Source: an optimization exercise on an open RTL-to-GDS flow (aim: small area, a short achievable clock period and few clock cycles per item). Production flows keep margins and buffers that such runs may drop. Where RTL was checked, it was by simulation tests only, not by an equivalence proof against the original. The series may have gaps, and a smaller design here may also do less where the tests do not look. Only the layout flow was run in runs 2 to 9; the RTL was not checked for function there.

Fig. 1: run 1, power grid
(2 px per µm) Pins as bars on the die edge.
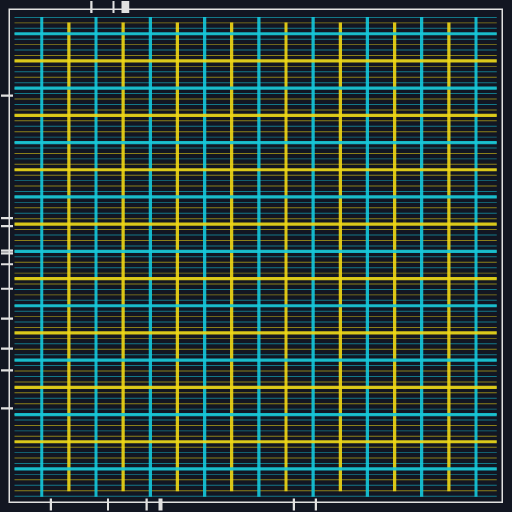
Fig. 2: run 1, cell classes on the final placement
(2 px per µm)
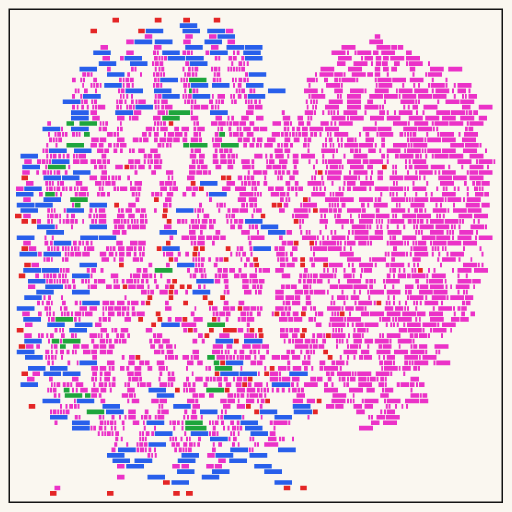
Fig. 3: run 1, clock network drawn from the DEF
(1.5 px per µm)
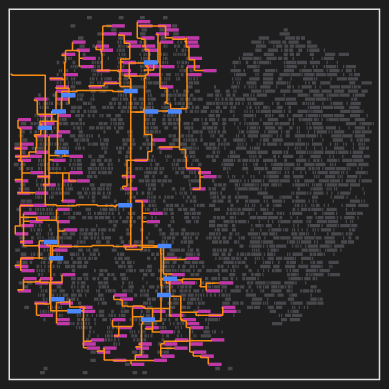
Fig. 4: run 1, signal wires by layer
(2 px per µm) Two of the layers only.
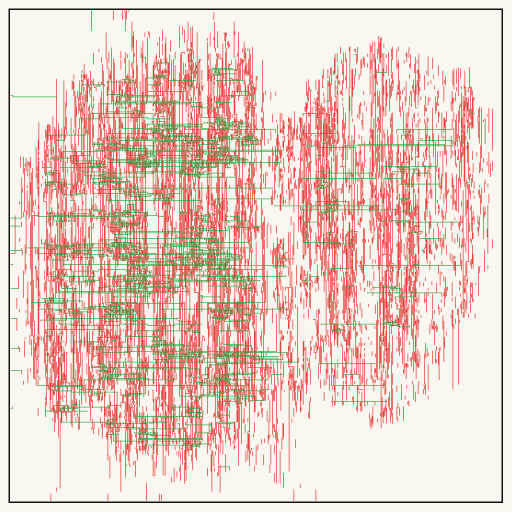
`design/flow/design.v`:
```
module geofence ( clk,reset,X,Y,valid,is_inside);
input clk;
input reset;
input [9:0] X;
input [9:0] Y;
output reg valid;
output reg is_inside;
parameter S_IDLE   = 3'b010;
parameter S_SORT   = 3'b110;
parameter S_CAL    = 3'b111;
parameter S_OUTPUT = 3'b011;
genvar i;
wire signed [21:0] product;
wire signed [10:0] A_s[1:0], B_s[1:0], C_s[1:0];
reg  [9:0] A[1:0], B[1:0], C[1:0];
reg  [9:0] A_nxt[1:0], B_nxt[1:0], C_nxt[1:0];
reg  [9:0] pos_x[6:0], pos_y[6:0];
reg [4:0] flag;
wire [2:0] flag_sum;
reg [2:0] pointer, cnt_sort, cnt;
reg [2:0] cs, ns;
assign product = (A_s[0] - C_s[0])*(B_s[1] - C_s[1]) - (A_s[1] - C_s[1])*(B_s[0] - C_s[0]);
generate 
for (i = 0; i < 2; i = i + 1) begin
    assign A_s[i] = {1'b0, A[i]};
    assign B_s[i] = {1'b0, B[i]};
    assign C_s[i] = {1'b0, C[i]};
end
endgenerate 
always @(*) begin
    case (cs)
        S_SORT : begin
            C[0] = pos_x[1];
            C[1] = pos_y[1];
            A[0] = (cnt == 3'd7) ? pos_x[0] : pos_x[cnt];
            A[1] = (cnt == 3'd7) ? pos_y[0] : pos_y[cnt];
            B[0] = (cnt_sort == 3'd7) ? pos_x[0] : pos_x[cnt_sort];
            B[1] = (cnt_sort == 3'd7) ? pos_y[0] : pos_y[cnt_sort];
        end
        S_CAL : begin
            A[0] = pos_x[0]; 
            A[1] = pos_y[0];
            case (cnt) 
                3'd1 : begin
                    C[0] = pos_x[2];
                    C[1] = pos_y[2];
                    B[0] = pos_x[3];
                    B[1] = pos_y[3];
                end
                3'd2 : begin 
                    C[0] = pos_x[3];
                    C[1] = pos_y[3];
                    B[0] = pos_x[4];
                    B[1] = pos_y[4];
                end
                3'd3 : begin
                    C[0] = pos_x[4];
                    C[1] = pos_y[4];
                    B[0] = pos_x[5];
                    B[1] = pos_y[5];
                end
                3'd4 : begin
                    C[0] = pos_x[5];
                    C[1] = pos_y[5];
                    B[0] = pos_x[6];
                    B[1] = pos_y[6];
                end
                3'd5 : begin
                    C[0] = pos_x[6];
                    C[1] = pos_y[6];
                    B[0] = pos_x[1];
                    B[1] = pos_y[1];
                end
                default : begin
                    C[0] = pos_x[1];
                    C[1] = pos_y[1];
                    B[0] = pos_x[2];
                    B[1] = pos_y[2];
                end
            endcase 
        end
        default : begin
            A[0] = pos_x[2];
            A[1] = pos_y[2];
            B[0] = pos_x[3];
            B[1] = pos_y[3];
            C[0] = pos_x[1];
            C[1] = pos_y[1];
        end
    endcase 
end
generate
for (i = 0; i < 7; i = i + 1) begin
    always @(posedge clk or posedge reset) begin
        if (reset) begin
            pos_x[i] <= 10'd0;
            pos_y[i] <= 10'd0;
        end
        else if (cs == S_IDLE) begin
            if (cnt == i) begin
                pos_x[i] <= X;
                pos_y[i] <= Y;
            end 
            else begin
                pos_x[i] <= pos_x[i];
                pos_y[i] <= pos_y[i];
            end 
        end
        else if (cs == S_SORT) begin
            if (i == 0 || i == 1) begin
                pos_x[i] <= pos_x[i];
                pos_y[i] <= pos_y[i];
            end
            else begin
                if (cnt_sort == 3'd7 && i == pointer) begin
                    pos_x[i] <= pos_x[cnt];    
                    pos_y[i] <= pos_y[cnt];
                end
                else if (cnt_sort == 3'd7 && i == cnt) begin
                    pos_x[i] <= pos_x[pointer];
                    pos_y[i] <= pos_y[pointer];
                end
                else begin
                    pos_x[i] <= pos_x[i];
                    pos_y[i] <= pos_y[i];
                end
            end
        end
        else begin
            pos_x[i] <= pos_x[i];
            pos_y[i] <= pos_y[i];
        end
    end
end
endgenerate
generate 
for (i = 0; i < 5; i = i + 1) begin
    always @(posedge clk or posedge reset) begin
        if (reset) flag[i] <= 1'b0;
        else if (cs == S_SORT) begin
            if (cnt_sort == 3'd7 && i + 2 == pointer) flag[i] <= 1'b1;       
            else                                      flag[i] <= flag[i];
        end
        else flag[i] <= 1'b0;
    end
end
endgenerate
always @(posedge clk or posedge reset) begin
    if (reset) pointer <= 3'd2;
    else if (cs == S_SORT) begin
        if (cnt_sort == 3'd7) pointer <= 3'd2;
        else if (cnt_sort == 3'd0) pointer <= pointer;
        else if (product[21] == 1'b0) pointer <= pointer + 3'd1;  
        else pointer <= pointer;
    end
    else pointer <= 3'd2;
end
always @(posedge clk or posedge reset) begin
    if (reset) cnt_sort <= 3'd3;
    else begin
        case (cs)
            S_IDLE : cnt_sort <= 3'd3;
            S_SORT : begin
                if (cnt_sort == 3'd7) cnt_sort <= 3'd0;  
                else if (cnt_sort == 3'd0 || flag_sum == 3'd4) cnt_sort <= (cnt == 3'd2) ? 3'd3 : 3'd2;  
                else if (cnt_sort == (cnt - 3'd1)) cnt_sort <= cnt_sort + 3'd2;
                else cnt_sort <= cnt_sort + 3'd1;
            end
            S_CAL : begin
                cnt_sort[2] <= cnt_sort[2];
                cnt_sort[1] <= (product[21] == 1'b1) ? 1'b0 : cnt_sort[1];  
                cnt_sort[0] <= cnt_sort[0];
            end
            default : cnt_sort <= cnt_sort;
        endcase
    end
end
assign flag_sum = flag[0] + flag[1] + flag[2] + flag[3] + flag[4];
always @(posedge clk or posedge reset) begin
    if (reset) cnt <= 3'd0;
    else begin
        case (cs) 
            S_IDLE : cnt <= (cnt == 3'b110) ? 3'd2 : cnt + 3'd1;  
            S_SORT : begin
                if (flag_sum == 3'd4) cnt <= 3'd1;
                else begin
                    cnt <= (pointer == cnt && cnt_sort == 3'd7) ? cnt + 3'd1 : cnt;
                end
            end
            S_CAL : cnt <= (cnt == 3'b111) ? cnt : cnt + 3'd1;
            default : cnt <= 3'd7;
        endcase
    end 
end
always @(*) begin
    case (cs) 
        S_IDLE : ns = (cnt == 3'b110) ? S_SORT : cs;
        S_SORT : ns = (flag_sum == 3'd4) ? S_CAL : cs;  
        S_CAL : ns = (cnt == 3'd6) ? S_OUTPUT : cs;
        S_OUTPUT : ns = S_IDLE;
        default : ns = S_IDLE;
    endcase
end
always @(posedge clk or posedge reset) begin
    if (reset) cs <= S_IDLE;
    else       cs <= ns;        
end
always @(posedge clk or posedge reset) begin
    if (reset)               valid <= 1'b0;
    else if (cs == S_OUTPUT) valid <= 1'b1;
    else                     valid <= 1'b0; 
end
always @(posedge clk or posedge reset) begin
    if (reset)               is_inside <= 1'b0;
    else if (cs == S_OUTPUT) is_inside <= cnt_sort[1];
    else                     is_inside <= 1'b0; 
end
endmodule
```
`design/flow/run.sh`:
```
#!/bin/bash
# synth_recipe.tcl (not shown) runs the flow's synth.tcl, then flattens the netlist and writes it again
# the make line also repeats each setting of config.mk as NAME=value (left out here)
make -C /OpenROAD-flow-scripts/flow DESIGN_CONFIG=/design/flow/config.mk WORK_HOME=/design/flow/orfs CLKGATE_MAP_FILE= SYNTH_SCRIPT=/design/flow/synth_recipe.tcl finish
```
`design/flow/config.mk`:
```
export PLATFORM = sky130hd
export DESIGN_NAME = geofence
export DESIGN_NICKNAME = geofence
export VERILOG_FILES = /design/flow/design.v
export SDC_FILE = /design/flow/constraint.sdc
export NUM_CORES = 4
export LEC_CHECK = 0
export CAP_MARGIN = 20
export CORE_MARGIN = 2
export CORE_UTILIZATION = 40
export SLEW_MARGIN = 20
```
`design/flow/constraint.sdc`:
```
create_clock -name core_clock -period 12.0 [get_ports {clk}]
set_input_delay 2.4000 -clock core_clock [delete_from_list [all_inputs] [get_ports {clk}]]
set_output_delay 2.4000 -clock core_clock [all_outputs]
set_load 0.01 [all_outputs]
```
==> summary.txt, run 1 <==
Mapped cell area: 23390 µm²
FF+latch area: 3961 µm²
Postcts setup bufs: 0
Clock-cell share: 2.412%
Crit path kind: flop to flop
Critical R2R Capture: pointer[2]$_DFFE_PP0P_
Synth async-reset ratio: 100.0%
Status: no timing/DRC/antenna violations
Resized cells post-CTS: 0
Ranking of synthesized cells by instance count: nand2_1, inv_1, fa_1
HP Start: flag[3]$_DFFE_PP0P_
Clock tree buffer depth: 2
HPWL after DPL: 60710 µm
Max-Cap Viols: 0
Area grow syn2layout: 7.817%
PnR worst setup slack: 0.8850 ns
Reg2reg setup slack: 0.88 ns
Measured slew at the worst slew-check pin: 1.088 ns
Max-area cell class: multi-input combinational cells
Global-route wire length before repair: 129400 µm
Area contributors post-synth: fa_1, dfrtp_1, nand2_1
Worst-path clk slew: 0.08 ns
Cell depth of the worst flop-to-flop path: 35
Synth Area in Simple Gates: 15.51%
Most frequent cells in the layout: nand2_1, inv_1, fa_1
Reg2reg start: cnt[0]$_DFFE_PP0P_
Tap cell count: 765
Sequential cell count: 158
Placer Congestion: 1.028
Synth warnings: 6
Antenna cells: 1
Setup violations, final: 0
CP max stage delay: 0.85 ns
Cts bufs inserted: 17
Top layer reached by signal wires: met5
Hold WC Path Type: flop to flop
Clock buffers: 18
Worst Setup EP: pointer[2]$_DFFE_PP0P_
Testbench counts for the RTL of run 1, summed over its fixed seeds: cycles 48,480, objects 1,200.
-- Fig. 1 (at the start) --
color	net
cyan	VSS
yellow	VDD
rows	88
signal pins	24
Die Ht: 245.8 µm
Placeable Area: 57700 µm²
DIE WIDTH: 245.8 µm

-- Fig. 2 (at the start) --
color	class	cells	share of their area
green	clock drivers and dummy loads	32	2.5%
blue	flip-flops	158	16%
red	other buffers and delay cells	111	3.7%
magenta	all other logic	2486	77%
Layout Utilization: 43.70%
final instance area: 25210 µm²
cell row count: 88
register share of the cell area: 15.71%

-- Fig. 3 (at the start) --
[orange] clock wires | length: 2610 µm
[magenta] flip-flops | count: 158
[blue] cells driving clock nets | count: 17
routed clock nets	18
Setup Skew: 0.01431 ns
clock latency (worst-skew pair): 0.46 ns

-- Fig. 4 (at the start) --
color	layer	wire length
red	met2	37.1 mm
green	met3	8180 µm
final wirelength: 83610 µm
Total GRT Usage: 27.80%
post-DR wirelength/cell: 23.53 µm
via count: 21855

Fig. 5: run 1, congestion heat map
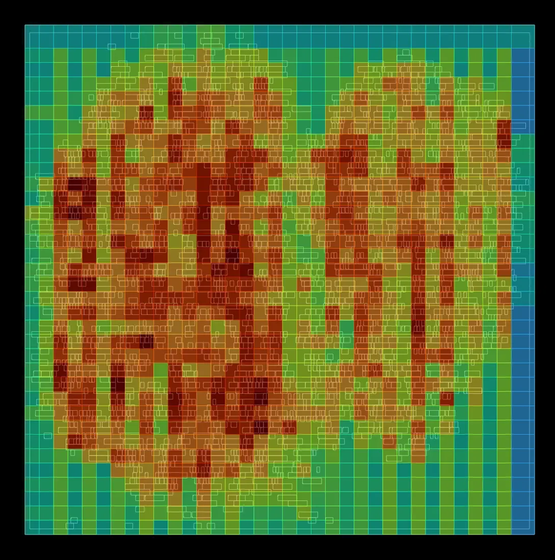

==> inputs of run 2 (changes only) <==
==> design/flow/design.v (replaced) <==
module geofence (clk, reset, X, Y, valid, is_inside);
input clk;
input reset;
input [9:0] X;
input [9:0] Y;
output valid;
output is_inside;
reg  [2:0] cnt;             
reg  [9:0] px, py;
reg  signed [10:0] rx, ry, lx, ly;
reg  in_flag;
wire signed [10:0] dx = $signed({1'b0, X}) - $signed({1'b0, px});
wire signed [10:0] dy = $signed({1'b0, Y}) - $signed({1'b0, py});
function pos_cross;
    input signed [10:0] ux, uy, wx, wy;
    reg tie;
    reg signed [22:0] s;
    begin
        tie = (uy > wy) | ((uy == wy) & (wx > ux));
        s = ux * wy - uy * wx - 23'sd1 + $signed({22'd0, tie});
        pos_cross = ~s[22];
    end
endfunction
wire pa = pos_cross(rx, ry, dx, dy);    
wire pb = pos_cross(dx, dy, lx, ly);    
always @(posedge clk or posedge reset) begin
    if (reset) cnt <= 3'd0;
    else       cnt <= cnt + 3'd1;
end
always @(posedge clk) begin
    if (cnt == 3'd0) begin
        px <= X;
        py <= Y;
    end
    if (cnt == 3'd1) begin
        rx <= dx; ry <= dy;
        lx <= dx; ly <= dy;
        in_flag <= 1'b0;
    end else if (cnt != 3'd0 && cnt != 3'd7) begin
        if (!pa && pb) begin rx <= dx; ry <= dy; end
        if (pa && !pb) begin lx <= dx; ly <= dy; end
        if (!pa && !pb) in_flag <= 1'b1;
    end
end
assign valid = (cnt == 3'd7);
assign is_inside = in_flag;
endmodule
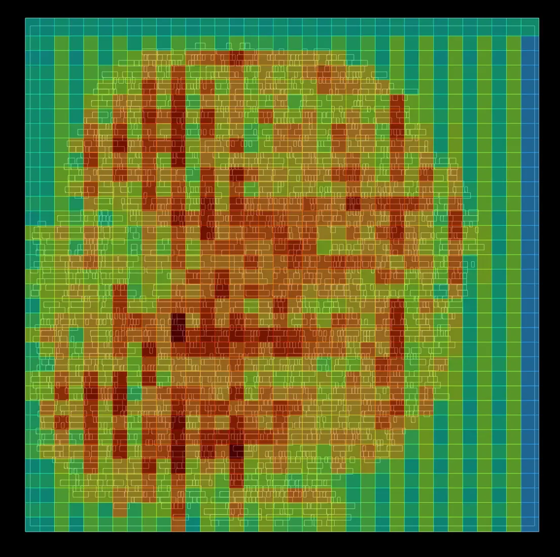
Fig. 6. Congestion heat map (run 2).
Total GRT Usage: 21.35%
met1 usage: 28.58%

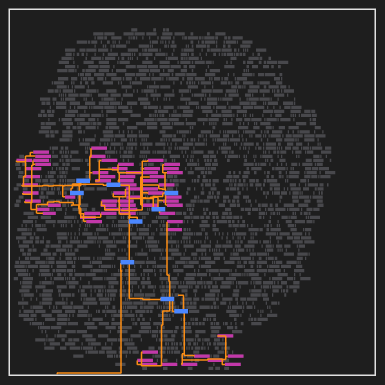
Fig. 7. Clock network drawn from the DEF (run 2).
(1.5 px per µm)
[orange] clock wires | length: 1140 µm
[magenta] flip-flops | count: 68
[blue] cells driving clock nets | count: 9
routed clock nets	10
Setup Skew: 0.01225 ns
clock latency (worst-skew pair): 0.34 ns

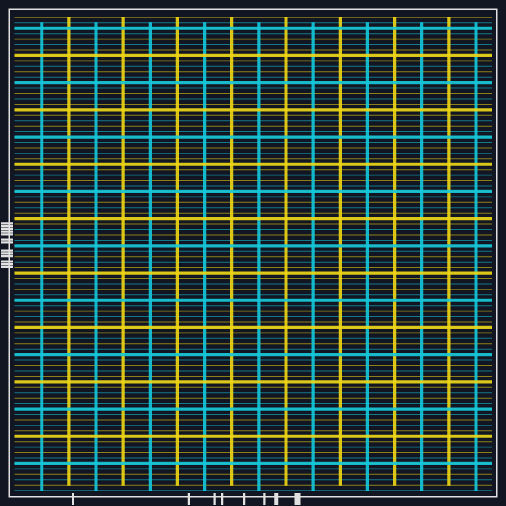
Fig. 8. Power grid (run 2).
(2 px per µm) Pins as bars on the die edge.
color	net
cyan	VSS
yellow	VDD
rows	87
signal pins	24
met5 straps	17
met4 straps	17
Placeable Area: 56500 µm²
Die Ht: 243.0 µm
DIE WIDTH: 243.0 µm

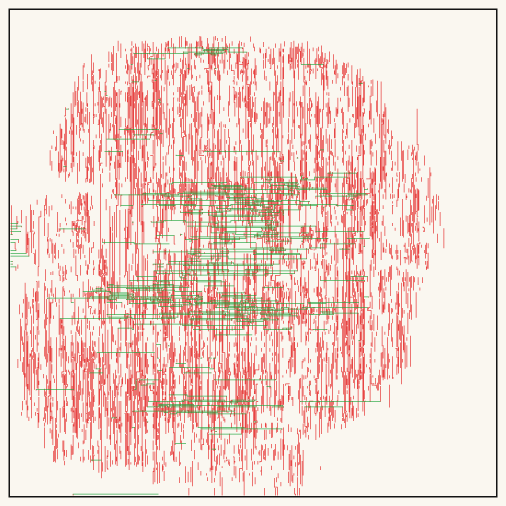
Fig. 9. Signal wires by layer (run 2).
(2 px per µm) Two of the layers only.
color	layer	wire length
green	met3	4620 µm
red	met2	28.0 mm
final wirelength: 58960 µm
via count: 15545
post-DR wirelength/cell: 18.83 µm

==> run 2 against run 1 <==
Against the previous run:
- synthesized area is 2.3% lower
- die area down 2.2%
- critical path depth increased by 1
- still clean on timing, DRC and antenna
- worst setup slack worse by 0.25 ns
- critical path type is now primary input to flop
- via count down 29%
==> summary.txt, run 2 <==
Worst Setup EP: lx[2]$_DFFE_PP_ (was pointer[2]$_DFFE_PP0P_)
Postcts setup bufs: 0 (unchanged)
Area grow syn2layout: 7.522% (was 7.817%)
Hold WC Path Type: flop to flop (unchanged)
Tap cell count: 756 (was 765)
Final instance area: 24570 µm² (was 25210 µm²)
Mapped cell area: 22860 µm² (was 23390 µm²)
Layout Utilization: 43.50% (was 43.70%)
CP max stage delay: 0.57 ns (was 0.85 ns)
Register share of the cell area: 8.207% (was 15.71%)
Measured slew at the worst slew-check pin: 0.8121 ns (was 1.088 ns)
Status: no timing/DRC/antenna violations (unchanged)
Synth Area in Simple Gates: 12.22% (was 15.51%)
FF+latch area: 2017 µm² (was 3961 µm²)
Cell row count: 87 (was 88)
Synth warnings: 1 (was 6)
Critical R2R Capture: lx[2]$_DFFE_PP_ (was pointer[2]$_DFFE_PP0P_)
Max-area cell class: multi-input combinational cells (unchanged)
Crit path kind: primary input to flop (was flop to flop)
Worst-path clk slew: 0.06 ns (was 0.08 ns)
Global-route wire length before repair: 96910 µm (was 129400 µm)
Clock-cell share: 1.135% (was 2.412%)
Setup violations, final: 0 (unchanged)
Antenna cells: 0 (was 1)
HP Start: cnt[0]$_DFF_PP0_ (was flag[3]$_DFFE_PP0P_)
Cts bufs inserted: 9 (was 17)
Ranking of synthesized cells by instance count: inv_1, fa_1, ha_1 (was nand2_1, inv_1, fa_1)
Top layer reached by signal wires: met4 (was met5)
Resized cells post-CTS: 0 (unchanged)
Placer Congestion: 0.9420 (was 1.028)
Fig. 10: run 2, placement view
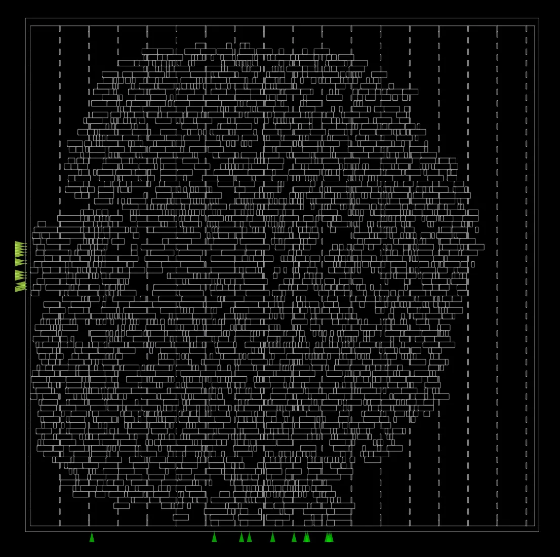

==> run 3: a larger rewrite; changed files in full <==
==> design/flow/design.v <==
module geofence (clk, reset, X, Y, valid, is_inside);
input clk;
input reset;
input [9:0] X;
input [9:0] Y;
output valid;
output is_inside;
reg  [2:0] cnt;             
reg  [9:0] px, py;
reg  signed [10:0] rx, ry, lx, ly;
reg  in_flag;
wire signed [10:0] dx = $signed({1'b0, X}) - $signed({1'b0, px});
wire signed [10:0] dy = $signed({1'b0, Y}) - $signed({1'b0, py});
wire tie_a = (ry > dy) | ((ry == dy) & (dx > rx));
wire tie_b = (dy > ly) | ((dy == ly) & (lx > dx));
wire pa, pb;
cross_pos u_a (.ux(rx), .uy(ry), .wx(dx), .wy(dy), .tie(tie_a), .pos(pa));  
cross_pos u_b (.ux(dx), .uy(dy), .wx(lx), .wy(ly), .tie(tie_b), .pos(pb));  
always @(posedge clk or posedge reset) begin
    if (reset) cnt <= 3'd0;
    else       cnt <= cnt + 3'd1;
end
always @(posedge clk) begin
    if (cnt == 3'd0) begin
        px <= X;
        py <= Y;
    end
    if (cnt == 3'd1 || (!pa && pb)) begin rx <= dx; ry <= dy; end
    if (cnt == 3'd1 || (pa && !pb)) begin lx <= dx; ly <= dy; end
    if (cnt == 3'd1)                in_flag <= 1'b0;
    else if (cnt != 3'd7 && !pa && !pb) in_flag <= 1'b1;
end
assign valid = (cnt == 3'd7);
assign is_inside = in_flag;
endmodule
module cross_pos (ux, uy, wx, wy, tie, pos);
input [10:0] ux, uy, wx, wy;
input tie;
output pos;
wire p1;
wire p2;
wire p3;
wire p4;
wire p5;
wire p6;
wire p7;
wire p8;
wire p9;
wire p10;
wire p11;
wire p12;
wire p13;
wire p14;
wire p15;
wire p16;
wire p17;
wire p18;
wire p19;
wire p20;
wire p21;
wire p22;
wire p23;
wire p24;
wire p25;
wire p26;
wire p27;
wire p28;
wire p29;
wire p30;
wire p31;
wire p32;
wire p33;
wire p34;
wire p35;
wire p36;
wire p37;
wire p38;
wire p39;
wire p40;
wire p41;
wire p42;
wire p43;
wire p44;
wire p45;
wire p46;
wire p47;
wire p48;
wire p49;
wire p50;
wire p51;
wire p52;
wire p53;
wire p54;
wire p55;
wire p56;
wire p57;
wire p58;
wire p59;
wire p60;
wire p61;
wire p62;
wire p63;
wire p64;
wire p65;
wire p66;
wire p67;
wire p68;
wire p69;
wire p70;
wire p71;
wire p72;
wire p73;
wire p74;
wire p75;
wire p76;
wire p77;
wire p78;
wire p79;
wire p80;
wire p81;
wire p82;
wire p83;
wire p84;
wire p85;
wire p86;
wire p87;
wire p88;
wire p89;
wire p90;
wire p91;
wire p92;
wire p93;
wire p94;
wire p95;
wire p96;
wire p97;
wire p98;
wire p99;
wire p100;
wire p101;
wire p102;
wire p103;
wire p104;
wire p105;
wire p106;
wire p107;
wire p108;
wire p109;
wire p110;
wire p111;
wire p112;
wire p113;
wire p114;
wire p115;
wire p116;
wire p117;
wire p118;
wire p119;
wire p120;
wire p121;
wire p122;
wire p123;
wire p124;
wire p125;
wire p126;
wire p127;
wire p128;
wire p129;
wire p130;
wire p131;
wire p132;
wire p133;
wire p134;
wire p135;
wire p136;
wire p137;
wire p138;
wire p139;
wire p140;
wire p141;
wire p142;
wire p143;
wire p144;
wire p145;
wire p146;
wire p147;
wire p148;
wire p149;
wire p150;
wire p151;
wire p152;
wire p153;
wire p154;
wire p155;
wire p156;
wire p157;
wire p158;
wire p159;
wire p160;
wire p161;
wire p162;
wire p163;
wire p164;
wire p165;
wire p166;
wire p167;
wire p168;
wire p169;
wire p170;
wire p171;
wire p172;
wire p173;
wire p174;
wire p175;
wire p176;
wire p177;
wire p178;
wire p179;
wire p180;
wire p181;
wire p182;
wire p183;
wire p184;
wire p185;
wire p186;
wire p187;
wire p188;
wire p189;
wire p190;
wire p191;
wire p192;
wire p193;
wire p194;
wire p195;
wire p196;
wire p197;
wire p198;
wire p199;
wire p200;
wire p201;
wire p202;
wire p203;
wire p204;
wire p205;
wire p206;
wire p207;
wire p208;
wire p209;
wire p210;
wire p211;
wire p212;
wire p213;
wire p214;
wire p215;
wire p216;
wire p217;
wire p218;
wire p219;
wire p220;
wire p221;
wire p222;
wire p223;
wire p224;
wire p225;
wire p226;
wire p227;
wire p228;
wire p229;
wire p230;
wire p231;
wire p232;
wire p233;
wire p234;
wire p235;
wire p236;
wire p237;
wire p238;
wire p239;
wire p240;
wire p241;
wire p242;
wire s243;
wire c244;
wire s245;
wire c246;
wire s247;
wire c248;
wire s249;
wire c250;
wire s251;
wire c252;
wire s253;
wire c254;
wire s255;
wire c256;
wire s257;
wire c258;
wire s259;
wire c260;
wire s261;
wire c262;
wire s263;
wire c264;
wire s265;
wire c266;
wire s267;
wire c268;
wire s269;
wire c270;
wire s271;
wire c272;
wire s273;
wire c274;
wire s275;
wire c276;
wire s277;
wire c278;
wire s279;
wire c280;
wire s281;
wire c282;
wire s283;
wire c284;
wire s285;
wire c286;
wire s287;
wire c288;
wire s289;
wire c290;
wire s291;
wire c292;
wire s293;
wire c294;
wire s295;
wire c296;
wire s297;
wire c298;
wire s299;
wire c300;
wire s301;
wire c302;
wire s303;
wire c304;
wire s305;
wire c306;
wire s307;
wire c308;
wire s309;
wire c310;
wire s311;
wire c312;
wire s313;
wire c314;
wire s315;
wire c316;
wire s317;
wire c318;
wire s319;
wire c320;
wire s321;
wire c322;
wire s323;
wire c324;
wire s325;
wire c326;
wire s327;
wire c328;
wire s329;
wire c330;
wire s331;
wire c332;
wire s333;
wire c334;
wire s335;
wire c336;
wire s337;
wire c338;
wire s339;
wire c340;
wire s341;
wire c342;
wire s343;
wire c344;
wire s345;
wire c346;
wire s347;
wire c348;
wire s349;
wire c350;
wire s351;
wire c352;
wire s353;
wire c354;
wire s355;
wire c356;
wire s357;
wire c358;
wire s359;
wire c360;
wire s361;
wire c362;
wire s363;
wire c364;
wire s365;
wire c366;
wire s367;
wire c368;
wire s369;
wire c370;
wire s371;
wire c372;
wire s373;
wire c374;
wire s375;
wire c376;
wire s377;
wire c378;
wire s379;
wire c380;
wire s381;
wire c382;
wire s383;
wire c384;
wire s385;
wire c386;
wire s387;
wire c388;
wire s389;
wire c390;
wire s391;
wire c392;
wire s393;
wire c394;
wire s395;
wire c396;
wire s397;
wire c398;
wire s399;
wire c400;
wire s401;
wire c402;
wire s403;
wire c404;
wire s405;
wire c406;
wire s407;
wire c408;
wire s409;
wire c410;
wire s411;
wire c412;
wire s413;
wire c414;
wire s415;
wire c416;
wire s417;
wire c418;
wire s419;
wire c420;
wire s421;
wire c422;
wire s423;
wire c424;
wire s425;
wire c426;
wire s427;
wire c428;
wire s429;
wire c430;
wire s431;
wire c432;
wire s433;
wire c434;
wire s435;
wire c436;
wire s437;
wire c438;
wire s439;
wire c440;
wire s441;
wire c442;
wire s443;
wire c444;
wire s445;
wire c446;
wire s447;
wire c448;
wire s449;
wire c450;
wire s451;
wire c452;
wire s453;
wire c454;
wire s455;
wire c456;
wire s457;
wire c458;
wire s459;
wire c460;
wire s461;
wire c462;
wire s463;
wire c464;
wire s465;
wire c466;
wire s467;
wire c468;
wire s469;
wire c470;
wire s471;
wire c472;
wire s473;
wire c474;
wire s475;
wire c476;
wire s477;
wire c478;
wire s479;
wire c480;
wire s481;
wire c482;
wire s483;
wire c484;
wire s485;
wire c486;
wire s487;
wire c488;
wire s489;
wire c490;
wire s491;
wire c492;
wire s493;
wire c494;
wire s495;
wire c496;
wire s497;
wire c498;
wire s499;
wire c500;
wire s501;
wire c502;
wire s503;
wire c504;
wire s505;
wire c506;
wire s507;
wire c508;
wire s509;
wire c510;
wire s511;
wire c512;
wire s513;
wire c514;
wire s515;
wire c516;
wire s517;
wire c518;
wire s519;
wire c520;
wire s521;
wire c522;
wire s523;
wire c524;
wire s525;
wire c526;
wire s527;
wire c528;
wire s529;
wire c530;
wire s531;
wire c532;
wire s533;
wire c534;
wire s535;
wire c536;
wire s537;
wire c538;
wire s539;
wire c540;
wire s541;
wire c542;
wire s543;
wire c544;
wire s545;
wire c546;
wire s547;
wire c548;
wire s549;
wire c550;
wire s551;
wire c552;
wire s553;
wire c554;
wire s555;
wire c556;
wire s557;
wire c558;
wire s559;
wire c560;
wire s561;
wire c562;
wire s563;
wire c564;
wire s565;
wire c566;
wire s567;
wire c568;
wire s569;
wire c570;
wire s571;
wire c572;
wire s573;
wire c574;
wire s575;
wire c576;
wire s577;
wire c578;
wire s579;
wire c580;
wire s581;
wire c582;
wire s583;
wire c584;
wire s585;
wire c586;
wire s587;
wire c588;
wire s589;
wire c590;
wire s591;
wire c592;
wire s593;
wire c594;
wire s595;
wire c596;
wire s597;
wire c598;
wire s599;
wire c600;
wire s601;
wire c602;
wire s603;
wire c604;
wire s605;
wire c606;
wire s607;
wire c608;
wire s609;
wire c610;
wire s611;
wire c612;
wire s613;
wire c614;
wire s615;
wire c616;
wire s617;
wire c618;
wire s619;
wire c620;
wire s621;
wire c622;
wire s623;
wire c624;
wire s625;
wire c626;
wire s627;
wire c628;
wire s629;
wire c630;
wire s631;
wire c632;
wire s633;
wire c634;
wire s635;
wire c636;
wire s637;
wire c638;
wire s639;
wire c640;
wire s641;
wire c642;
wire s643;
wire c644;
wire s645;
wire c646;
wire s647;
wire c648;
wire s649;
wire c650;
wire s651;
wire c652;
wire s653;
wire c654;
wire s655;
wire c656;
wire s657;
wire c658;
wire s659;
wire c660;
wire s661;
wire c662;
wire s663;
wire c664;
wire s665;
wire c666;
wire s667;
wire c668;
wire s669;
wire c670;
wire s671;
wire c672;
wire s673;
wire c674;
wire s675;
wire c676;
wire s677;
wire c678;
wire s679;
wire c680;
wire s681;
wire c682;
wire s683;
wire c684;
wire g685;
wire q686;
wire g687;
wire q688;
wire g689;
wire q690;
wire g691;
wire q692;
wire g693;
wire q694;
wire g695;
wire q696;
wire g697;
wire q698;
wire g699;
wire q700;
wire g701;
wire q702;
wire g703;
wire q704;
wire g705;
wire q706;
wire g707;
wire q708;
wire g709;
wire q710;
wire g711;
wire q712;
wire g713;
wire q714;
wire g715;
wire q716;
wire g717;
wire q718;
wire g719;
wire q720;
wire g721;
wire q722;
wire g723;
wire q724;
wire g725;
wire q726;
wire g727;
wire q728;
wire g729;
wire q730;
wire g731;
wire q732;
wire g733;
wire q734;
wire g735;
wire q736;
wire g737;
wire q738;
wire g739;
wire q740;
wire g741;
wire q742;
wire g743;
wire q744;
wire g745;
wire q746;
wire g747;
wire q748;
assign p1 = ux[0] & wy[0];
assign p2 = ux[0] & wy[1];
assign p3 = ux[0] & wy[2];
assign p4 = ux[0] & wy[3];
assign p5 = ux[0] & wy[4];
assign p6 = ux[0] & wy[5];
assign p7 = ux[0] & wy[6];
assign p8 = ux[0] & wy[7];
assign p9 = ux[0] & wy[8];
assign p10 = ux[0] & wy[9];
assign p11 = ~(ux[0] & wy[10]);
assign p12 = ux[1] & wy[0];
assign p13 = ux[1] & wy[1];
assign p14 = ux[1] & wy[2];
assign p15 = ux[1] & wy[3];
assign p16 = ux[1] & wy[4];
assign p17 = ux[1] & wy[5];
assign p18 = ux[1] & wy[6];
assign p19 = ux[1] & wy[7];
assign p20 = ux[1] & wy[8];
assign p21 = ux[1] & wy[9];
assign p22 = ~(ux[1] & wy[10]);
assign p23 = ux[2] & wy[0];
assign p24 = ux[2] & wy[1];
assign p25 = ux[2] & wy[2];
assign p26 = ux[2] & wy[3];
assign p27 = ux[2] & wy[4];
assign p28 = ux[2] & wy[5];
assign p29 = ux[2] & wy[6];
assign p30 = ux[2] & wy[7];
assign p31 = ux[2] & wy[8];
assign p32 = ux[2] & wy[9];
assign p33 = ~(ux[2] & wy[10]);
assign p34 = ux[3] & wy[0];
assign p35 = ux[3] & wy[1];
assign p36 = ux[3] & wy[2];
assign p37 = ux[3] & wy[3];
assign p38 = ux[3] & wy[4];
assign p39 = ux[3] & wy[5];
assign p40 = ux[3] & wy[6];
assign p41 = ux[3] & wy[7];
assign p42 = ux[3] & wy[8];
assign p43 = ux[3] & wy[9];
assign p44 = ~(ux[3] & wy[10]);
assign p45 = ux[4] & wy[0];
assign p46 = ux[4] & wy[1];
assign p47 = ux[4] & wy[2];
assign p48 = ux[4] & wy[3];
assign p49 = ux[4] & wy[4];
assign p50 = ux[4] & wy[5];
assign p51 = ux[4] & wy[6];
assign p52 = ux[4] & wy[7];
assign p53 = ux[4] & wy[8];
assign p54 = ux[4] & wy[9];
assign p55 = ~(ux[4] & wy[10]);
assign p56 = ux[5] & wy[0];
assign p57 = ux[5] & wy[1];
assign p58 = ux[5] & wy[2];
assign p59 = ux[5] & wy[3];
assign p60 = ux[5] & wy[4];
assign p61 = ux[5] & wy[5];
assign p62 = ux[5] & wy[6];
assign p63 = ux[5] & wy[7];
assign p64 = ux[5] & wy[8];
assign p65 = ux[5] & wy[9];
assign p66 = ~(ux[5] & wy[10]);
assign p67 = ux[6] & wy[0];
assign p68 = ux[6] & wy[1];
assign p69 = ux[6] & wy[2];
assign p70 = ux[6] & wy[3];
assign p71 = ux[6] & wy[4];
assign p72 = ux[6] & wy[5];
assign p73 = ux[6] & wy[6];
assign p74 = ux[6] & wy[7];
assign p75 = ux[6] & wy[8];
assign p76 = ux[6] & wy[9];
assign p77 = ~(ux[6] & wy[10]);
assign p78 = ux[7] & wy[0];
assign p79 = ux[7] & wy[1];
assign p80 = ux[7] & wy[2];
assign p81 = ux[7] & wy[3];
assign p82 = ux[7] & wy[4];
assign p83 = ux[7] & wy[5];
assign p84 = ux[7] & wy[6];
assign p85 = ux[7] & wy[7];
assign p86 = ux[7] & wy[8];
assign p87 = ux[7] & wy[9];
assign p88 = ~(ux[7] & wy[10]);
assign p89 = ux[8] & wy[0];
assign p90 = ux[8] & wy[1];
assign p91 = ux[8] & wy[2];
assign p92 = ux[8] & wy[3];
assign p93 = ux[8] & wy[4];
assign p94 = ux[8] & wy[5];
assign p95 = ux[8] & wy[6];
assign p96 = ux[8] & wy[7];
assign p97 = ux[8] & wy[8];
assign p98 = ux[8] & wy[9];
assign p99 = ~(ux[8] & wy[10]);
assign p100 = ux[9] & wy[0];
assign p101 = ux[9] & wy[1];
assign p102 = ux[9] & wy[2];
assign p103 = ux[9] & wy[3];
assign p104 = ux[9] & wy[4];
assign p105 = ux[9] & wy[5];
assign p106 = ux[9] & wy[6];
assign p107 = ux[9] & wy[7];
assign p108 = ux[9] & wy[8];
assign p109 = ux[9] & wy[9];
assign p110 = ~(ux[9] & wy[10]);
assign p111 = ~(ux[10] & wy[0]);
assign p112 = ~(ux[10] & wy[1]);
assign p113 = ~(ux[10] & wy[2]);
assign p114 = ~(ux[10] & wy[3]);
assign p115 = ~(ux[10] & wy[4]);
assign p116 = ~(ux[10] & wy[5]);
assign p117 = ~(ux[10] & wy[6]);
assign p118 = ~(ux[10] & wy[7]);
assign p119 = ~(ux[10] & wy[8]);
assign p120 = ~(ux[10] & wy[9]);
assign p121 = ux[10] & wy[10];
assign p122 = ~(uy[0] & wx[0]);
assign p123 = ~(uy[0] & wx[1]);
assign p124 = ~(uy[0] & wx[2]);
assign p125 = ~(uy[0] & wx[3]);
assign p126 = ~(uy[0] & wx[4]);
assign p127 = ~(uy[0] & wx[5]);
assign p128 = ~(uy[0] & wx[6]);
assign p129 = ~(uy[0] & wx[7]);
assign p130 = ~(uy[0] & wx[8]);
assign p131 = ~(uy[0] & wx[9]);
assign p132 = uy[0] & wx[10];
assign p133 = ~(uy[1] & wx[0]);
assign p134 = ~(uy[1] & wx[1]);
assign p135 = ~(uy[1] & wx[2]);
assign p136 = ~(uy[1] & wx[3]);
assign p137 = ~(uy[1] & wx[4]);
assign p138 = ~(uy[1] & wx[5]);
assign p139 = ~(uy[1] & wx[6]);
assign p140 = ~(uy[1] & wx[7]);
assign p141 = ~(uy[1] & wx[8]);
assign p142 = ~(uy[1] & wx[9]);
assign p143 = uy[1] & wx[10];
assign p144 = ~(uy[2] & wx[0]);
assign p145 = ~(uy[2] & wx[1]);
assign p146 = ~(uy[2] & wx[2]);
assign p147 = ~(uy[2] & wx[3]);
assign p148 = ~(uy[2] & wx[4]);
assign p149 = ~(uy[2] & wx[5]);
assign p150 = ~(uy[2] & wx[6]);
assign p151 = ~(uy[2] & wx[7]);
assign p152 = ~(uy[2] & wx[8]);
assign p153 = ~(uy[2] & wx[9]);
assign p154 = uy[2] & wx[10];
assign p155 = ~(uy[3] & wx[0]);
assign p156 = ~(uy[3] & wx[1]);
assign p157 = ~(uy[3] & wx[2]);
assign p158 = ~(uy[3] & wx[3]);
assign p159 = ~(uy[3] & wx[4]);
assign p160 = ~(uy[3] & wx[5]);
assign p161 = ~(uy[3] & wx[6]);
assign p162 = ~(uy[3] & wx[7]);
assign p163 = ~(uy[3] & wx[8]);
assign p164 = ~(uy[3] & wx[9]);
assign p165 = uy[3] & wx[10];
assign p166 = ~(uy[4] & wx[0]);
assign p167 = ~(uy[4] & wx[1]);
assign p168 = ~(uy[4] & wx[2]);
assign p169 = ~(uy[4] & wx[3]);
assign p170 = ~(uy[4] & wx[4]);
assign p171 = ~(uy[4] & wx[5]);
assign p172 = ~(uy[4] & wx[6]);
assign p173 = ~(uy[4] & wx[7]);
assign p174 = ~(uy[4] & wx[8]);
assign p175 = ~(uy[4] & wx[9]);
assign p176 = uy[4] & wx[10];
assign p177 = ~(uy[5] & wx[0]);
assign p178 = ~(uy[5] & wx[1]);
assign p179 = ~(uy[5] & wx[2]);
assign p180 = ~(uy[5] & wx[3]);
assign p181 = ~(uy[5] & wx[4]);
assign p182 = ~(uy[5] & wx[5]);
assign p183 = ~(uy[5] & wx[6]);
assign p184 = ~(uy[5] & wx[7]);
assign p185 = ~(uy[5] & wx[8]);
assign p186 = ~(uy[5] & wx[9]);
assign p187 = uy[5] & wx[10];
assign p188 = ~(uy[6] & wx[0]);
assign p189 = ~(uy[6] & wx[1]);
assign p190 = ~(uy[6] & wx[2]);
assign p191 = ~(uy[6] & wx[3]);
assign p192 = ~(uy[6] & wx[4]);
assign p193 = ~(uy[6] & wx[5]);
assign p194 = ~(uy[6] & wx[6]);
assign p195 = ~(uy[6] & wx[7]);
assign p196 = ~(uy[6] & wx[8]);
assign p197 = ~(uy[6] & wx[9]);
assign p198 = uy[6] & wx[10];
assign p199 = ~(uy[7] & wx[0]);
assign p200 = ~(uy[7] & wx[1]);
assign p201 = ~(uy[7] & wx[2]);
assign p202 = ~(uy[7] & wx[3]);
assign p203 = ~(uy[7] & wx[4]);
assign p204 = ~(uy[7] & wx[5]);
assign p205 = ~(uy[7] & wx[6]);
assign p206 = ~(uy[7] & wx[7]);
assign p207 = ~(uy[7] & wx[8]);
assign p208 = ~(uy[7] & wx[9]);
assign p209 = uy[7] & wx[10];
assign p210 = ~(uy[8] & wx[0]);
assign p211 = ~(uy[8] & wx[1]);
assign p212 = ~(uy[8] & wx[2]);
assign p213 = ~(uy[8] & wx[3]);
assign p214 = ~(uy[8] & wx[4]);
assign p215 = ~(uy[8] & wx[5]);
assign p216 = ~(uy[8] & wx[6]);
assign p217 = ~(uy[8] & wx[7]);
assign p218 = ~(uy[8] & wx[8]);
assign p219 = ~(uy[8] & wx[9]);
assign p220 = uy[8] & wx[10];
assign p221 = ~(uy[9] & wx[0]);
assign p222 = ~(uy[9] & wx[1]);
assign p223 = ~(uy[9] & wx[2]);
assign p224 = ~(uy[9] & wx[3]);
assign p225 = ~(uy[9] & wx[4]);
assign p226 = ~(uy[9] & wx[5]);
assign p227 = ~(uy[9] & wx[6]);
assign p228 = ~(uy[9] & wx[7]);
assign p229 = ~(uy[9] & wx[8]);
assign p230 = ~(uy[9] & wx[9]);
assign p231 = uy[9] & wx[10];
assign p232 = uy[10] & wx[0];
assign p233 = uy[10] & wx[1];
assign p234 = uy[10] & wx[2];
assign p235 = uy[10] & wx[3];
assign p236 = uy[10] & wx[4];
assign p237 = uy[10] & wx[5];
assign p238 = uy[10] & wx[6];
assign p239 = uy[10] & wx[7];
assign p240 = uy[10] & wx[8];
assign p241 = uy[10] & wx[9];
assign p242 = ~(uy[10] & wx[10]);
fa_cell us243 (.a(p1), .b(p122), .c(tie), .s(s243), .co(c244));
fa_cell us245 (.a(1'b1), .b(p12), .c(p123), .s(s245), .co(c246));
fa_cell us247 (.a(p133), .b(p2), .c(s245), .s(s247), .co(c248));
fa_cell us249 (.a(1'b1), .b(p124), .c(p13), .s(s249), .co(c250));
fa_cell us251 (.a(p134), .b(p144), .c(p23), .s(s251), .co(c252));
fa_cell us253 (.a(p3), .b(c246), .c(s249), .s(s253), .co(c254));
fa_cell us255 (.a(s251), .b(c248), .c(s253), .s(s255), .co(c256));
fa_cell us257 (.a(1'b1), .b(p125), .c(p135), .s(s257), .co(c258));
fa_cell us259 (.a(p14), .b(p145), .c(p155), .s(s259), .co(c260));
fa_cell us261 (.a(p24), .b(p34), .c(p4), .s(s261), .co(c262));
fa_cell us263 (.a(c250), .b(c252), .c(s257), .s(s263), .co(c264));
fa_cell us265 (.a(s259), .b(s261), .c(c254), .s(s265), .co(c266));
fa_cell us267 (.a(s263), .b(c256), .c(s265), .s(s267), .co(c268));
fa_cell us269 (.a(1'b1), .b(p126), .c(p136), .s(s269), .co(c270));
fa_cell us271 (.a(p146), .b(p15), .c(p156), .s(s271), .co(c272));
fa_cell us273 (.a(p166), .b(p25), .c(p35), .s(s273), .co(c274));
fa_cell us275 (.a(p45), .b(p5), .c(c258), .s(s275), .co(c276));
fa_cell us277 (.a(c260), .b(c262), .c(s269), .s(s277), .co(c278));
fa_cell us279 (.a(s271), .b(s273), .c(c264), .s(s279), .co(c280));
fa_cell us281 (.a(s275), .b(s277), .c(c266), .s(s281), .co(c282));
fa_cell us283 (.a(s279), .b(c268), .c(s281), .s(s283), .co(c284));
fa_cell us285 (.a(1'b1), .b(p127), .c(p137), .s(s285), .co(c286));
fa_cell us287 (.a(p147), .b(p157), .c(p16), .s(s287), .co(c288));
fa_cell us289 (.a(p167), .b(p177), .c(p26), .s(s289), .co(c290));
fa_cell us291 (.a(p36), .b(p46), .c(p56), .s(s291), .co(c292));
fa_cell us293 (.a(p6), .b(c270), .c(c272), .s(s293), .co(c294));
fa_cell us295 (.a(c274), .b(s285), .c(s287), .s(s295), .co(c296));
fa_cell us297 (.a(s289), .b(s291), .c(c276), .s(s297), .co(c298));
fa_cell us299 (.a(c278), .b(s293), .c(s295), .s(s299), .co(c300));
fa_cell us301 (.a(c280), .b(s297), .c(s299), .s(s301), .co(c302));
fa_cell us303 (.a(c282), .b(s301), .c(c284), .s(s303), .co(c304));
fa_cell us305 (.a(1'b1), .b(p128), .c(p138), .s(s305), .co(c306));
fa_cell us307 (.a(p148), .b(p158), .c(p168), .s(s307), .co(c308));
fa_cell us309 (.a(p17), .b(p178), .c(p188), .s(s309), .co(c310));
fa_cell us311 (.a(p27), .b(p37), .c(p47), .s(s311), .co(c312));
fa_cell us313 (.a(p57), .b(p67), .c(p7), .s(s313), .co(c314));
fa_cell us315 (.a(c286), .b(c288), .c(c290), .s(s315), .co(c316));
fa_cell us317 (.a(c292), .b(s305), .c(s307), .s(s317), .co(c318));
fa_cell us319 (.a(s309), .b(s311), .c(s313), .s(s319), .co(c320));
fa_cell us321 (.a(c294), .b(c296), .c(s315), .s(s321), .co(c322));
fa_cell us323 (.a(s317), .b(s319), .c(c298), .s(s323), .co(c324));
fa_cell us325 (.a(c300), .b(s321), .c(s323), .s(s325), .co(c326));
fa_cell us327 (.a(c302), .b(s325), .c(c304), .s(s327), .co(c328));
fa_cell us329 (.a(1'b1), .b(p129), .c(p139), .s(s329), .co(c330));
fa_cell us331 (.a(p149), .b(p159), .c(p169), .s(s331), .co(c332));
fa_cell us333 (.a(p179), .b(p18), .c(p189), .s(s333), .co(c334));
fa_cell us335 (.a(p199), .b(p28), .c(p38), .s(s335), .co(c336));
fa_cell us337 (.a(p48), .b(p58), .c(p68), .s(s337), .co(c338));
fa_cell us339 (.a(p78), .b(p8), .c(c306), .s(s339), .co(c340));
fa_cell us341 (.a(c308), .b(c310), .c(c312), .s(s341), .co(c342));
fa_cell us343 (.a(c314), .b(s329), .c(s331), .s(s343), .co(c344));
fa_cell us345 (.a(s333), .b(s335), .c(s337), .s(s345), .co(c346));
fa_cell us347 (.a(c316), .b(c318), .c(c320), .s(s347), .co(c348));
fa_cell us349 (.a(s339), .b(s341), .c(s343), .s(s349), .co(c350));
fa_cell us351 (.a(s345), .b(c322), .c(s347), .s(s351), .co(c352));
fa_cell us353 (.a(s349), .b(c324), .c(s351), .s(s353), .co(c354));
fa_cell us355 (.a(c326), .b(s353), .c(c328), .s(s355), .co(c356));
fa_cell us357 (.a(1'b1), .b(p130), .c(p140), .s(s357), .co(c358));
fa_cell us359 (.a(p150), .b(p160), .c(p170), .s(s359), .co(c360));
fa_cell us361 (.a(p180), .b(p19), .c(p190), .s(s361), .co(c362));
fa_cell us363 (.a(p200), .b(p210), .c(p29), .s(s363), .co(c364));
fa_cell us365 (.a(p39), .b(p49), .c(p59), .s(s365), .co(c366));
fa_cell us367 (.a(p69), .b(p79), .c(p89), .s(s367), .co(c368));
fa_cell us369 (.a(p9), .b(c330), .c(c332), .s(s369), .co(c370));
fa_cell us371 (.a(c334), .b(c336), .c(c338), .s(s371), .co(c372));
fa_cell us373 (.a(s357), .b(s359), .c(s361), .s(s373), .co(c374));
fa_cell us375 (.a(s363), .b(s365), .c(s367), .s(s375), .co(c376));
fa_cell us377 (.a(c340), .b(c342), .c(c344), .s(s377), .co(c378));
fa_cell us379 (.a(c346), .b(s369), .c(s371), .s(s379), .co(c380));
fa_cell us381 (.a(s373), .b(s375), .c(c348), .s(s381), .co(c382));
fa_cell us383 (.a(c350), .b(s377), .c(s379), .s(s383), .co(c384));
fa_cell us385 (.a(c352), .b(s381), .c(s383), .s(s385), .co(c386));
fa_cell us387 (.a(c354), .b(s385), .c(c356), .s(s387), .co(c388));
fa_cell us389 (.a(1'b1), .b(p10), .c(p100), .s(s389), .co(c390));
fa_cell us391 (.a(p131), .b(p141), .c(p151), .s(s391), .co(c392));
fa_cell us393 (.a(p161), .b(p171), .c(p181), .s(s393), .co(c394));
fa_cell us395 (.a(p191), .b(p20), .c(p201), .s(s395), .co(c396));
fa_cell us397 (.a(p211), .b(p221), .c(p30), .s(s397), .co(c398));
fa_cell us399 (.a(p40), .b(p50), .c(p60), .s(s399), .co(c400));
fa_cell us401 (.a(p70), .b(p80), .c(p90), .s(s401), .co(c402));
fa_cell us403 (.a(c358), .b(c360), .c(c362), .s(s403), .co(c404));
fa_cell us405 (.a(c364), .b(c366), .c(c368), .s(s405), .co(c406));
fa_cell us407 (.a(s389), .b(s391), .c(s393), .s(s407), .co(c408));
fa_cell us409 (.a(s395), .b(s397), .c(s399), .s(s409), .co(c410));
fa_cell us411 (.a(s401), .b(c370), .c(c372), .s(s411), .co(c412));
fa_cell us413 (.a(c374), .b(c376), .c(s403), .s(s413), .co(c414));
fa_cell us415 (.a(s405), .b(s407), .c(s409), .s(s415), .co(c416));
fa_cell us417 (.a(c378), .b(c380), .c(s411), .s(s417), .co(c418));
fa_cell us419 (.a(s413), .b(s415), .c(c382), .s(s419), .co(c420));
fa_cell us421 (.a(c384), .b(s417), .c(s419), .s(s421), .co(c422));
fa_cell us423 (.a(c386), .b(s421), .c(c388), .s(s423), .co(c424));
fa_cell us425 (.a(1'b1), .b(p101), .c(p11), .s(s425), .co(c426));
fa_cell us427 (.a(p111), .b(p132), .c(p142), .s(s427), .co(c428));
fa_cell us429 (.a(p152), .b(p162), .c(p172), .s(s429), .co(c430));
fa_cell us431 (.a(p182), .b(p192), .c(p202), .s(s431), .co(c432));
fa_cell us433 (.a(p21), .b(p212), .c(p222), .s(s433), .co(c434));
fa_cell us435 (.a(p232), .b(p31), .c(p41), .s(s435), .co(c436));
fa_cell us437 (.a(p51), .b(p61), .c(p71), .s(s437), .co(c438));
fa_cell us439 (.a(p81), .b(p91), .c(c390), .s(s439), .co(c440));
fa_cell us441 (.a(c392), .b(c394), .c(c396), .s(s441), .co(c442));
fa_cell us443 (.a(c398), .b(c400), .c(c402), .s(s443), .co(c444));
fa_cell us445 (.a(s425), .b(s427), .c(s429), .s(s445), .co(c446));
fa_cell us447 (.a(s431), .b(s433), .c(s435), .s(s447), .co(c448));
fa_cell us449 (.a(s437), .b(c404), .c(c406), .s(s449), .co(c450));
fa_cell us451 (.a(c408), .b(c410), .c(s439), .s(s451), .co(c452));
fa_cell us453 (.a(s441), .b(s443), .c(s445), .s(s453), .co(c454));
fa_cell us455 (.a(s447), .b(c412), .c(c414), .s(s455), .co(c456));
fa_cell us457 (.a(s449), .b(c416), .c(s451), .s(s457), .co(c458));
fa_cell us459 (.a(s453), .b(c418), .c(s455), .s(s459), .co(c460));
fa_cell us461 (.a(s457), .b(c420), .c(s459), .s(s461), .co(c462));
fa_cell us463 (.a(c422), .b(s461), .c(c424), .s(s463), .co(c464));
fa_cell us465 (.a(1'b1), .b(p102), .c(p112), .s(s465), .co(c466));
fa_cell us467 (.a(p143), .b(p153), .c(p163), .s(s467), .co(c468));
fa_cell us469 (.a(p173), .b(p183), .c(p193), .s(s469), .co(c470));
fa_cell us471 (.a(p203), .b(p213), .c(p22), .s(s471), .co(c472));
fa_cell us473 (.a(p223), .b(p233), .c(p32), .s(s473), .co(c474));
fa_cell us475 (.a(p42), .b(p52), .c(p62), .s(s475), .co(c476));
fa_cell us477 (.a(p72), .b(p82), .c(p92), .s(s477), .co(c478));
fa_cell us479 (.a(c426), .b(c428), .c(c430), .s(s479), .co(c480));
fa_cell us481 (.a(c432), .b(c434), .c(c436), .s(s481), .co(c482));
fa_cell us483 (.a(c438), .b(s465), .c(s467), .s(s483), .co(c484));
fa_cell us485 (.a(s469), .b(s471), .c(s473), .s(s485), .co(c486));
fa_cell us487 (.a(s475), .b(s477), .c(c440), .s(s487), .co(c488));
fa_cell us489 (.a(c442), .b(c444), .c(c446), .s(s489), .co(c490));
fa_cell us491 (.a(c448), .b(s479), .c(s481), .s(s491), .co(c492));
fa_cell us493 (.a(s483), .b(s485), .c(c450), .s(s493), .co(c494));
fa_cell us495 (.a(c452), .b(s487), .c(c454), .s(s495), .co(c496));
fa_cell us497 (.a(s489), .b(s491), .c(s493), .s(s497), .co(c498));
fa_cell us499 (.a(c456), .b(c458), .c(s495), .s(s499), .co(c500));
fa_cell us501 (.a(s497), .b(c460), .c(s499), .s(s501), .co(c502));
fa_cell us503 (.a(c462), .b(s501), .c(c464), .s(s503), .co(c504));
fa_cell us505 (.a(p103), .b(p113), .c(p154), .s(s505), .co(c506));
fa_cell us507 (.a(p164), .b(p174), .c(p184), .s(s507), .co(c508));
fa_cell us509 (.a(p194), .b(p204), .c(p214), .s(s509), .co(c510));
fa_cell us511 (.a(p224), .b(p234), .c(p33), .s(s511), .co(c512));
fa_cell us513 (.a(p43), .b(p53), .c(p63), .s(s513), .co(c514));
fa_cell us515 (.a(p73), .b(p83), .c(p93), .s(s515), .co(c516));
fa_cell us517 (.a(c466), .b(c468), .c(c470), .s(s517), .co(c518));
fa_cell us519 (.a(c472), .b(c474), .c(c476), .s(s519), .co(c520));
fa_cell us521 (.a(c478), .b(s505), .c(s507), .s(s521), .co(c522));
fa_cell us523 (.a(s509), .b(s511), .c(s513), .s(s523), .co(c524));
fa_cell us525 (.a(s515), .b(c480), .c(c482), .s(s525), .co(c526));
fa_cell us527 (.a(c484), .b(c486), .c(s517), .s(s527), .co(c528));
fa_cell us529 (.a(s519), .b(s521), .c(s523), .s(s529), .co(c530));
fa_cell us531 (.a(c488), .b(c490), .c(c492), .s(s531), .co(c532));
fa_cell us533 (.a(s525), .b(s527), .c(s529), .s(s533), .co(c534));
fa_cell us535 (.a(c494), .b(c496), .c(s531), .s(s535), .co(c536));
fa_cell us537 (.a(s533), .b(c498), .c(s535), .s(s537), .co(c538));
fa_cell us539 (.a(c500), .b(s537), .c(c502), .s(s539), .co(c540));
fa_cell us541 (.a(p104), .b(p114), .c(p165), .s(s541), .co(c542));
fa_cell us543 (.a(p175), .b(p185), .c(p195), .s(s543), .co(c544));
fa_cell us545 (.a(p205), .b(p215), .c(p225), .s(s545), .co(c546));
fa_cell us547 (.a(p235), .b(p44), .c(p54), .s(s547), .co(c548));
fa_cell us549 (.a(p64), .b(p74), .c(p84), .s(s549), .co(c550));
fa_cell us551 (.a(p94), .b(c506), .c(c508), .s(s551), .co(c552));
fa_cell us553 (.a(c510), .b(c512), .c(c514), .s(s553), .co(c554));
fa_cell us555 (.a(c516), .b(s541), .c(s543), .s(s555), .co(c556));
fa_cell us557 (.a(s545), .b(s547), .c(s549), .s(s557), .co(c558));
fa_cell us559 (.a(c518), .b(c520), .c(c522), .s(s559), .co(c560));
fa_cell us561 (.a(c524), .b(s551), .c(s553), .s(s561), .co(c562));
fa_cell us563 (.a(s555), .b(s557), .c(c526), .s(s563), .co(c564));
fa_cell us565 (.a(c528), .b(c530), .c(s559), .s(s565), .co(c566));
fa_cell us567 (.a(s561), .b(s563), .c(c532), .s(s567), .co(c568));
fa_cell us569 (.a(c534), .b(s565), .c(c536), .s(s569), .co(c570));
fa_cell us571 (.a(s567), .b(c538), .c(s569), .s(s571), .co(c572));
fa_cell us573 (.a(p105), .b(p115), .c(p176), .s(s573), .co(c574));
fa_cell us575 (.a(p186), .b(p196), .c(p206), .s(s575), .co(c576));
fa_cell us577 (.a(p216), .b(p226), .c(p236), .s(s577), .co(c578));
fa_cell us579 (.a(p55), .b(p65), .c(p75), .s(s579), .co(c580));
fa_cell us581 (.a(p85), .b(p95), .c(c542), .s(s581), .co(c582));
fa_cell us583 (.a(c544), .b(c546), .c(c548), .s(s583), .co(c584));
fa_cell us585 (.a(c550), .b(s573), .c(s575), .s(s585), .co(c586));
fa_cell us587 (.a(s577), .b(s579), .c(c552), .s(s587), .co(c588));
fa_cell us589 (.a(c554), .b(c556), .c(c558), .s(s589), .co(c590));
fa_cell us591 (.a(s581), .b(s583), .c(s585), .s(s591), .co(c592));
fa_cell us593 (.a(c560), .b(c562), .c(s587), .s(s593), .co(c594));
fa_cell us595 (.a(s589), .b(s591), .c(c564), .s(s595), .co(c596));
fa_cell us597 (.a(c566), .b(s593), .c(s595), .s(s597), .co(c598));
fa_cell us599 (.a(c568), .b(s597), .c(c570), .s(s599), .co(c600));
fa_cell us601 (.a(p106), .b(p116), .c(p187), .s(s601), .co(c602));
fa_cell us603 (.a(p197), .b(p207), .c(p217), .s(s603), .co(c604));
fa_cell us605 (.a(p227), .b(p237), .c(p66), .s(s605), .co(c606));
fa_cell us607 (.a(p76), .b(p86), .c(p96), .s(s607), .co(c608));
fa_cell us609 (.a(c574), .b(c576), .c(c578), .s(s609), .co(c610));
fa_cell us611 (.a(c580), .b(s601), .c(s603), .s(s611), .co(c612));
fa_cell us613 (.a(s605), .b(s607), .c(c582), .s(s613), .co(c614));
fa_cell us615 (.a(c584), .b(c586), .c(s609), .s(s615), .co(c616));
fa_cell us617 (.a(s611), .b(c588), .c(c590), .s(s617), .co(c618));
fa_cell us619 (.a(s613), .b(c592), .c(s615), .s(s619), .co(c620));
fa_cell us621 (.a(c594), .b(s617), .c(s619), .s(s621), .co(c622));
fa_cell us623 (.a(c596), .b(s621), .c(c598), .s(s623), .co(c624));
fa_cell us625 (.a(p107), .b(p117), .c(p198), .s(s625), .co(c626));
fa_cell us627 (.a(p208), .b(p218), .c(p228), .s(s627), .co(c628));
fa_cell us629 (.a(p238), .b(p77), .c(p87), .s(s629), .co(c630));
fa_cell us631 (.a(p97), .b(c602), .c(c604), .s(s631), .co(c632));
fa_cell us633 (.a(c606), .b(c608), .c(s625), .s(s633), .co(c634));
fa_cell us635 (.a(s627), .b(s629), .c(c610), .s(s635), .co(c636));
fa_cell us637 (.a(c612), .b(s631), .c(s633), .s(s637), .co(c638));
fa_cell us639 (.a(c614), .b(c616), .c(s635), .s(s639), .co(c640));
fa_cell us641 (.a(s637), .b(c618), .c(c620), .s(s641), .co(c642));
fa_cell us643 (.a(s639), .b(s641), .c(c622), .s(s643), .co(c644));
fa_cell us645 (.a(p108), .b(p118), .c(p209), .s(s645), .co(c646));
fa_cell us647 (.a(p219), .b(p229), .c(p239), .s(s647), .co(c648));
fa_cell us649 (.a(p88), .b(p98), .c(c626), .s(s649), .co(c650));
fa_cell us651 (.a(c628), .b(c630), .c(s645), .s(s651), .co(c652));
fa_cell us653 (.a(s647), .b(c632), .c(c634), .s(s653), .co(c654));
fa_cell us655 (.a(s649), .b(s651), .c(c636), .s(s655), .co(c656));
fa_cell us657 (.a(c638), .b(s653), .c(s655), .s(s657), .co(c658));
fa_cell us659 (.a(c640), .b(s657), .c(c642), .s(s659), .co(c660));
fa_cell us661 (.a(p109), .b(p119), .c(p220), .s(s661), .co(c662));
fa_cell us663 (.a(p230), .b(p240), .c(p99), .s(s663), .co(c664));
fa_cell us665 (.a(c646), .b(c648), .c(s661), .s(s665), .co(c666));
fa_cell us667 (.a(s663), .b(c650), .c(c652), .s(s667), .co(c668));
fa_cell us669 (.a(s665), .b(c654), .c(s667), .s(s669), .co(c670));
fa_cell us671 (.a(c656), .b(s669), .c(c658), .s(s671), .co(c672));
fa_cell us673 (.a(p110), .b(p120), .c(p231), .s(s673), .co(c674));
fa_cell us675 (.a(p241), .b(c662), .c(c664), .s(s675), .co(c676));
fa_cell us677 (.a(s673), .b(c666), .c(s675), .s(s677), .co(c678));
fa_cell us679 (.a(c668), .b(s677), .c(c670), .s(s679), .co(c680));
fa_cell us681 (.a(p121), .b(p242), .c(c674), .s(s681), .co(c682));
fa_cell us683 (.a(c676), .b(s681), .c(c678), .s(s683), .co(c684));
assign g685 = s247 & c244;
assign q686 = s247 | c244;
assign g687 = s539 & c504;
assign q688 = s539 | c504;
assign g689 = s571 & c540;
assign q690 = s571 | c540;
assign g691 = c572 & s599;
assign q692 = c572 | s599;
assign g693 = s623 & c600;
assign q694 = s623 | c600;
assign g695 = s643 & c624;
assign q696 = s643 | c624;
assign g697 = s659 & c644;
assign q698 = s659 | c644;
assign g699 = s671 & c660;
assign q700 = s671 | c660;
assign g701 = s679 & c672;
assign q702 = s679 | c672;
assign g703 = s683 & c680;
assign q704 = s683 | c680;
assign g705 = c682 & c684;
assign q706 = c682 | c684;
assign g707 = g685 | (q686 & 1'b0);
assign q708 = q686 & s243;
assign g709 = 1'b0 | (s267 & 1'b0);
assign q710 = s267 & s255;
assign g711 = 1'b0 | (s303 & 1'b0);
assign q712 = s303 & s283;
assign g713 = 1'b0 | (s355 & 1'b0);
assign q714 = s355 & s327;
assign g715 = 1'b0 | (s423 & 1'b0);
assign q716 = s423 & s387;
assign g717 = 1'b0 | (s503 & 1'b0);
assign q718 = s503 & s463;
assign g719 = g689 | (q690 & g687);
assign q720 = q690 & q688;
assign g721 = g693 | (q694 & g691);
assign q722 = q694 & q692;
assign g723 = g697 | (q698 & g695);
assign q724 = q698 & q696;
assign g725 = g701 | (q702 & g699);
assign q726 = q702 & q700;
assign g727 = g705 | (q706 & g703);
assign q728 = q706 & q704;
assign g729 = g709 | (q710 & g707);
assign q730 = q710 & q708;
assign g731 = g713 | (q714 & g711);
assign q732 = q714 & q712;
assign g733 = g717 | (q718 & g715);
assign q734 = q718 & q716;
assign g735 = g721 | (q722 & g719);
assign q736 = q722 & q720;
assign g737 = g725 | (q726 & g723);
assign q738 = q726 & q724;
assign g739 = g731 | (q732 & g729);
assign q740 = q732 & q730;
assign g741 = g735 | (q736 & g733);
assign q742 = q736 & q734;
assign g743 = g727 | (q728 & g737);
assign q744 = q728 & q738;
assign g745 = g741 | (q742 & g739);
assign q746 = q742 & q740;
assign g747 = g743 | (q744 & g745);
assign q748 = q744 & q746;
assign pos = ~(g747 ^ 1'b1);
endmodule
module fa_cell (a, b, c, s, co);
input a, b, c;
output s, co;
assign s = a ^ b ^ c;
assign co = (a & b) | (a & c) | (b & c);
endmodule
==> design/flow/config.mk <==
export PLATFORM = sky130hd
export DESIGN_NAME = geofence
export DESIGN_NICKNAME = geofence
export VERILOG_FILES = /design/flow/design.v
export SDC_FILE = /design/flow/constraint.sdc
export NUM_CORES = 4
export LEC_CHECK = 0
export CAP_MARGIN = 20
export CORE_MARGIN = 2
export CORE_UTILIZATION = 40
export SLEW_MARGIN = 20
export SYNTH_HIERARCHICAL = 1
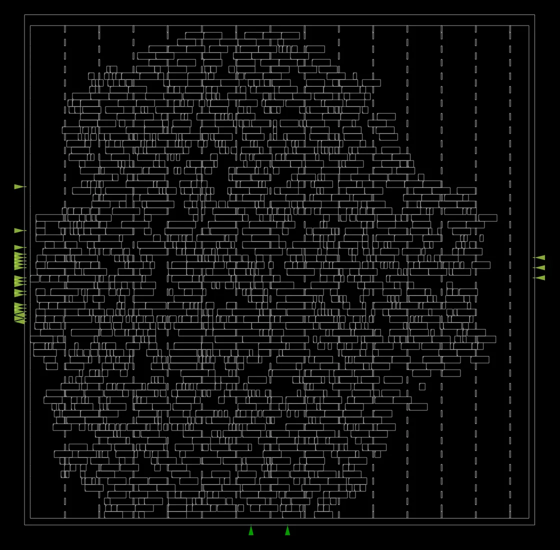
Fig. 11. Placement view (run 3).
cell row count: 73
Placeable Area: 39910 µm²
Layout Utilization: 43.98%
tap cell count: 525
fillers: 3696

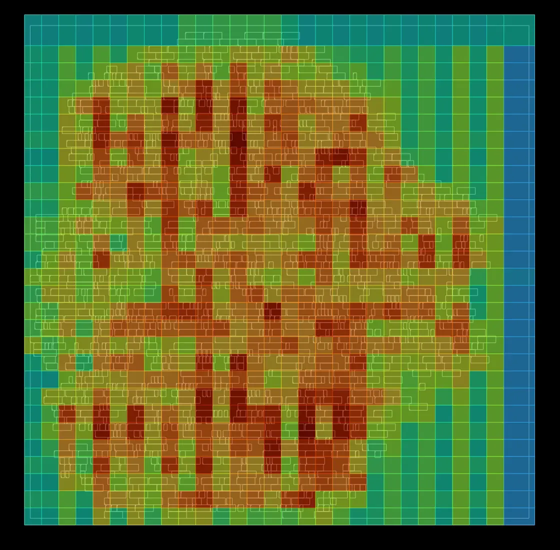
Fig. 12. Congestion heat map (run 3).
Total GRT Usage: 23.39%
GRT busiest layer: met2

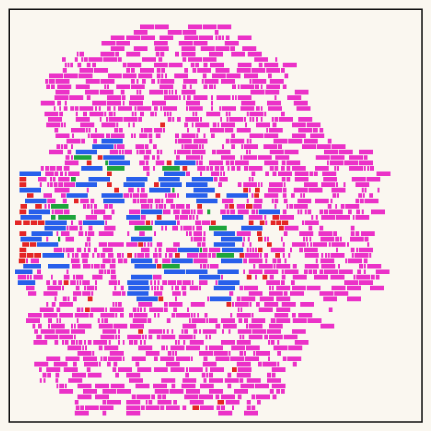
Fig. 13. Cell classes on the final placement (run 3).
(2 px per µm)
color	class	cells	share of their area
green	clock drivers and dummy loads	16	1.5%
magenta	all other logic	1310	83%
red	other buffers and delay cells	66	3.3%
blue	flip-flops	68	12%
final instance area: 17560 µm²
register share of the cell area: 11.49%

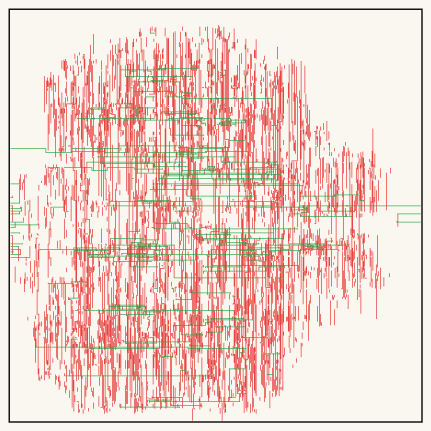
Fig. 14. Signal wires by layer (run 3).
(2 px per µm) Two of the layers only.
color	layer	wire length
green	met3	3660 µm
red	met2	22.1 mm
via count: 10877
final wirelength: 45990 µm
post-DR wirelength/cell: 23.17 µm

==> run 3 against run 2 <==
Against the previous run:
- design area fell by 29%
- die area fell by 28%
- sequential share of layout area is 3.3 points higher
- critical path type unchanged
- largest cell class unchanged
- highest routed layer is now met5
==> summary.txt, run 3 <==
HP Start: cnt[0]$_DFF_PP0_ (unchanged)
Number of global-route vias before repair: 12212 (was 17630)
Global-route wire length before repair: 73040 µm (was 96910 µm)
Measured slew at the worst slew-check pin: 0.8127 ns (was 0.8121 ns)
Clock buffers: 11 (was 10)
HPWL after DPL: 35810 µm (was 49320 µm)
Post-place setup slack: 0.5341 ns (was 0.2716 ns)
Cell depth of the worst flop-to-flop path: 27 (was 34)
Clock latency (worst-skew pair): 0.33 ns (was 0.34 ns)
Sequential cell count: 68 (unchanged)
Met2 WL: 22090 µm (was 28020 µm)
Hold WC Path Type: flop to flop (unchanged)
Postcts setup bufs: 0 (unchanged)
Setup Skew: 0.005925 ns (was 0.01225 ns)
Clock tree buffer depth: 2 (unchanged)
Multi-input combinational area share: 78.48% (was 73.50%)
Mapped cell area: 16270 µm² (was 22860 µm²)
Worst path most repeated cell: fa_1 (unchanged)
Post-synth top area cell: fa_1 (unchanged)
Met3 routed WL: 3664 µm (was 4619 µm)
Max-Cap Viols: 0 (unchanged)
Slew headroom: 45.32% (was 45.86%)
Commonest non-fill, non-tap cell in the layout: fa_1 (was inv_1)
Status: no timing/DRC/antenna violations (unchanged)
Most frequent cells in the layout: fa_1, nand2_1, and2_1 (was inv_1, fa_1, ha_1)
Slew Limit Fails: 0 (unchanged)
Ranking of synthesized cells by instance count: fa_1, nand2_1, and2_1 (was inv_1, fa_1, ha_1)
Top layer reached by signal wires: met5 (was met4)
FF+latch area: 2017 µm² (unchanged)
Resized cells post-CTS: 0 (unchanged)
Antenna cells: 0 (unchanged)
Synth Area in Simple Gates: 18.28% (was 12.22%)
Clock-cell share: 1.490% (was 1.135%)
Reg2reg setup slack: 3.14 ns (was 2.84 ns)
Max-area cell class: multi-input combinational cells (unchanged)
PnR worst setup slack: 0.8537 ns (was 0.6310 ns)
Area contributors post-synth: fa_1, edfxtp_1, and2_1 (was fa_1, ha_1, inv_1)
Cts bufs inserted: 9 (unchanged)
Crit path kind: primary input to flop (unchanged)
Critical R2R Capture: rx[2]$_DFFE_PP_ (was lx[2]$_DFFE_PP_)
Synth warnings: 7 (was 1)
Worst Setup EP: rx[2]$_DFFE_PP_ (was lx[2]$_DFFE_PP_)
Placer Congestion: 0.8999 (was 0.9420)
Library cells used by synthesis: 75 (was 61)
Met1 usage: 32.38% (was 28.58%)
Worst-path clk slew: 0.05 ns (was 0.06 ns)
CP max stage delay: 0.60 ns (was 0.57 ns)
Synth async-reset ratio: 4.412% (unchanged)
Reg2reg start: px[0]$_DFFE_PN_ (unchanged)
Setup violations, final: 0 (unchanged)
DIE WIDTH: 205.7 µm (was 243.0 µm)
Fig. 15: run 3, power grid
(2 px per µm) Pins as bars on the die edge.
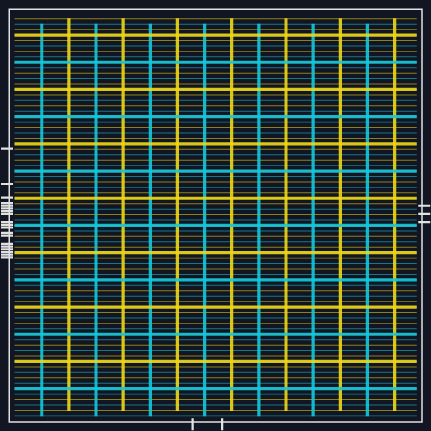

==> inputs of run 4 (changes only) <==
--- a/design/flow/config.mk
+++ b/design/flow/config.mk
@@ -6,7 +6,9 @@
 export NUM_CORES = 4
 export LEC_CHECK = 0
+export ABC_CLOCK_PERIOD_IN_PS = 5000
 export CAP_MARGIN = 20
 export CORE_MARGIN = 2
 export CORE_UTILIZATION = 40
+export SETUP_SLACK_MARGIN = 3
 export SLEW_MARGIN = 20
 export SYNTH_HIERARCHICAL = 1
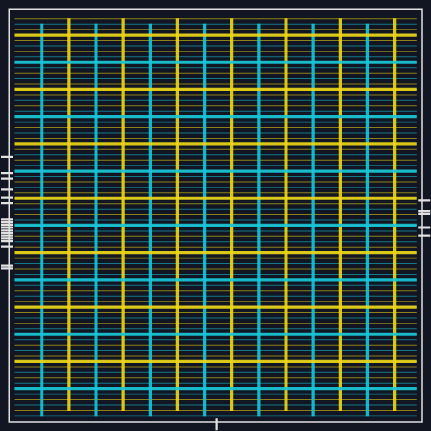
Fig. 16. Power grid (run 4).
(2 px per µm) Pins as bars on the die edge.
color	net
yellow	VDD
cyan	VSS
met4 straps	14
met1 rails	74
DIE WIDTH: 205.7 µm

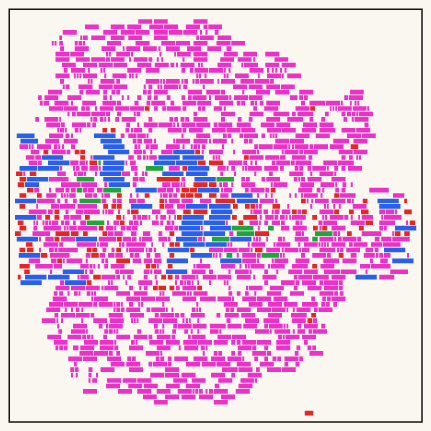
Fig. 17. Cell classes on the final placement (run 4).
(2 px per µm)
color	class	cells	share of their area
magenta	all other logic	1312	81%
blue	flip-flops	68	11%
green	clock drivers and dummy loads	16	1.8%
red	other buffers and delay cells	123	6.5%
Layout Utilization: 47.04%
final instance area: 18780 µm²
register share of the cell area: 10.74%

==> run 4 against run 3 <==
Against the previous run:
- still clean on timing, DRC and antenna
- critical path depth shrank 2
- final cell count up 3.0%
- design area up 6.9%
- non-clock buffer count grew 57
- routed wire length increased by 6.0%
- first-iteration DRC count is 13% higher
- sequential cell count unchanged
- global-route usage increased by 1.2 points
- worst setup slack improved by 1.3 ns
- worst hold slack got worse by 0.020 ns
==> summary.txt, run 4 <==
Status: no timing/DRC/antenna violations (unchanged)
Number of global-route vias before repair: 12925 (was 12212)
Synth Area in Simple Gates: 18.28% (unchanged)
PnR worst setup slack: 2.110 ns (was 0.8537 ns)
Hold WC Path Type: flop to flop (unchanged)
Most frequent cells in the layout: fa_1, nand2_1, and2_1 (unchanged)
Area contributors post-synth: fa_1, edfxtp_1, and2_1 (unchanged)
Multi-input combinational area share: 76.04% (was 78.48%)
Measured slew at the worst slew-check pin: 0.8358 ns (was 0.8127 ns)
CP max stage delay: 0.71 ns (was 0.60 ns)
Global-route wire length before repair: 76300 µm (was 73040 µm)
Post-synth top area cell: fa_1 (unchanged)
Clock tree buffer depth: 2 (unchanged)
Tap cell count: 525 (unchanged)
Clock-cell share: 1.726% (was 1.490%)
Crit path kind: primary input to flop (unchanged)
Reg2reg setup slack: 3.88 ns (was 3.14 ns)
Critical R2R Capture: rx[7]$_DFFE_PP_ (was rx[2]$_DFFE_PP_)
Setup violations, final: 0 (unchanged)
Worst path most repeated cell: fa_2 (was fa_1)
Area grow syn2layout: 15.43% (was 7.931%)
Postcts setup bufs: 45 (was 0)
HPWL after DPL: 35410 µm (was 35810 µm)
Placeable Area: 39910 µm² (unchanged)
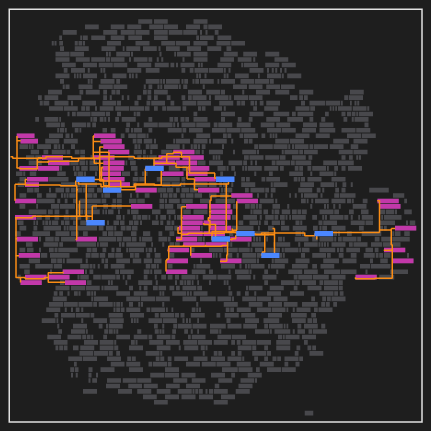
Fig. 18. Clock network drawn from the DEF (run 4).
(2 px per µm)
[blue] cells driving clock nets | count: 9
[magenta] flip-flops | count: 68
[orange] clock wires | length: 1170 µm
routed clock nets	10
Setup Skew: 0.009468 ns

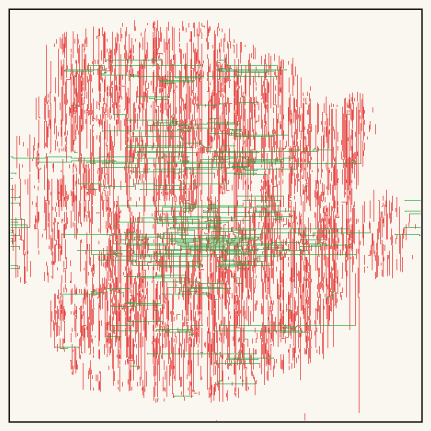
Fig. 19. Signal wires by layer (run 4).
(2 px per µm) Two of the layers only.
color	layer	wire length
red	met2	23.6 mm
green	met3	4350 µm
final wirelength: 48740 µm
post-DR wirelength/cell: 23.85 µm
Total GRT Usage: 24.60%

Fig. 20: run 4, placement view
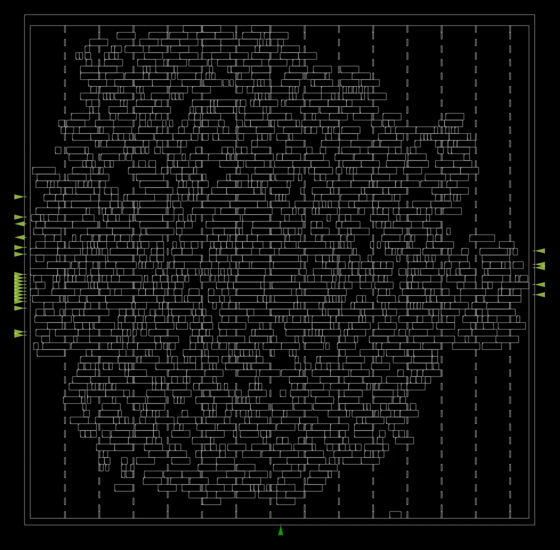

## Run 5: large edit since run 4, in outline
design/flow/design.v: 1322 -> 1537 lines; modules unchanged: 1
  cross_pos: edited, 1281 -> 1502 lines
  removed: fa_cell
--- a/design/flow/config.mk
+++ b/design/flow/config.mk
@@ -6,9 +6,6 @@
 export NUM_CORES = 4
 export LEC_CHECK = 0
-export ABC_CLOCK_PERIOD_IN_PS = 5000
 export CAP_MARGIN = 20
 export CORE_MARGIN = 2
 export CORE_UTILIZATION = 40
-export SETUP_SLACK_MARGIN = 3
 export SLEW_MARGIN = 20
-export SYNTH_HIERARCHICAL = 1
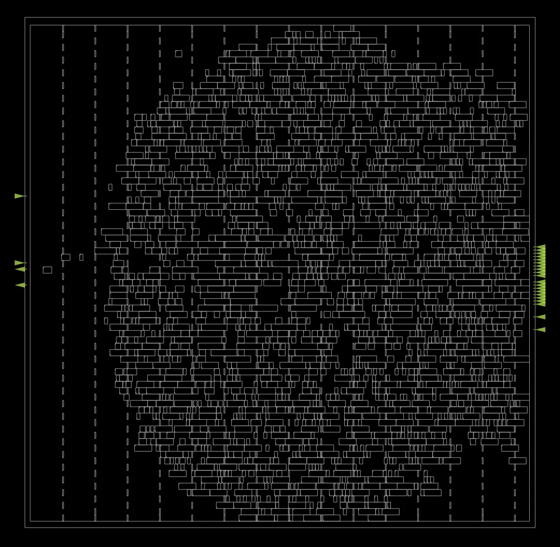
Fig. 21. Placement view (run 5).
fillers: 4456
Layout Cells excl Fill: 2554
register share of the cell area: 10.14%
Layout Utilization: 43.93%

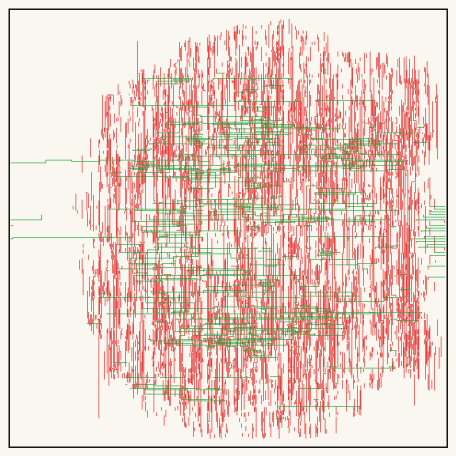
Fig. 22. Signal wires by layer (run 5).
(2 px per µm) Two of the layers only.
color	layer	wire length
red	met2	26.5 mm
green	met3	5960 µm
via count: 14036
final wirelength: 58720 µm
post-DR wirelength/cell: 22.99 µm
Total GRT Usage: 26.01%

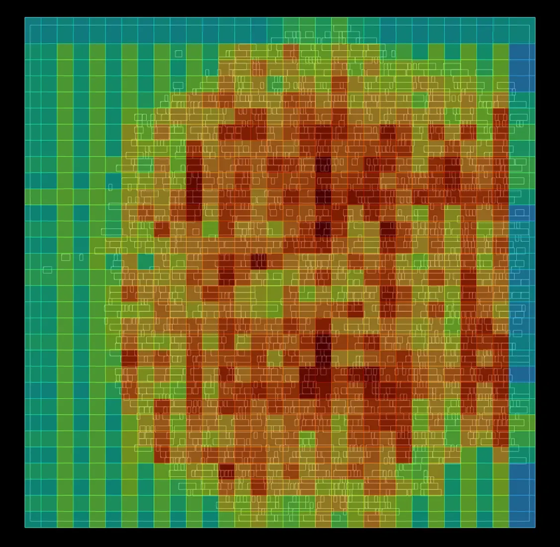
Fig. 23. Congestion heat map (run 5).
met3 usage: 5.720%
met1 usage: 34.68%
GR Util met2: 41.10%

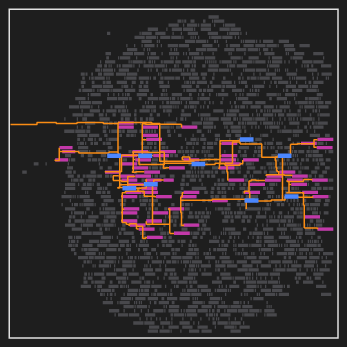
Fig. 24. Clock network drawn from the DEF (run 5).
(1.5 px per µm)
[orange] clock wires | length: 1210 µm
[blue] cells driving clock nets | count: 9
[magenta] flip-flops | count: 68
routed clock nets	10

==> run 5 against run 4 <==
Against the previous run:
- register-to-register slack got worse by 0.95 ns
- critical path depth rose by 4
- synthesized cell count rose by 34%
- first-iteration DRC count rose by 47%
- worst setup slack got worse by 1.4 ns
- critical path type unchanged
==> summary.txt, run 5 <==
Synth Area in Simple Gates: 14.50% (was 18.28%)
Final instance area: 19890 µm² (was 18780 µm²)
Setup Skew: 0.007465 ns (was 0.009468 ns)
Post-place setup slack: 0.1372 ns (was 0.6516 ns)
Post-synth top area cell: fa_1 (unchanged)
Met2 WL: 26490 µm (was 23630 µm)
Cell depth of the worst flop-to-flop path: 29 (unchanged)
Synth warnings: 1 (was 7)
Resized cells post-CTS: 0 (was 100)
Clock tree buffer depth: 2 (unchanged)
CP max stage delay: 0.61 ns (was 0.71 ns)
Worst-path clk slew: 0.06 ns (about the same)
Worst Setup EP: rx[6]$_DFFE_PP_ (was rx[7]$_DFFE_PP_)
Placer Congestion: 0.9388 (was 0.8426)
Die Ht: 218.2 µm (was 205.7 µm)
Sequential cell count: 68 (unchanged)
Multi-input combinational area share: 72.01% (was 76.04%)
Cts bufs inserted: 9 (unchanged)
Setup violations, final: 0 (unchanged)
Most frequent cells in the layout: inv_1, fa_1, nand2_1 (was fa_1, nand2_1, and2_1)
Library cells used by synthesis: 69 (was 75)
Synth async-reset ratio: 4.412% (unchanged)
Crit path kind: primary input to flop (unchanged)
Clock-cell share: 1.541% (was 1.726%)
Tap cell count: 600 (was 525)
Worst path most repeated cell: fa_1 (was fa_2)
Global-route wire length before repair: 91780 µm (was 76300 µm)
Ranking of synthesized cells by instance count: inv_1, fa_1, nand2_1 (was fa_1, nand2_1, and2_1)
DIE WIDTH: 218.2 µm (was 205.7 µm)
HPWL after DPL: 45740 µm (was 35410 µm)
Top layer reached by signal wires: met4 (unchanged)
Slew headroom: 28.37% (was 43.77%)
Area grow syn2layout: 8.407% (was 15.43%)
Hold WC Path Type: flop to flop (unchanged)
Cell row count: 78 (was 73)
Reg2reg setup slack: 2.93 ns (was 3.88 ns)
Measured slew at the worst slew-check pin: 1.067 ns (was 0.8358 ns)
Slew Limit Fails: 0 (unchanged)
Status: no timing/DRC/antenna violations (unchanged)
Mapped cell area: 18350 µm² (was 16270 µm²)
Antenna cells: 2 (was 0)
Clock buffers: 10 (was 9)
FF+latch area: 2017 µm² (unchanged)
Number of global-route vias before repair: 15455 (was 12925)
Fig. 25: run 5, cell classes on the final placement
(2 px per µm)
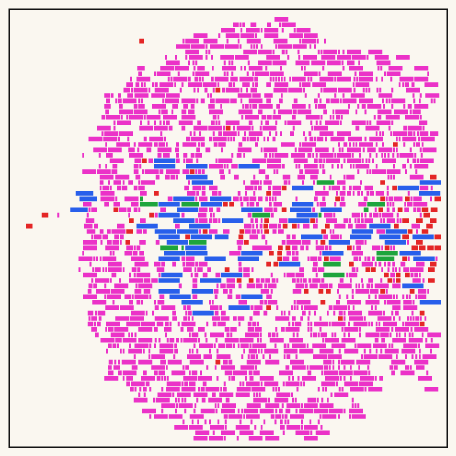

## Run 6: large edit since run 5, in outline
design/flow/design.v: 1537 -> 988 lines; modules unchanged: 0
  geofence: edited, 35 -> 61 lines
  cross_pos: edited, 1502 -> 916 lines
  pp3_cell: new, 5 lines
  fa_cell: new, 6 lines
==> module fa_cell as of run 6 <==
module fa_cell (a, b, c, s, co);
input a, b, c;
output s, co;
assign s = a ^ b ^ c;
assign co = (a & b) | (a & c) | (b & c);
endmodule
==> module geofence as of run 6 <==
module geofence (clk, reset, X, Y, valid, is_inside);
input clk;
input reset;
input [9:0] X;
input [9:0] Y;
output valid;
output is_inside;
reg  [3:0] cnt;       
reg  [9:0] px, py;
reg  [9:0] dmx, dmy, rmx, rmy, lmx, lmy;    
reg  [11:0] dmx3, dmy3;                     
reg        dsx, dsy, rsx, rsy, lsx, lsy;    
reg        in_flag;
wire [10:0] ex = {1'b0, X} - {1'b0, px};
wire [10:0] ey = {1'b0, Y} - {1'b0, py};
wire [9:0]  fx = px - X;
wire [9:0]  fy = py - Y;
wire        nx = ex[10], ny = ey[10];
wire        zx = (X == px), zy = (Y == py);
wire [9:0]  mx = nx ? fx : ex[9:0];
wire [9:0]  my = ny ? fy : ey[9:0];
always @(posedge clk) begin
    dmx <= mx;
    dmy <= my;
    dmx3 <= {2'b00, mx} + {1'b0, mx, 1'b0};
    dmy3 <= {2'b00, my} + {1'b0, my, 1'b0};
    dsx <= nx | (zx & ny);
    dsy <= ny | (zy & ~nx);
end
wire tie = ~dsy;
wire pa, ql;
cross_pos u_a (.usx(rsx), .umx(rmx), .usy(rsy), .umy(rmy),
               .wsx(dsx), .wmx(dmx), .wsy(dsy), .wmy(dmy),
               .wmx3(dmx3), .wmy3(dmy3), .tie(tie), .pos(pa));
cross_pos u_b (.usx(lsx), .umx(lmx), .usy(lsy), .umy(lmy),
               .wsx(dsx), .wmx(dmx), .wsy(dsy), .wmy(dmy),
               .wmx3(dmx3), .wmy3(dmy3), .tie(tie), .pos(ql));
wire pb = ~ql;        
always @(posedge clk or posedge reset) begin
    if (reset)            cnt <= 4'd0;
    else if (cnt[3])      cnt <= 4'd0;
    else                  cnt <= cnt + 4'd1;
end
wire first = (cnt == 4'd2);
always @(posedge clk) begin
    if (cnt == 4'd0) begin
        px <= X;
        py <= Y;
    end
    if (first || (!pa && pb)) begin
        rmx <= dmx; rsx <= dsx; rmy <= dmy; rsy <= dsy;
    end
    if (first || (pa && !pb)) begin
        lmx <= dmx; lsx <= dsx; lmy <= dmy; lsy <= dsy;
    end
    if (first)                          in_flag <= 1'b0;
    else if (!pa && !pb)               in_flag <= 1'b1;
end
assign valid = cnt[3];
assign is_inside = in_flag;
endmodule
==> module pp3_cell as of run 6 <==
module pp3_cell (a1, a2, b1, b2, c1, c2, y);
input a1, a2, b1, b2, c1, c2;
output y;
assign y = ~((a1 & a2) | (b1 & b2) | (c1 & c2));
endmodule
==> design/flow/flow/run.sh (new file) <==
#!/bin/bash
set -euo pipefail
bash standard.sh SETUP_SLACK_MARGIN=6.5 finish > standard.log 2>&1
==> design/flow/standard.sh (new file) <==
#!/bin/bash
# synth_recipe.tcl (not shown) runs the flow's synth.tcl, then flattens the netlist and writes it again
# the make line also repeats each setting of config.mk as NAME=value (left out here)
make -C /OpenROAD-flow-scripts/flow DESIGN_CONFIG=/design/flow/config.mk WORK_HOME=/design/flow/orfs CLKGATE_MAP_FILE= SYNTH_SCRIPT=/design/flow/synth_recipe.tcl "${@:-finish}"
--- a/design/flow/config.mk
+++ b/design/flow/config.mk
@@ -6,6 +6,8 @@
 export NUM_CORES = 4
 export LEC_CHECK = 0
+export ABC_CLOCK_PERIOD_IN_PS = 4000
 export CAP_MARGIN = 20
 export CORE_MARGIN = 2
 export CORE_UTILIZATION = 40
 export SLEW_MARGIN = 20
+export SYNTH_HIERARCHICAL = 1
removed: design/flow/run.sh
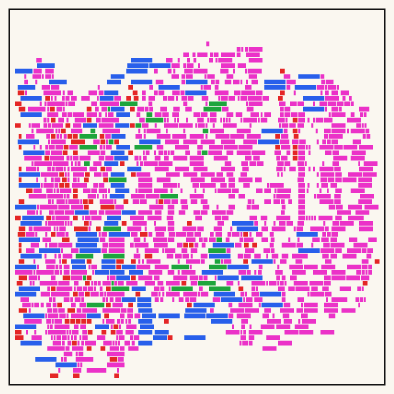
Fig. 26. Cell classes on the final placement (run 6).
(2 px per µm)
color	class	cells	share of their area
magenta	all other logic	1109	71%
green	clock drivers and dummy loads	32	3.8%
blue	flip-flops	113	18%
red	other buffers and delay cells	134	6.9%
final instance area: 16550 µm²
register share of the cell area: 17.67%
Layout Utilization: 50.50%

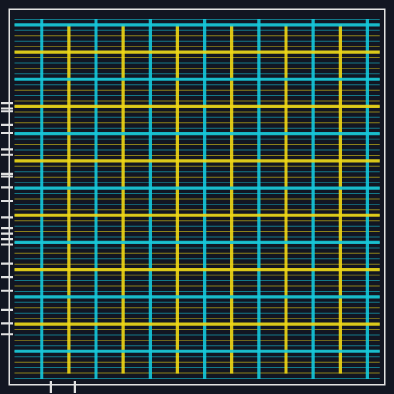
Fig. 27. Power grid (run 6).
(2 px per µm) Pins as bars on the die edge.
color	net
cyan	VSS
yellow	VDD
met5 straps	13
met4 straps	13
met1 rails	67
rows	66
Placeable Area: 32780 µm²
DIE WIDTH: 187.0 µm
Die Ht: 187.0 µm

==> run 6 against run 5 <==
Against the previous run:
- core utilization up 6.6 points
- fmax up 100%
- register-to-register slack better by 3.5 ns
- routed wire length down 22%
- critical path type is now flop to flop
- critical path depth down 14
- still clean on timing, DRC and antenna
- highest routed layer unchanged
- critical endpoint is now rmy[4]$_DFFE_PP_
==> summary.txt, run 6 <==
Status: no timing/DRC/antenna violations (unchanged)
Fillers: 2915 (was 4456)
Reg2reg setup slack: 6.39 ns (was 2.93 ns)
Met1 usage: 32.00% (was 34.68%)
Antenna cells: 0 (was 2)
Slew Limit Fails: 0 (unchanged)
Setup Skew: 0.01622 ns (was 0.007465 ns)
Area contributors post-synth: fa_1, edfxtp_1, a222oi_1 (was fa_1, edfxtp_1, inv_1)
Clock latency (worst-skew pair): 0.43 ns (was 0.35 ns)
Number of global-route vias before repair: 11840 (was 15455)
Placer Congestion: 0.9209 (was 0.9388)
Clock-cell share: 3.651% (was 1.541%)
Setup violations, final: 0 (unchanged)
Library cells used by synthesis: 79 (was 69)
Synth async-reset ratio: 3.540% (was 4.412%)
Worst-path clk slew: 0.07 ns (was 0.06 ns)
Sequential cell count: 113 (was 68)
Post-place setup slack: 5.308 ns (was 0.1372 ns)
Cts bufs inserted: 17 (was 9)
Synth warnings: 7 (was 1)
Crit path kind: flop to flop (was primary input to flop)
Multi-input combinational area share: 65.04% (was 72.01%)
Max-area cell class: multi-input combinational cells (unchanged)
Ranking of synthesized cells by instance count: a222oi_1, fa_1, inv_1 (was inv_1, fa_1, nand2_1)
Met3 usage: 5.779% (was 5.720%)
Resized cells post-CTS: 134 (was 0)
Hold WC Path Type: flop to flop (unchanged)
Tap cell count: 442 (was 600)
Synth Area in Simple Gates: 9.569% (was 14.50%)
Critical R2R Capture: rmy[4]$_DFFE_PP_ (was rx[6]$_DFFE_PP_)
Global-route wire length before repair: 68590 µm (was 91780 µm)
Most frequent cells in the layout: a222oi_1, fa_1, inv_1 (was inv_1, fa_1, nand2_1)
Post-synth top area cell: fa_1 (unchanged)
Slew headroom: 28.21% (was 28.37%)
Top layer reached by signal wires: met4 (unchanged)
GRT busiest layer: met2 (unchanged)
Mapped cell area: 13390 µm² (was 18350 µm²)
Layout Cells excl Fill: 1830 (was 2554)
Area grow syn2layout: 23.64% (was 8.407%)
Postcts setup bufs: 51 (was 0)
Clock tree buffer depth: 2 (unchanged)
Worst path most repeated cell: fa_1 (unchanged)
HP Start: cnt[0]$_DFF_PP0_ (unchanged)
Cell depth of the worst flop-to-flop path: 17 (was 29)
Met2 WL: 21270 µm (was 26490 µm)
GR Util met2: 41.51% (was 41.10%)
Worst Setup EP: rmy[4]$_DFFE_PP_ (was rx[6]$_DFFE_PP_)
Measured slew at the worst slew-check pin: 1.075 ns (was 1.067 ns)
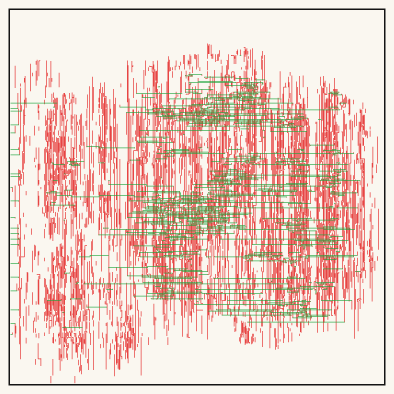
Fig. 28. Signal wires by layer (run 6).
(2 px per µm) Two of the layers only.
color	layer	wire length
green	met3	5070 µm
red	met2	21.3 mm
Total GRT Usage: 25.39%
final wirelength: 45580 µm
post-DR wirelength/cell: 24.91 µm
via count: 11857

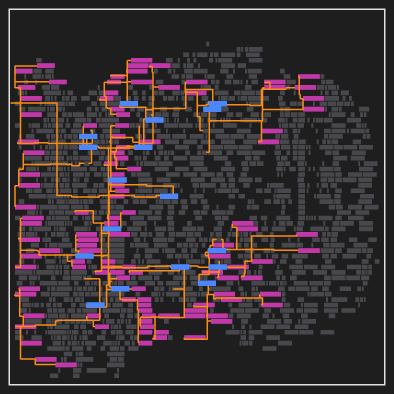
Fig. 29. Clock network drawn from the DEF (run 6).
(2 px per µm)
[blue] cells driving clock nets | count: 17
[orange] clock wires | length: 1870 µm
[magenta] flip-flops | count: 113
routed clock nets	18
flops lie	all over the die

Fig. 30: run 6, placement view
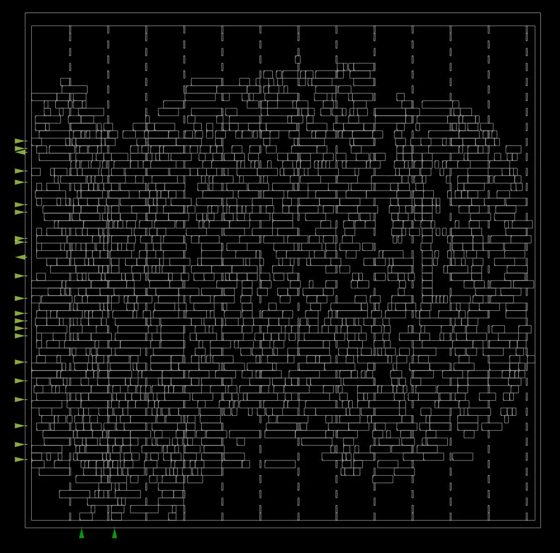

==> inputs of run 7 (changes only) <==
==> design/flow/flow/run.sh (replaced) <==
#!/bin/bash
set -euo pipefail
bash standard.sh SETUP_SLACK_MARGIN=7 finish > standard.log 2>&1
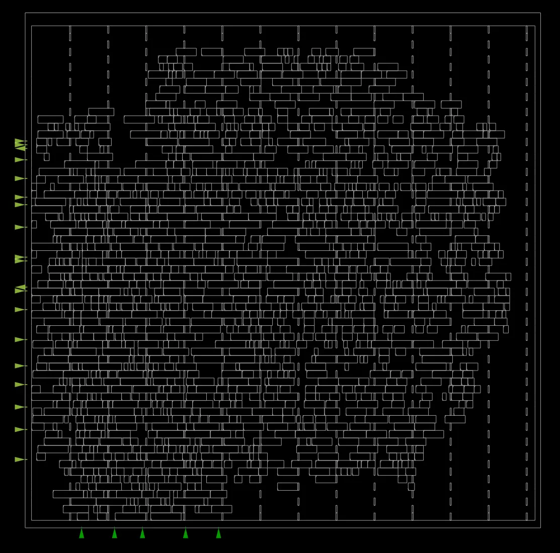
Fig. 31. Placement view (run 7).
Layout Cells excl Fill: 1874
Layout Utilization: 53.01%
register share of the cell area: 16.83%

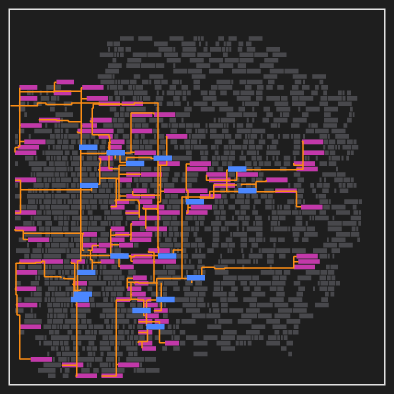
Fig. 32. Clock network drawn from the DEF (run 7).
(2 px per µm)
[orange] clock wires | length: 1760 µm
[blue] cells driving clock nets | count: 17
[magenta] flip-flops | count: 113
routed clock nets	18
Setup Skew: 0.01297 ns
clock latency (worst-skew pair): 0.42 ns

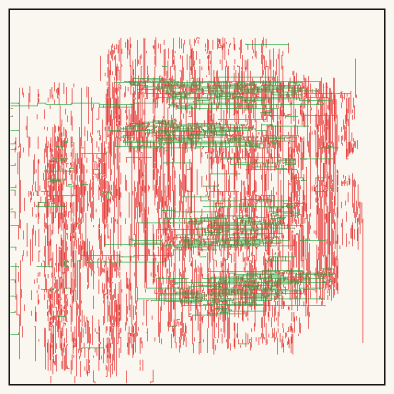
Fig. 33. Signal wires by layer (run 7).
(2 px per µm) Two of the layers only.
color	layer	wire length
green	met3	5020 µm
red	met2	20.7 mm
via count: 11968
Total GRT Usage: 24.68%
post-DR wirelength/cell: 23.79 µm

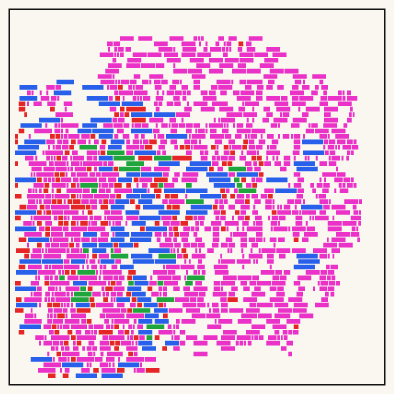
Fig. 34. Cell classes on the final placement (run 7).
(2 px per µm)
color	class	cells	share of their area
green	clock drivers and dummy loads	32	3.5%
magenta	all other logic	1110	70%
red	other buffers and delay cells	177	9.3%
blue	flip-flops	113	17%
cell row count: 66
final instance area: 17380 µm²

==> run 7 against run 6 <==
Against the previous run:
- first-iteration DRC count down 10%
- final cell count up 2.4%
- core utilization up 2.5 points
- critical path depth rose by 1
- worst setup slack better by 0.14 ns
- critical path type unchanged
- highest routed layer unchanged
==> summary.txt, run 7 <==
Library cells used by synthesis: 79 (unchanged)
Critical R2R Capture: rmx[3]$_DFFE_PP_ (was rmy[4]$_DFFE_PP_)
Reg2reg setup slack: 6.53 ns (was 6.39 ns)
GRT busiest layer: met2 (unchanged)
Met3 routed WL: 5020 µm (was 5066 µm)
Met1 usage: 31.56% (was 32.00%)
Area grow syn2layout: 29.80% (was 23.64%)
Synth async-reset ratio: 3.540% (unchanged)
Die Ht: 187.0 µm (unchanged)
Met2 WL: 20730 µm (was 21270 µm)
PnR worst setup slack: 6.533 ns (was 6.389 ns)
Most frequent cells in the layout: a222oi_1, fa_1, inv_1 (unchanged)
Top layer reached by signal wires: met4 (unchanged)
Worst Setup EP: rmx[3]$_DFFE_PP_ (was rmy[4]$_DFFE_PP_)
Post-synth top area cell: fa_1 (unchanged)
Max-area cell class: multi-input combinational cells (unchanged)
Max-Cap Viols: 0 (unchanged)
Measured slew at the worst slew-check pin: 0.8462 ns (was 1.075 ns)
Final wirelength: 44580 µm (was 45580 µm)
Resized cells post-CTS: 200 (was 134)
Worst-path clk slew: 0.06 ns (was 0.07 ns)
Sequential cell count: 113 (unchanged)
Cell depth of the worst flop-to-flop path: 18 (was 17)
Placeable Area: 32780 µm² (unchanged)
Tap cell count: 442 (unchanged)
Clock buffers: 17 (unchanged)
Fillers: 2810 (was 2915)
Global-route wire length before repair: 67160 µm (was 68590 µm)
GR Util met2: 40.02% (was 41.51%)
DIE WIDTH: 187.0 µm (unchanged)
Worst path most repeated cell: fa_1 (unchanged)
Clock-cell share: 3.434% (was 3.651%)
HPWL after DPL: 29050 µm (was 29920 µm)
Commonest non-fill, non-tap cell in the layout: a222oi_1 (unchanged)
Hold WC Path Type: flop to flop (unchanged)
Ranking of synthesized cells by instance count: a222oi_1, fa_1, inv_1 (unchanged)
Status: no timing/DRC/antenna violations (unchanged)
Fig. 35: run 7, power grid
(2 px per µm) Pins as bars on the die edge.
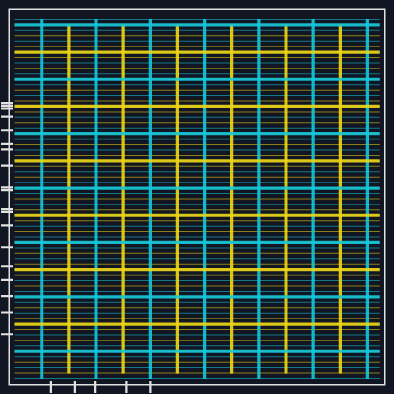

## Run 8: large edit since run 7, in outline
design/flow/design.v: 988 -> 1233 lines; modules unchanged: 1
  geofence: edited, 61 -> 63 lines
  cross_pos: edited, 916 -> 1124 lines
  xnor2_cell: new, 5 lines
  or2_cell: new, 5 lines
  nand2_cell: new, 5 lines
  nor2_cell: new, 5 lines
  inv_cell: new, 5 lines
  aoi21_cell: new, 5 lines
  oai21_cell: new, 5 lines
  mux2i_cell: new, 5 lines
  removed: pp3_cell
==> module nor2_cell as of run 8 <==
module nor2_cell (a, b, y);
input a, b;
output y;
assign y = ~(a | b);
endmodule
==> module inv_cell as of run 8 <==
module inv_cell (a, y);
input a;
output y;
assign y = ~a;
endmodule
==> module mux2i_cell as of run 8 <==
module mux2i_cell (s, a1, a0, y);
input s, a1, a0;
output y;
assign y = ~(s ? a1 : a0);
endmodule
==> module xnor2_cell as of run 8 <==
module xnor2_cell (a, b, y);
input a, b;
output y;
assign y = ~(a ^ b);
endmodule
==> module aoi21_cell as of run 8 <==
module aoi21_cell (a1, a2, b1, y);
input a1, a2, b1;
output y;
assign y = ~((a1 & a2) | b1);
endmodule
==> module or2_cell as of run 8 <==
module or2_cell (a, b, y);
input a, b;
output y;
assign y = a | b;
endmodule
==> module nand2_cell as of run 8 <==
module nand2_cell (a, b, y);
input a, b;
output y;
assign y = ~(a & b);
endmodule
==> module oai21_cell as of run 8 <==
module oai21_cell (a1, a2, b1, y);
input a1, a2, b1;
output y;
assign y = ~((a1 | a2) & b1);
endmodule
==> module geofence as of run 8 <==
module geofence (clk, reset, X, Y, valid, is_inside);
input clk;
input reset;
input [9:0] X;
input [9:0] Y;
output valid;
output is_inside;
reg  [3:0] cnt;       
reg  [9:0] px, py;
reg  [9:0] dmx, dmy_n, rmx_n, rmy, lmx_n, lmy;
reg        dsx, dsy, rsx, rsy, lsx, lsy;    
reg        in_flag;
wire [10:0] ex = {1'b0, X} - {1'b0, px};
wire [10:0] ey = {1'b0, Y} - {1'b0, py};
wire        nx = ex[10], ny = ey[10];
wire        zx = (X == px), zy = (Y == py);
wire [9:0]  ox, oy;
assign ox[0] = 1'b0;
assign oy[0] = 1'b0;
genvar j;
generate
    for (j = 1; j < 10; j = j + 1) begin : g_abs
        assign ox[j] = ox[j-1] | ex[j-1];
        assign oy[j] = oy[j-1] | ey[j-1];
    end
endgenerate
always @(posedge clk) begin
    dmx <= ex[9:0] ^ ({10{nx}} & ox);
    dmy_n <= ~(ey[9:0] ^ ({10{ny}} & oy));
    dsx <= nx | (zx & ny);
    dsy <= ny | (zy & ~nx);
end
wire tie = ~dsy;
wire npa, nql;
wire pa = ~npa, ql = ~nql;
cross_pos u_a (.usx(rsx), .unx(rmx_n), .usy(rsy), .umy(rmy),
               .wsx(dsx), .wmx(dmx), .wsy(dsy), .nwy(dmy_n), .tie(tie), .npos(npa));
cross_pos u_b (.usx(lsx), .unx(lmx_n), .usy(lsy), .umy(lmy),
               .wsx(dsx), .wmx(dmx), .wsy(dsy), .nwy(dmy_n), .tie(tie), .npos(nql));
wire pb = ~ql;        
always @(posedge clk or posedge reset) begin
    if (reset)            cnt <= 4'd0;
    else if (cnt[3])      cnt <= 4'd0;
    else                  cnt <= cnt + 4'd1;
end
wire first = (cnt == 4'd2);
always @(posedge clk) begin
    if (cnt == 4'd0) begin
        px <= X;
        py <= Y;
    end
    if (first || (!pa && pb)) begin
        rmx_n <= ~dmx; rsx <= dsx; rmy <= ~dmy_n; rsy <= dsy;
    end
    if (first || (pa && !pb)) begin
        lmx_n <= ~dmx; lsx <= dsx; lmy <= ~dmy_n; lsy <= dsy;
    end
    if (first)                          in_flag <= 1'b0;
    else if (!pa && !pb)               in_flag <= 1'b1;
end
assign valid = cnt[3];
assign is_inside = in_flag;
endmodule
==> design/flow/flow/run.sh (replaced) <==
#!/bin/bash
set -euo pipefail
bash standard.sh SETUP_SLACK_MARGIN=6.25 finish > standard.log 2>&1
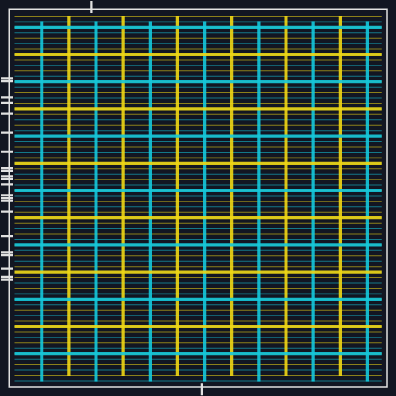
Fig. 36. Power grid (run 8).
(2 px per µm) Pins as bars on the die edge.
color	net
cyan	VSS
yellow	VDD
met4 straps	13
rows	67
met1 rails	68
DIE WIDTH: 188.2 µm
Placeable Area: 33450 µm²

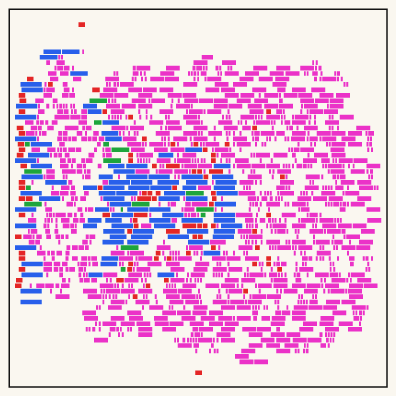
Fig. 37. Cell classes on the final placement (run 8).
(2 px per µm)
color	class	cells	share of their area
red	other buffers and delay cells	86	5.4%
green	clock drivers and dummy loads	16	1.9%
blue	flip-flops	91	17%
magenta	all other logic	1193	76%
Layout Utilization: 45.73%
final instance area: 15300 µm²
register share of the cell area: 16.55%
cell row count: 67

==> run 8 against run 7 <==
Against the previous run:
- still clean
- first-iteration DRC count down 66%
- final cell count down 2.1%
- sequential share of layout area down 0.28 points
- synthesized area up 1.3%
- largest cell class unchanged
==> summary.txt, run 8 <==
Status: no timing/DRC/antenna violations (unchanged)
Mapped cell area: 13570 µm² (was 13390 µm²)
Hold WC Path Type: flop to flop (unchanged)
Reg2reg setup slack: 6.34 ns (was 6.53 ns)
Met2 WL: 17580 µm (was 20730 µm)
HP Start: cnt[0]$_DFF_PP0_ (unchanged)
Post-synth top area cell: fa_1 (unchanged)
Commonest non-fill, non-tap cell in the layout: fa_1 (was a222oi_1)
Ranking of synthesized cells by instance count: fa_1, nor2_1, nand2_1 (was a222oi_1, fa_1, inv_1)
GRT busiest layer: met2 (unchanged)
Met3 usage: 3.297% (was 6.811%)
Fillers: 3113 (was 2810)
Cell depth of the worst flop-to-flop path: 17 (was 18)
Slew Limit Fails: 0 (unchanged)
Via count: 9831 (was 11968)
Measured slew at the worst slew-check pin: 0.7348 ns (was 0.8462 ns)
Clock tree buffer depth: 2 (unchanged)
Area contributors post-synth: fa_1, edfxtp_1, nor2_1 (was fa_1, edfxtp_1, a222oi_1)
Most frequent cells in the layout: fa_1, nor2_1, nand2_1 (was a222oi_1, fa_1, inv_1)
Tap cell count: 448 (was 442)
Sequential cell count: 91 (was 113)
Crit path kind: flop to flop (unchanged)
FF+latch area: 2532 µm² (was 2925 µm²)
HPWL after DPL: 25670 µm (was 29050 µm)
Global-route wire length before repair: 56990 µm (was 67160 µm)
Critical R2R Capture: lmy[8]$_DFFE_PP_ (was rmx[3]$_DFFE_PP_)
Setup Skew: 0.006610 ns (was 0.01297 ns)
Worst path most repeated cell: fa_1 (unchanged)
Reg2reg start: lmy[8]$_DFFE_PP_ (was lmx[8]$_DFFE_PP_)
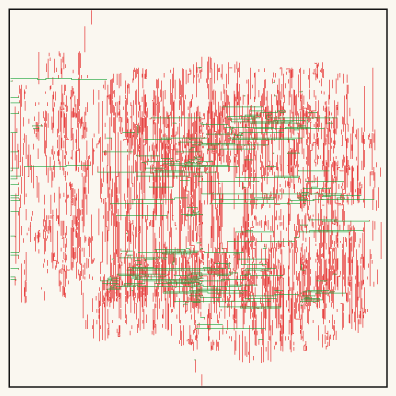
Fig. 38. Signal wires by layer (run 8).
(2 px per µm) Two of the layers only.
color	layer	wire length
green	met3	2790 µm
red	met2	17600 µm
post-DR wirelength/cell: 19.24 µm
final wirelength: 35280 µm

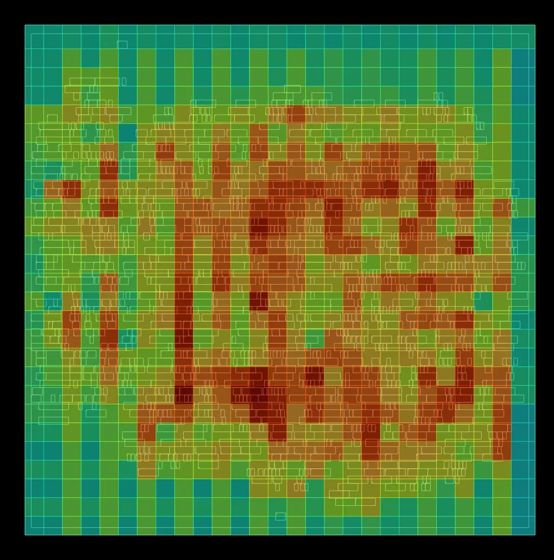
Fig. 39. Congestion heat map (run 8).
Total GRT Usage: 20.68%
GR Util met2: 35.68%

Fig. 40: run 8, placement view
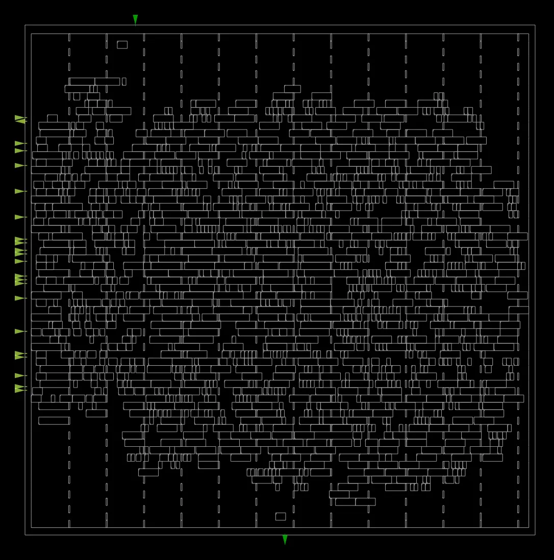

==> inputs of run 9 (changes only) <==
==> design/flow/flow/run.sh (replaced) <==
#!/bin/bash
set -euo pipefail
bash standard.sh SETUP_SLACK_MARGIN=6.5 finish > standard.log 2>&1
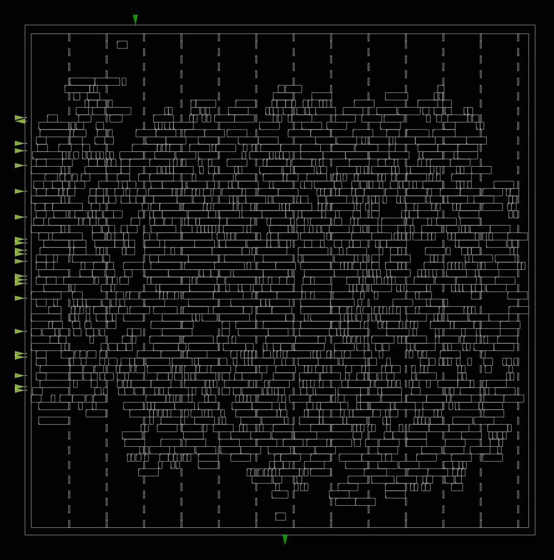
Fig. 41. Placement view (run 9).
sequential cell count: 91
register share of the cell area: 15.88%
tap cell count: 448

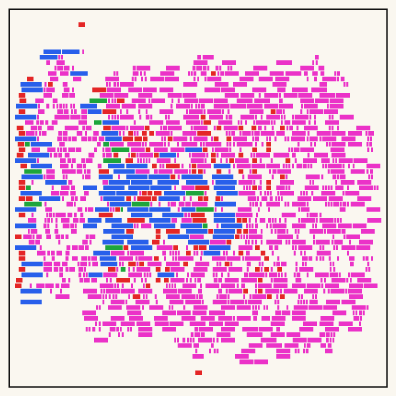
Fig. 42. Cell classes on the final placement (run 9).
(2 px per µm)
color	class	cells	share of their area
magenta	all other logic	1193	73%
blue	flip-flops	91	16%
green	clock drivers and dummy loads	16	1.8%
red	other buffers and delay cells	133	8.2%
final instance area: 15980 µm²
Layout Utilization: 47.78%

==> run 9 against run 8 <==
Against the previous run:
- worst hold slack unchanged
- synthesized area unchanged
- count of clock-buffer cells in the layout unchanged
- synthesized cell count unchanged
- worst setup slack better by 0.23 ns
- design area up 4.5%
- non-clock buffer count up 47
- clock skew up 0.0031 ns
- final cell count up 2.6%
==> summary.txt, run 9 <==
Clock tree buffer depth: 2 (unchanged)
Slew Limit Fails: 0 (unchanged)
Clock-cell share: 1.746% (was 1.824%)
Placeable Area: 33450 µm² (unchanged)
Synth warnings: 7 (unchanged)
Post-DR wirelength/cell: 20.43 µm (was 19.24 µm)
Library cells used by synthesis: 58 (unchanged)
Postcts setup bufs: 62 (was 14)
Layout Cells excl Fill: 1881 (was 1834)
Area grow syn2layout: 17.80% (was 12.74%)
Ranking of synthesized cells by instance count: fa_1, nor2_1, nand2_1 (unchanged)
Slew headroom: 54.14% (was 50.80%)
Synth Area in Simple Gates: 18.25% (unchanged)
HPWL after DPL: 25670 µm (unchanged)
Cell depth of the worst flop-to-flop path: 18 (was 17)
Met3 routed WL: 3459 µm (was 2789 µm)
GRT busiest layer: met2 (unchanged)
Global-route wire length before repair: 58720 µm (was 56990 µm)
Worst-path clk slew: 0.06 ns (about the same)
PnR worst setup slack: 6.565 ns (was 6.340 ns)
Placer Congestion: 0.8485 (unchanged)
CP max stage delay: 0.56 ns (was 0.64 ns)
Final wirelength: 38420 µm (was 35280 µm)
Met2 WL: 18770 µm (was 17580 µm)
Cts bufs inserted: 9 (unchanged)
Antenna cells: 0 (unchanged)
Fillers: 3062 (was 3113)
Multi-input combinational area share: 69.41% (was 71.22%)
Max-Cap Viols: 0 (unchanged)
Met3 usage: 4.358% (was 3.297%)
DIE WIDTH: 188.2 µm (unchanged)
Via count: 10161 (was 9831)
Setup violations, final: 0 (unchanged)
Die Ht: 188.2 µm (unchanged)
Worst path most repeated cell: fa_1 (unchanged)
Measured slew at the worst slew-check pin: 0.6849 ns (was 0.7348 ns)
Worst Setup EP: lmx_n[5]$_DFFE_PP_ (was lmy[8]$_DFFE_PP_)
Reg2reg start: lmx_n[8]$_DFFE_PP_ (was lmy[8]$_DFFE_PP_)
Most frequent cells in the layout: fa_1, nand2_1, nor2_1 (was fa_1, nor2_1, nand2_1)
Critical R2R Capture: lmx_n[5]$_DFFE_PP_ (was lmy[8]$_DFFE_PP_)
FF+latch area: 2539 µm² (was 2532 µm²)
Clock buffers: 10 (unchanged)
Post-place setup slack: 5.411 ns (unchanged)
Mapped cell area: 13570 µm² (unchanged)
Status: no timing/DRC/antenna violations (unchanged)
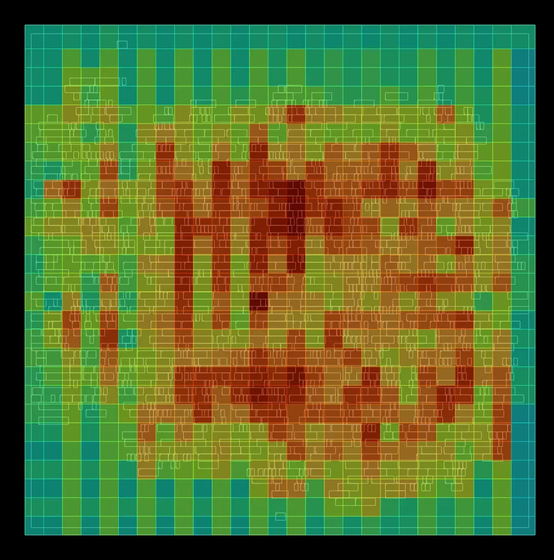
Fig. 43. Congestion heat map (run 9).
Total GRT Usage: 21.49%
GR Util met2: 36.38%
met1 usage: 28.00%

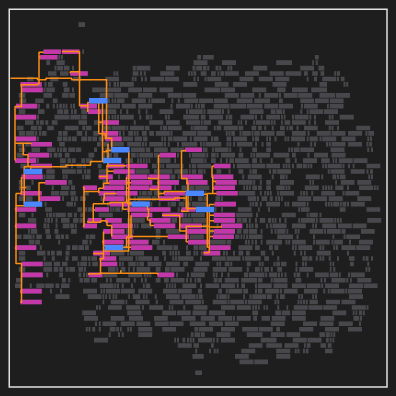
Fig. 44. Clock network drawn from the DEF (run 9).
(2 px per µm)
[blue] cells driving clock nets | count: 9
[magenta] flip-flops | count: 91
[orange] clock wires | length: 1120 µm
routed clock nets	10
Setup Skew: 0.009677 ns
clock latency (worst-skew pair): 0.35 ns


==> notes/layouts.md <==
Pictures saved along the way, in no particular order.

Congestion heat map.
picture 1
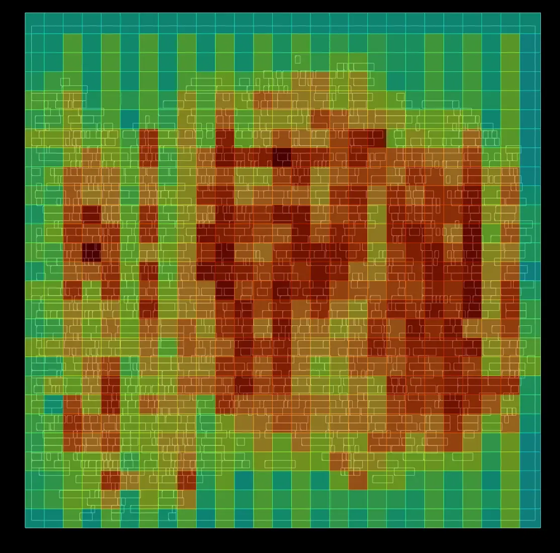
picture 2
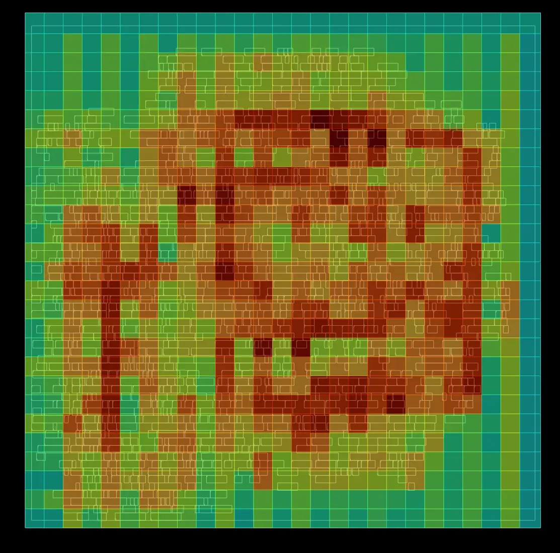
picture 3
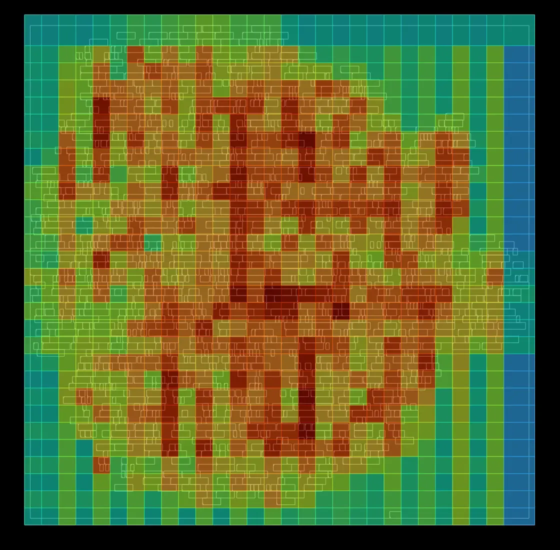
run 7: picture 2
run 4: picture 3
run 6: picture 1

## separate check: timing with driven ports
Ports are ideal in the flow. The routed layouts listed here were re-timed in OpenROAD.
Step 1 assumes that a clkbuf_16 drives the clock port and a buf_2 every other input.
Step 2, shift: input delay + t, output delay - t, t = (earliest + latest rising clock arrival at the registers) / 2. This alone moves slack from input paths to output paths.
Three values: ideal ports, drivers, drivers and shift; two values: the first two.
| run | shift t [ns] | setup slack, ns | worst setup path after step 2 |
|---|---|---|---|
| run 1 | 0.510 | 0.885 / 0.885 / 0.885 | register to register |
| run 2 | 0.377 | 0.631 / 0.649 / 0.272 | input to register |
| run 3 | 0.370 | 0.854 / 0.870 / 0.500 | input to register |
| run 4 | 0.385 | 2.110 / 2.114 / 1.730 | input to register |
| run 5 | 0.395 | 0.711 / 0.737 / 0.342 | input to register |
| run 6 | 0.471 | 6.389 / 6.389 / 6.070 | input to register |
| run 7 | 0.467 | 6.533 / 6.533 / 6.125 | input to register |
| run 8 | 0.377 | 6.340 / 6.340 / 6.340 | register to register |
| run 9 | 0.379 | 6.565 / 6.565 / 6.565 | register to register |
After both steps every run listed still meets setup and hold. The setup slack of run 7, which loses most, moves by 0.000 ns with the drivers and by -0.408 ns with both steps.
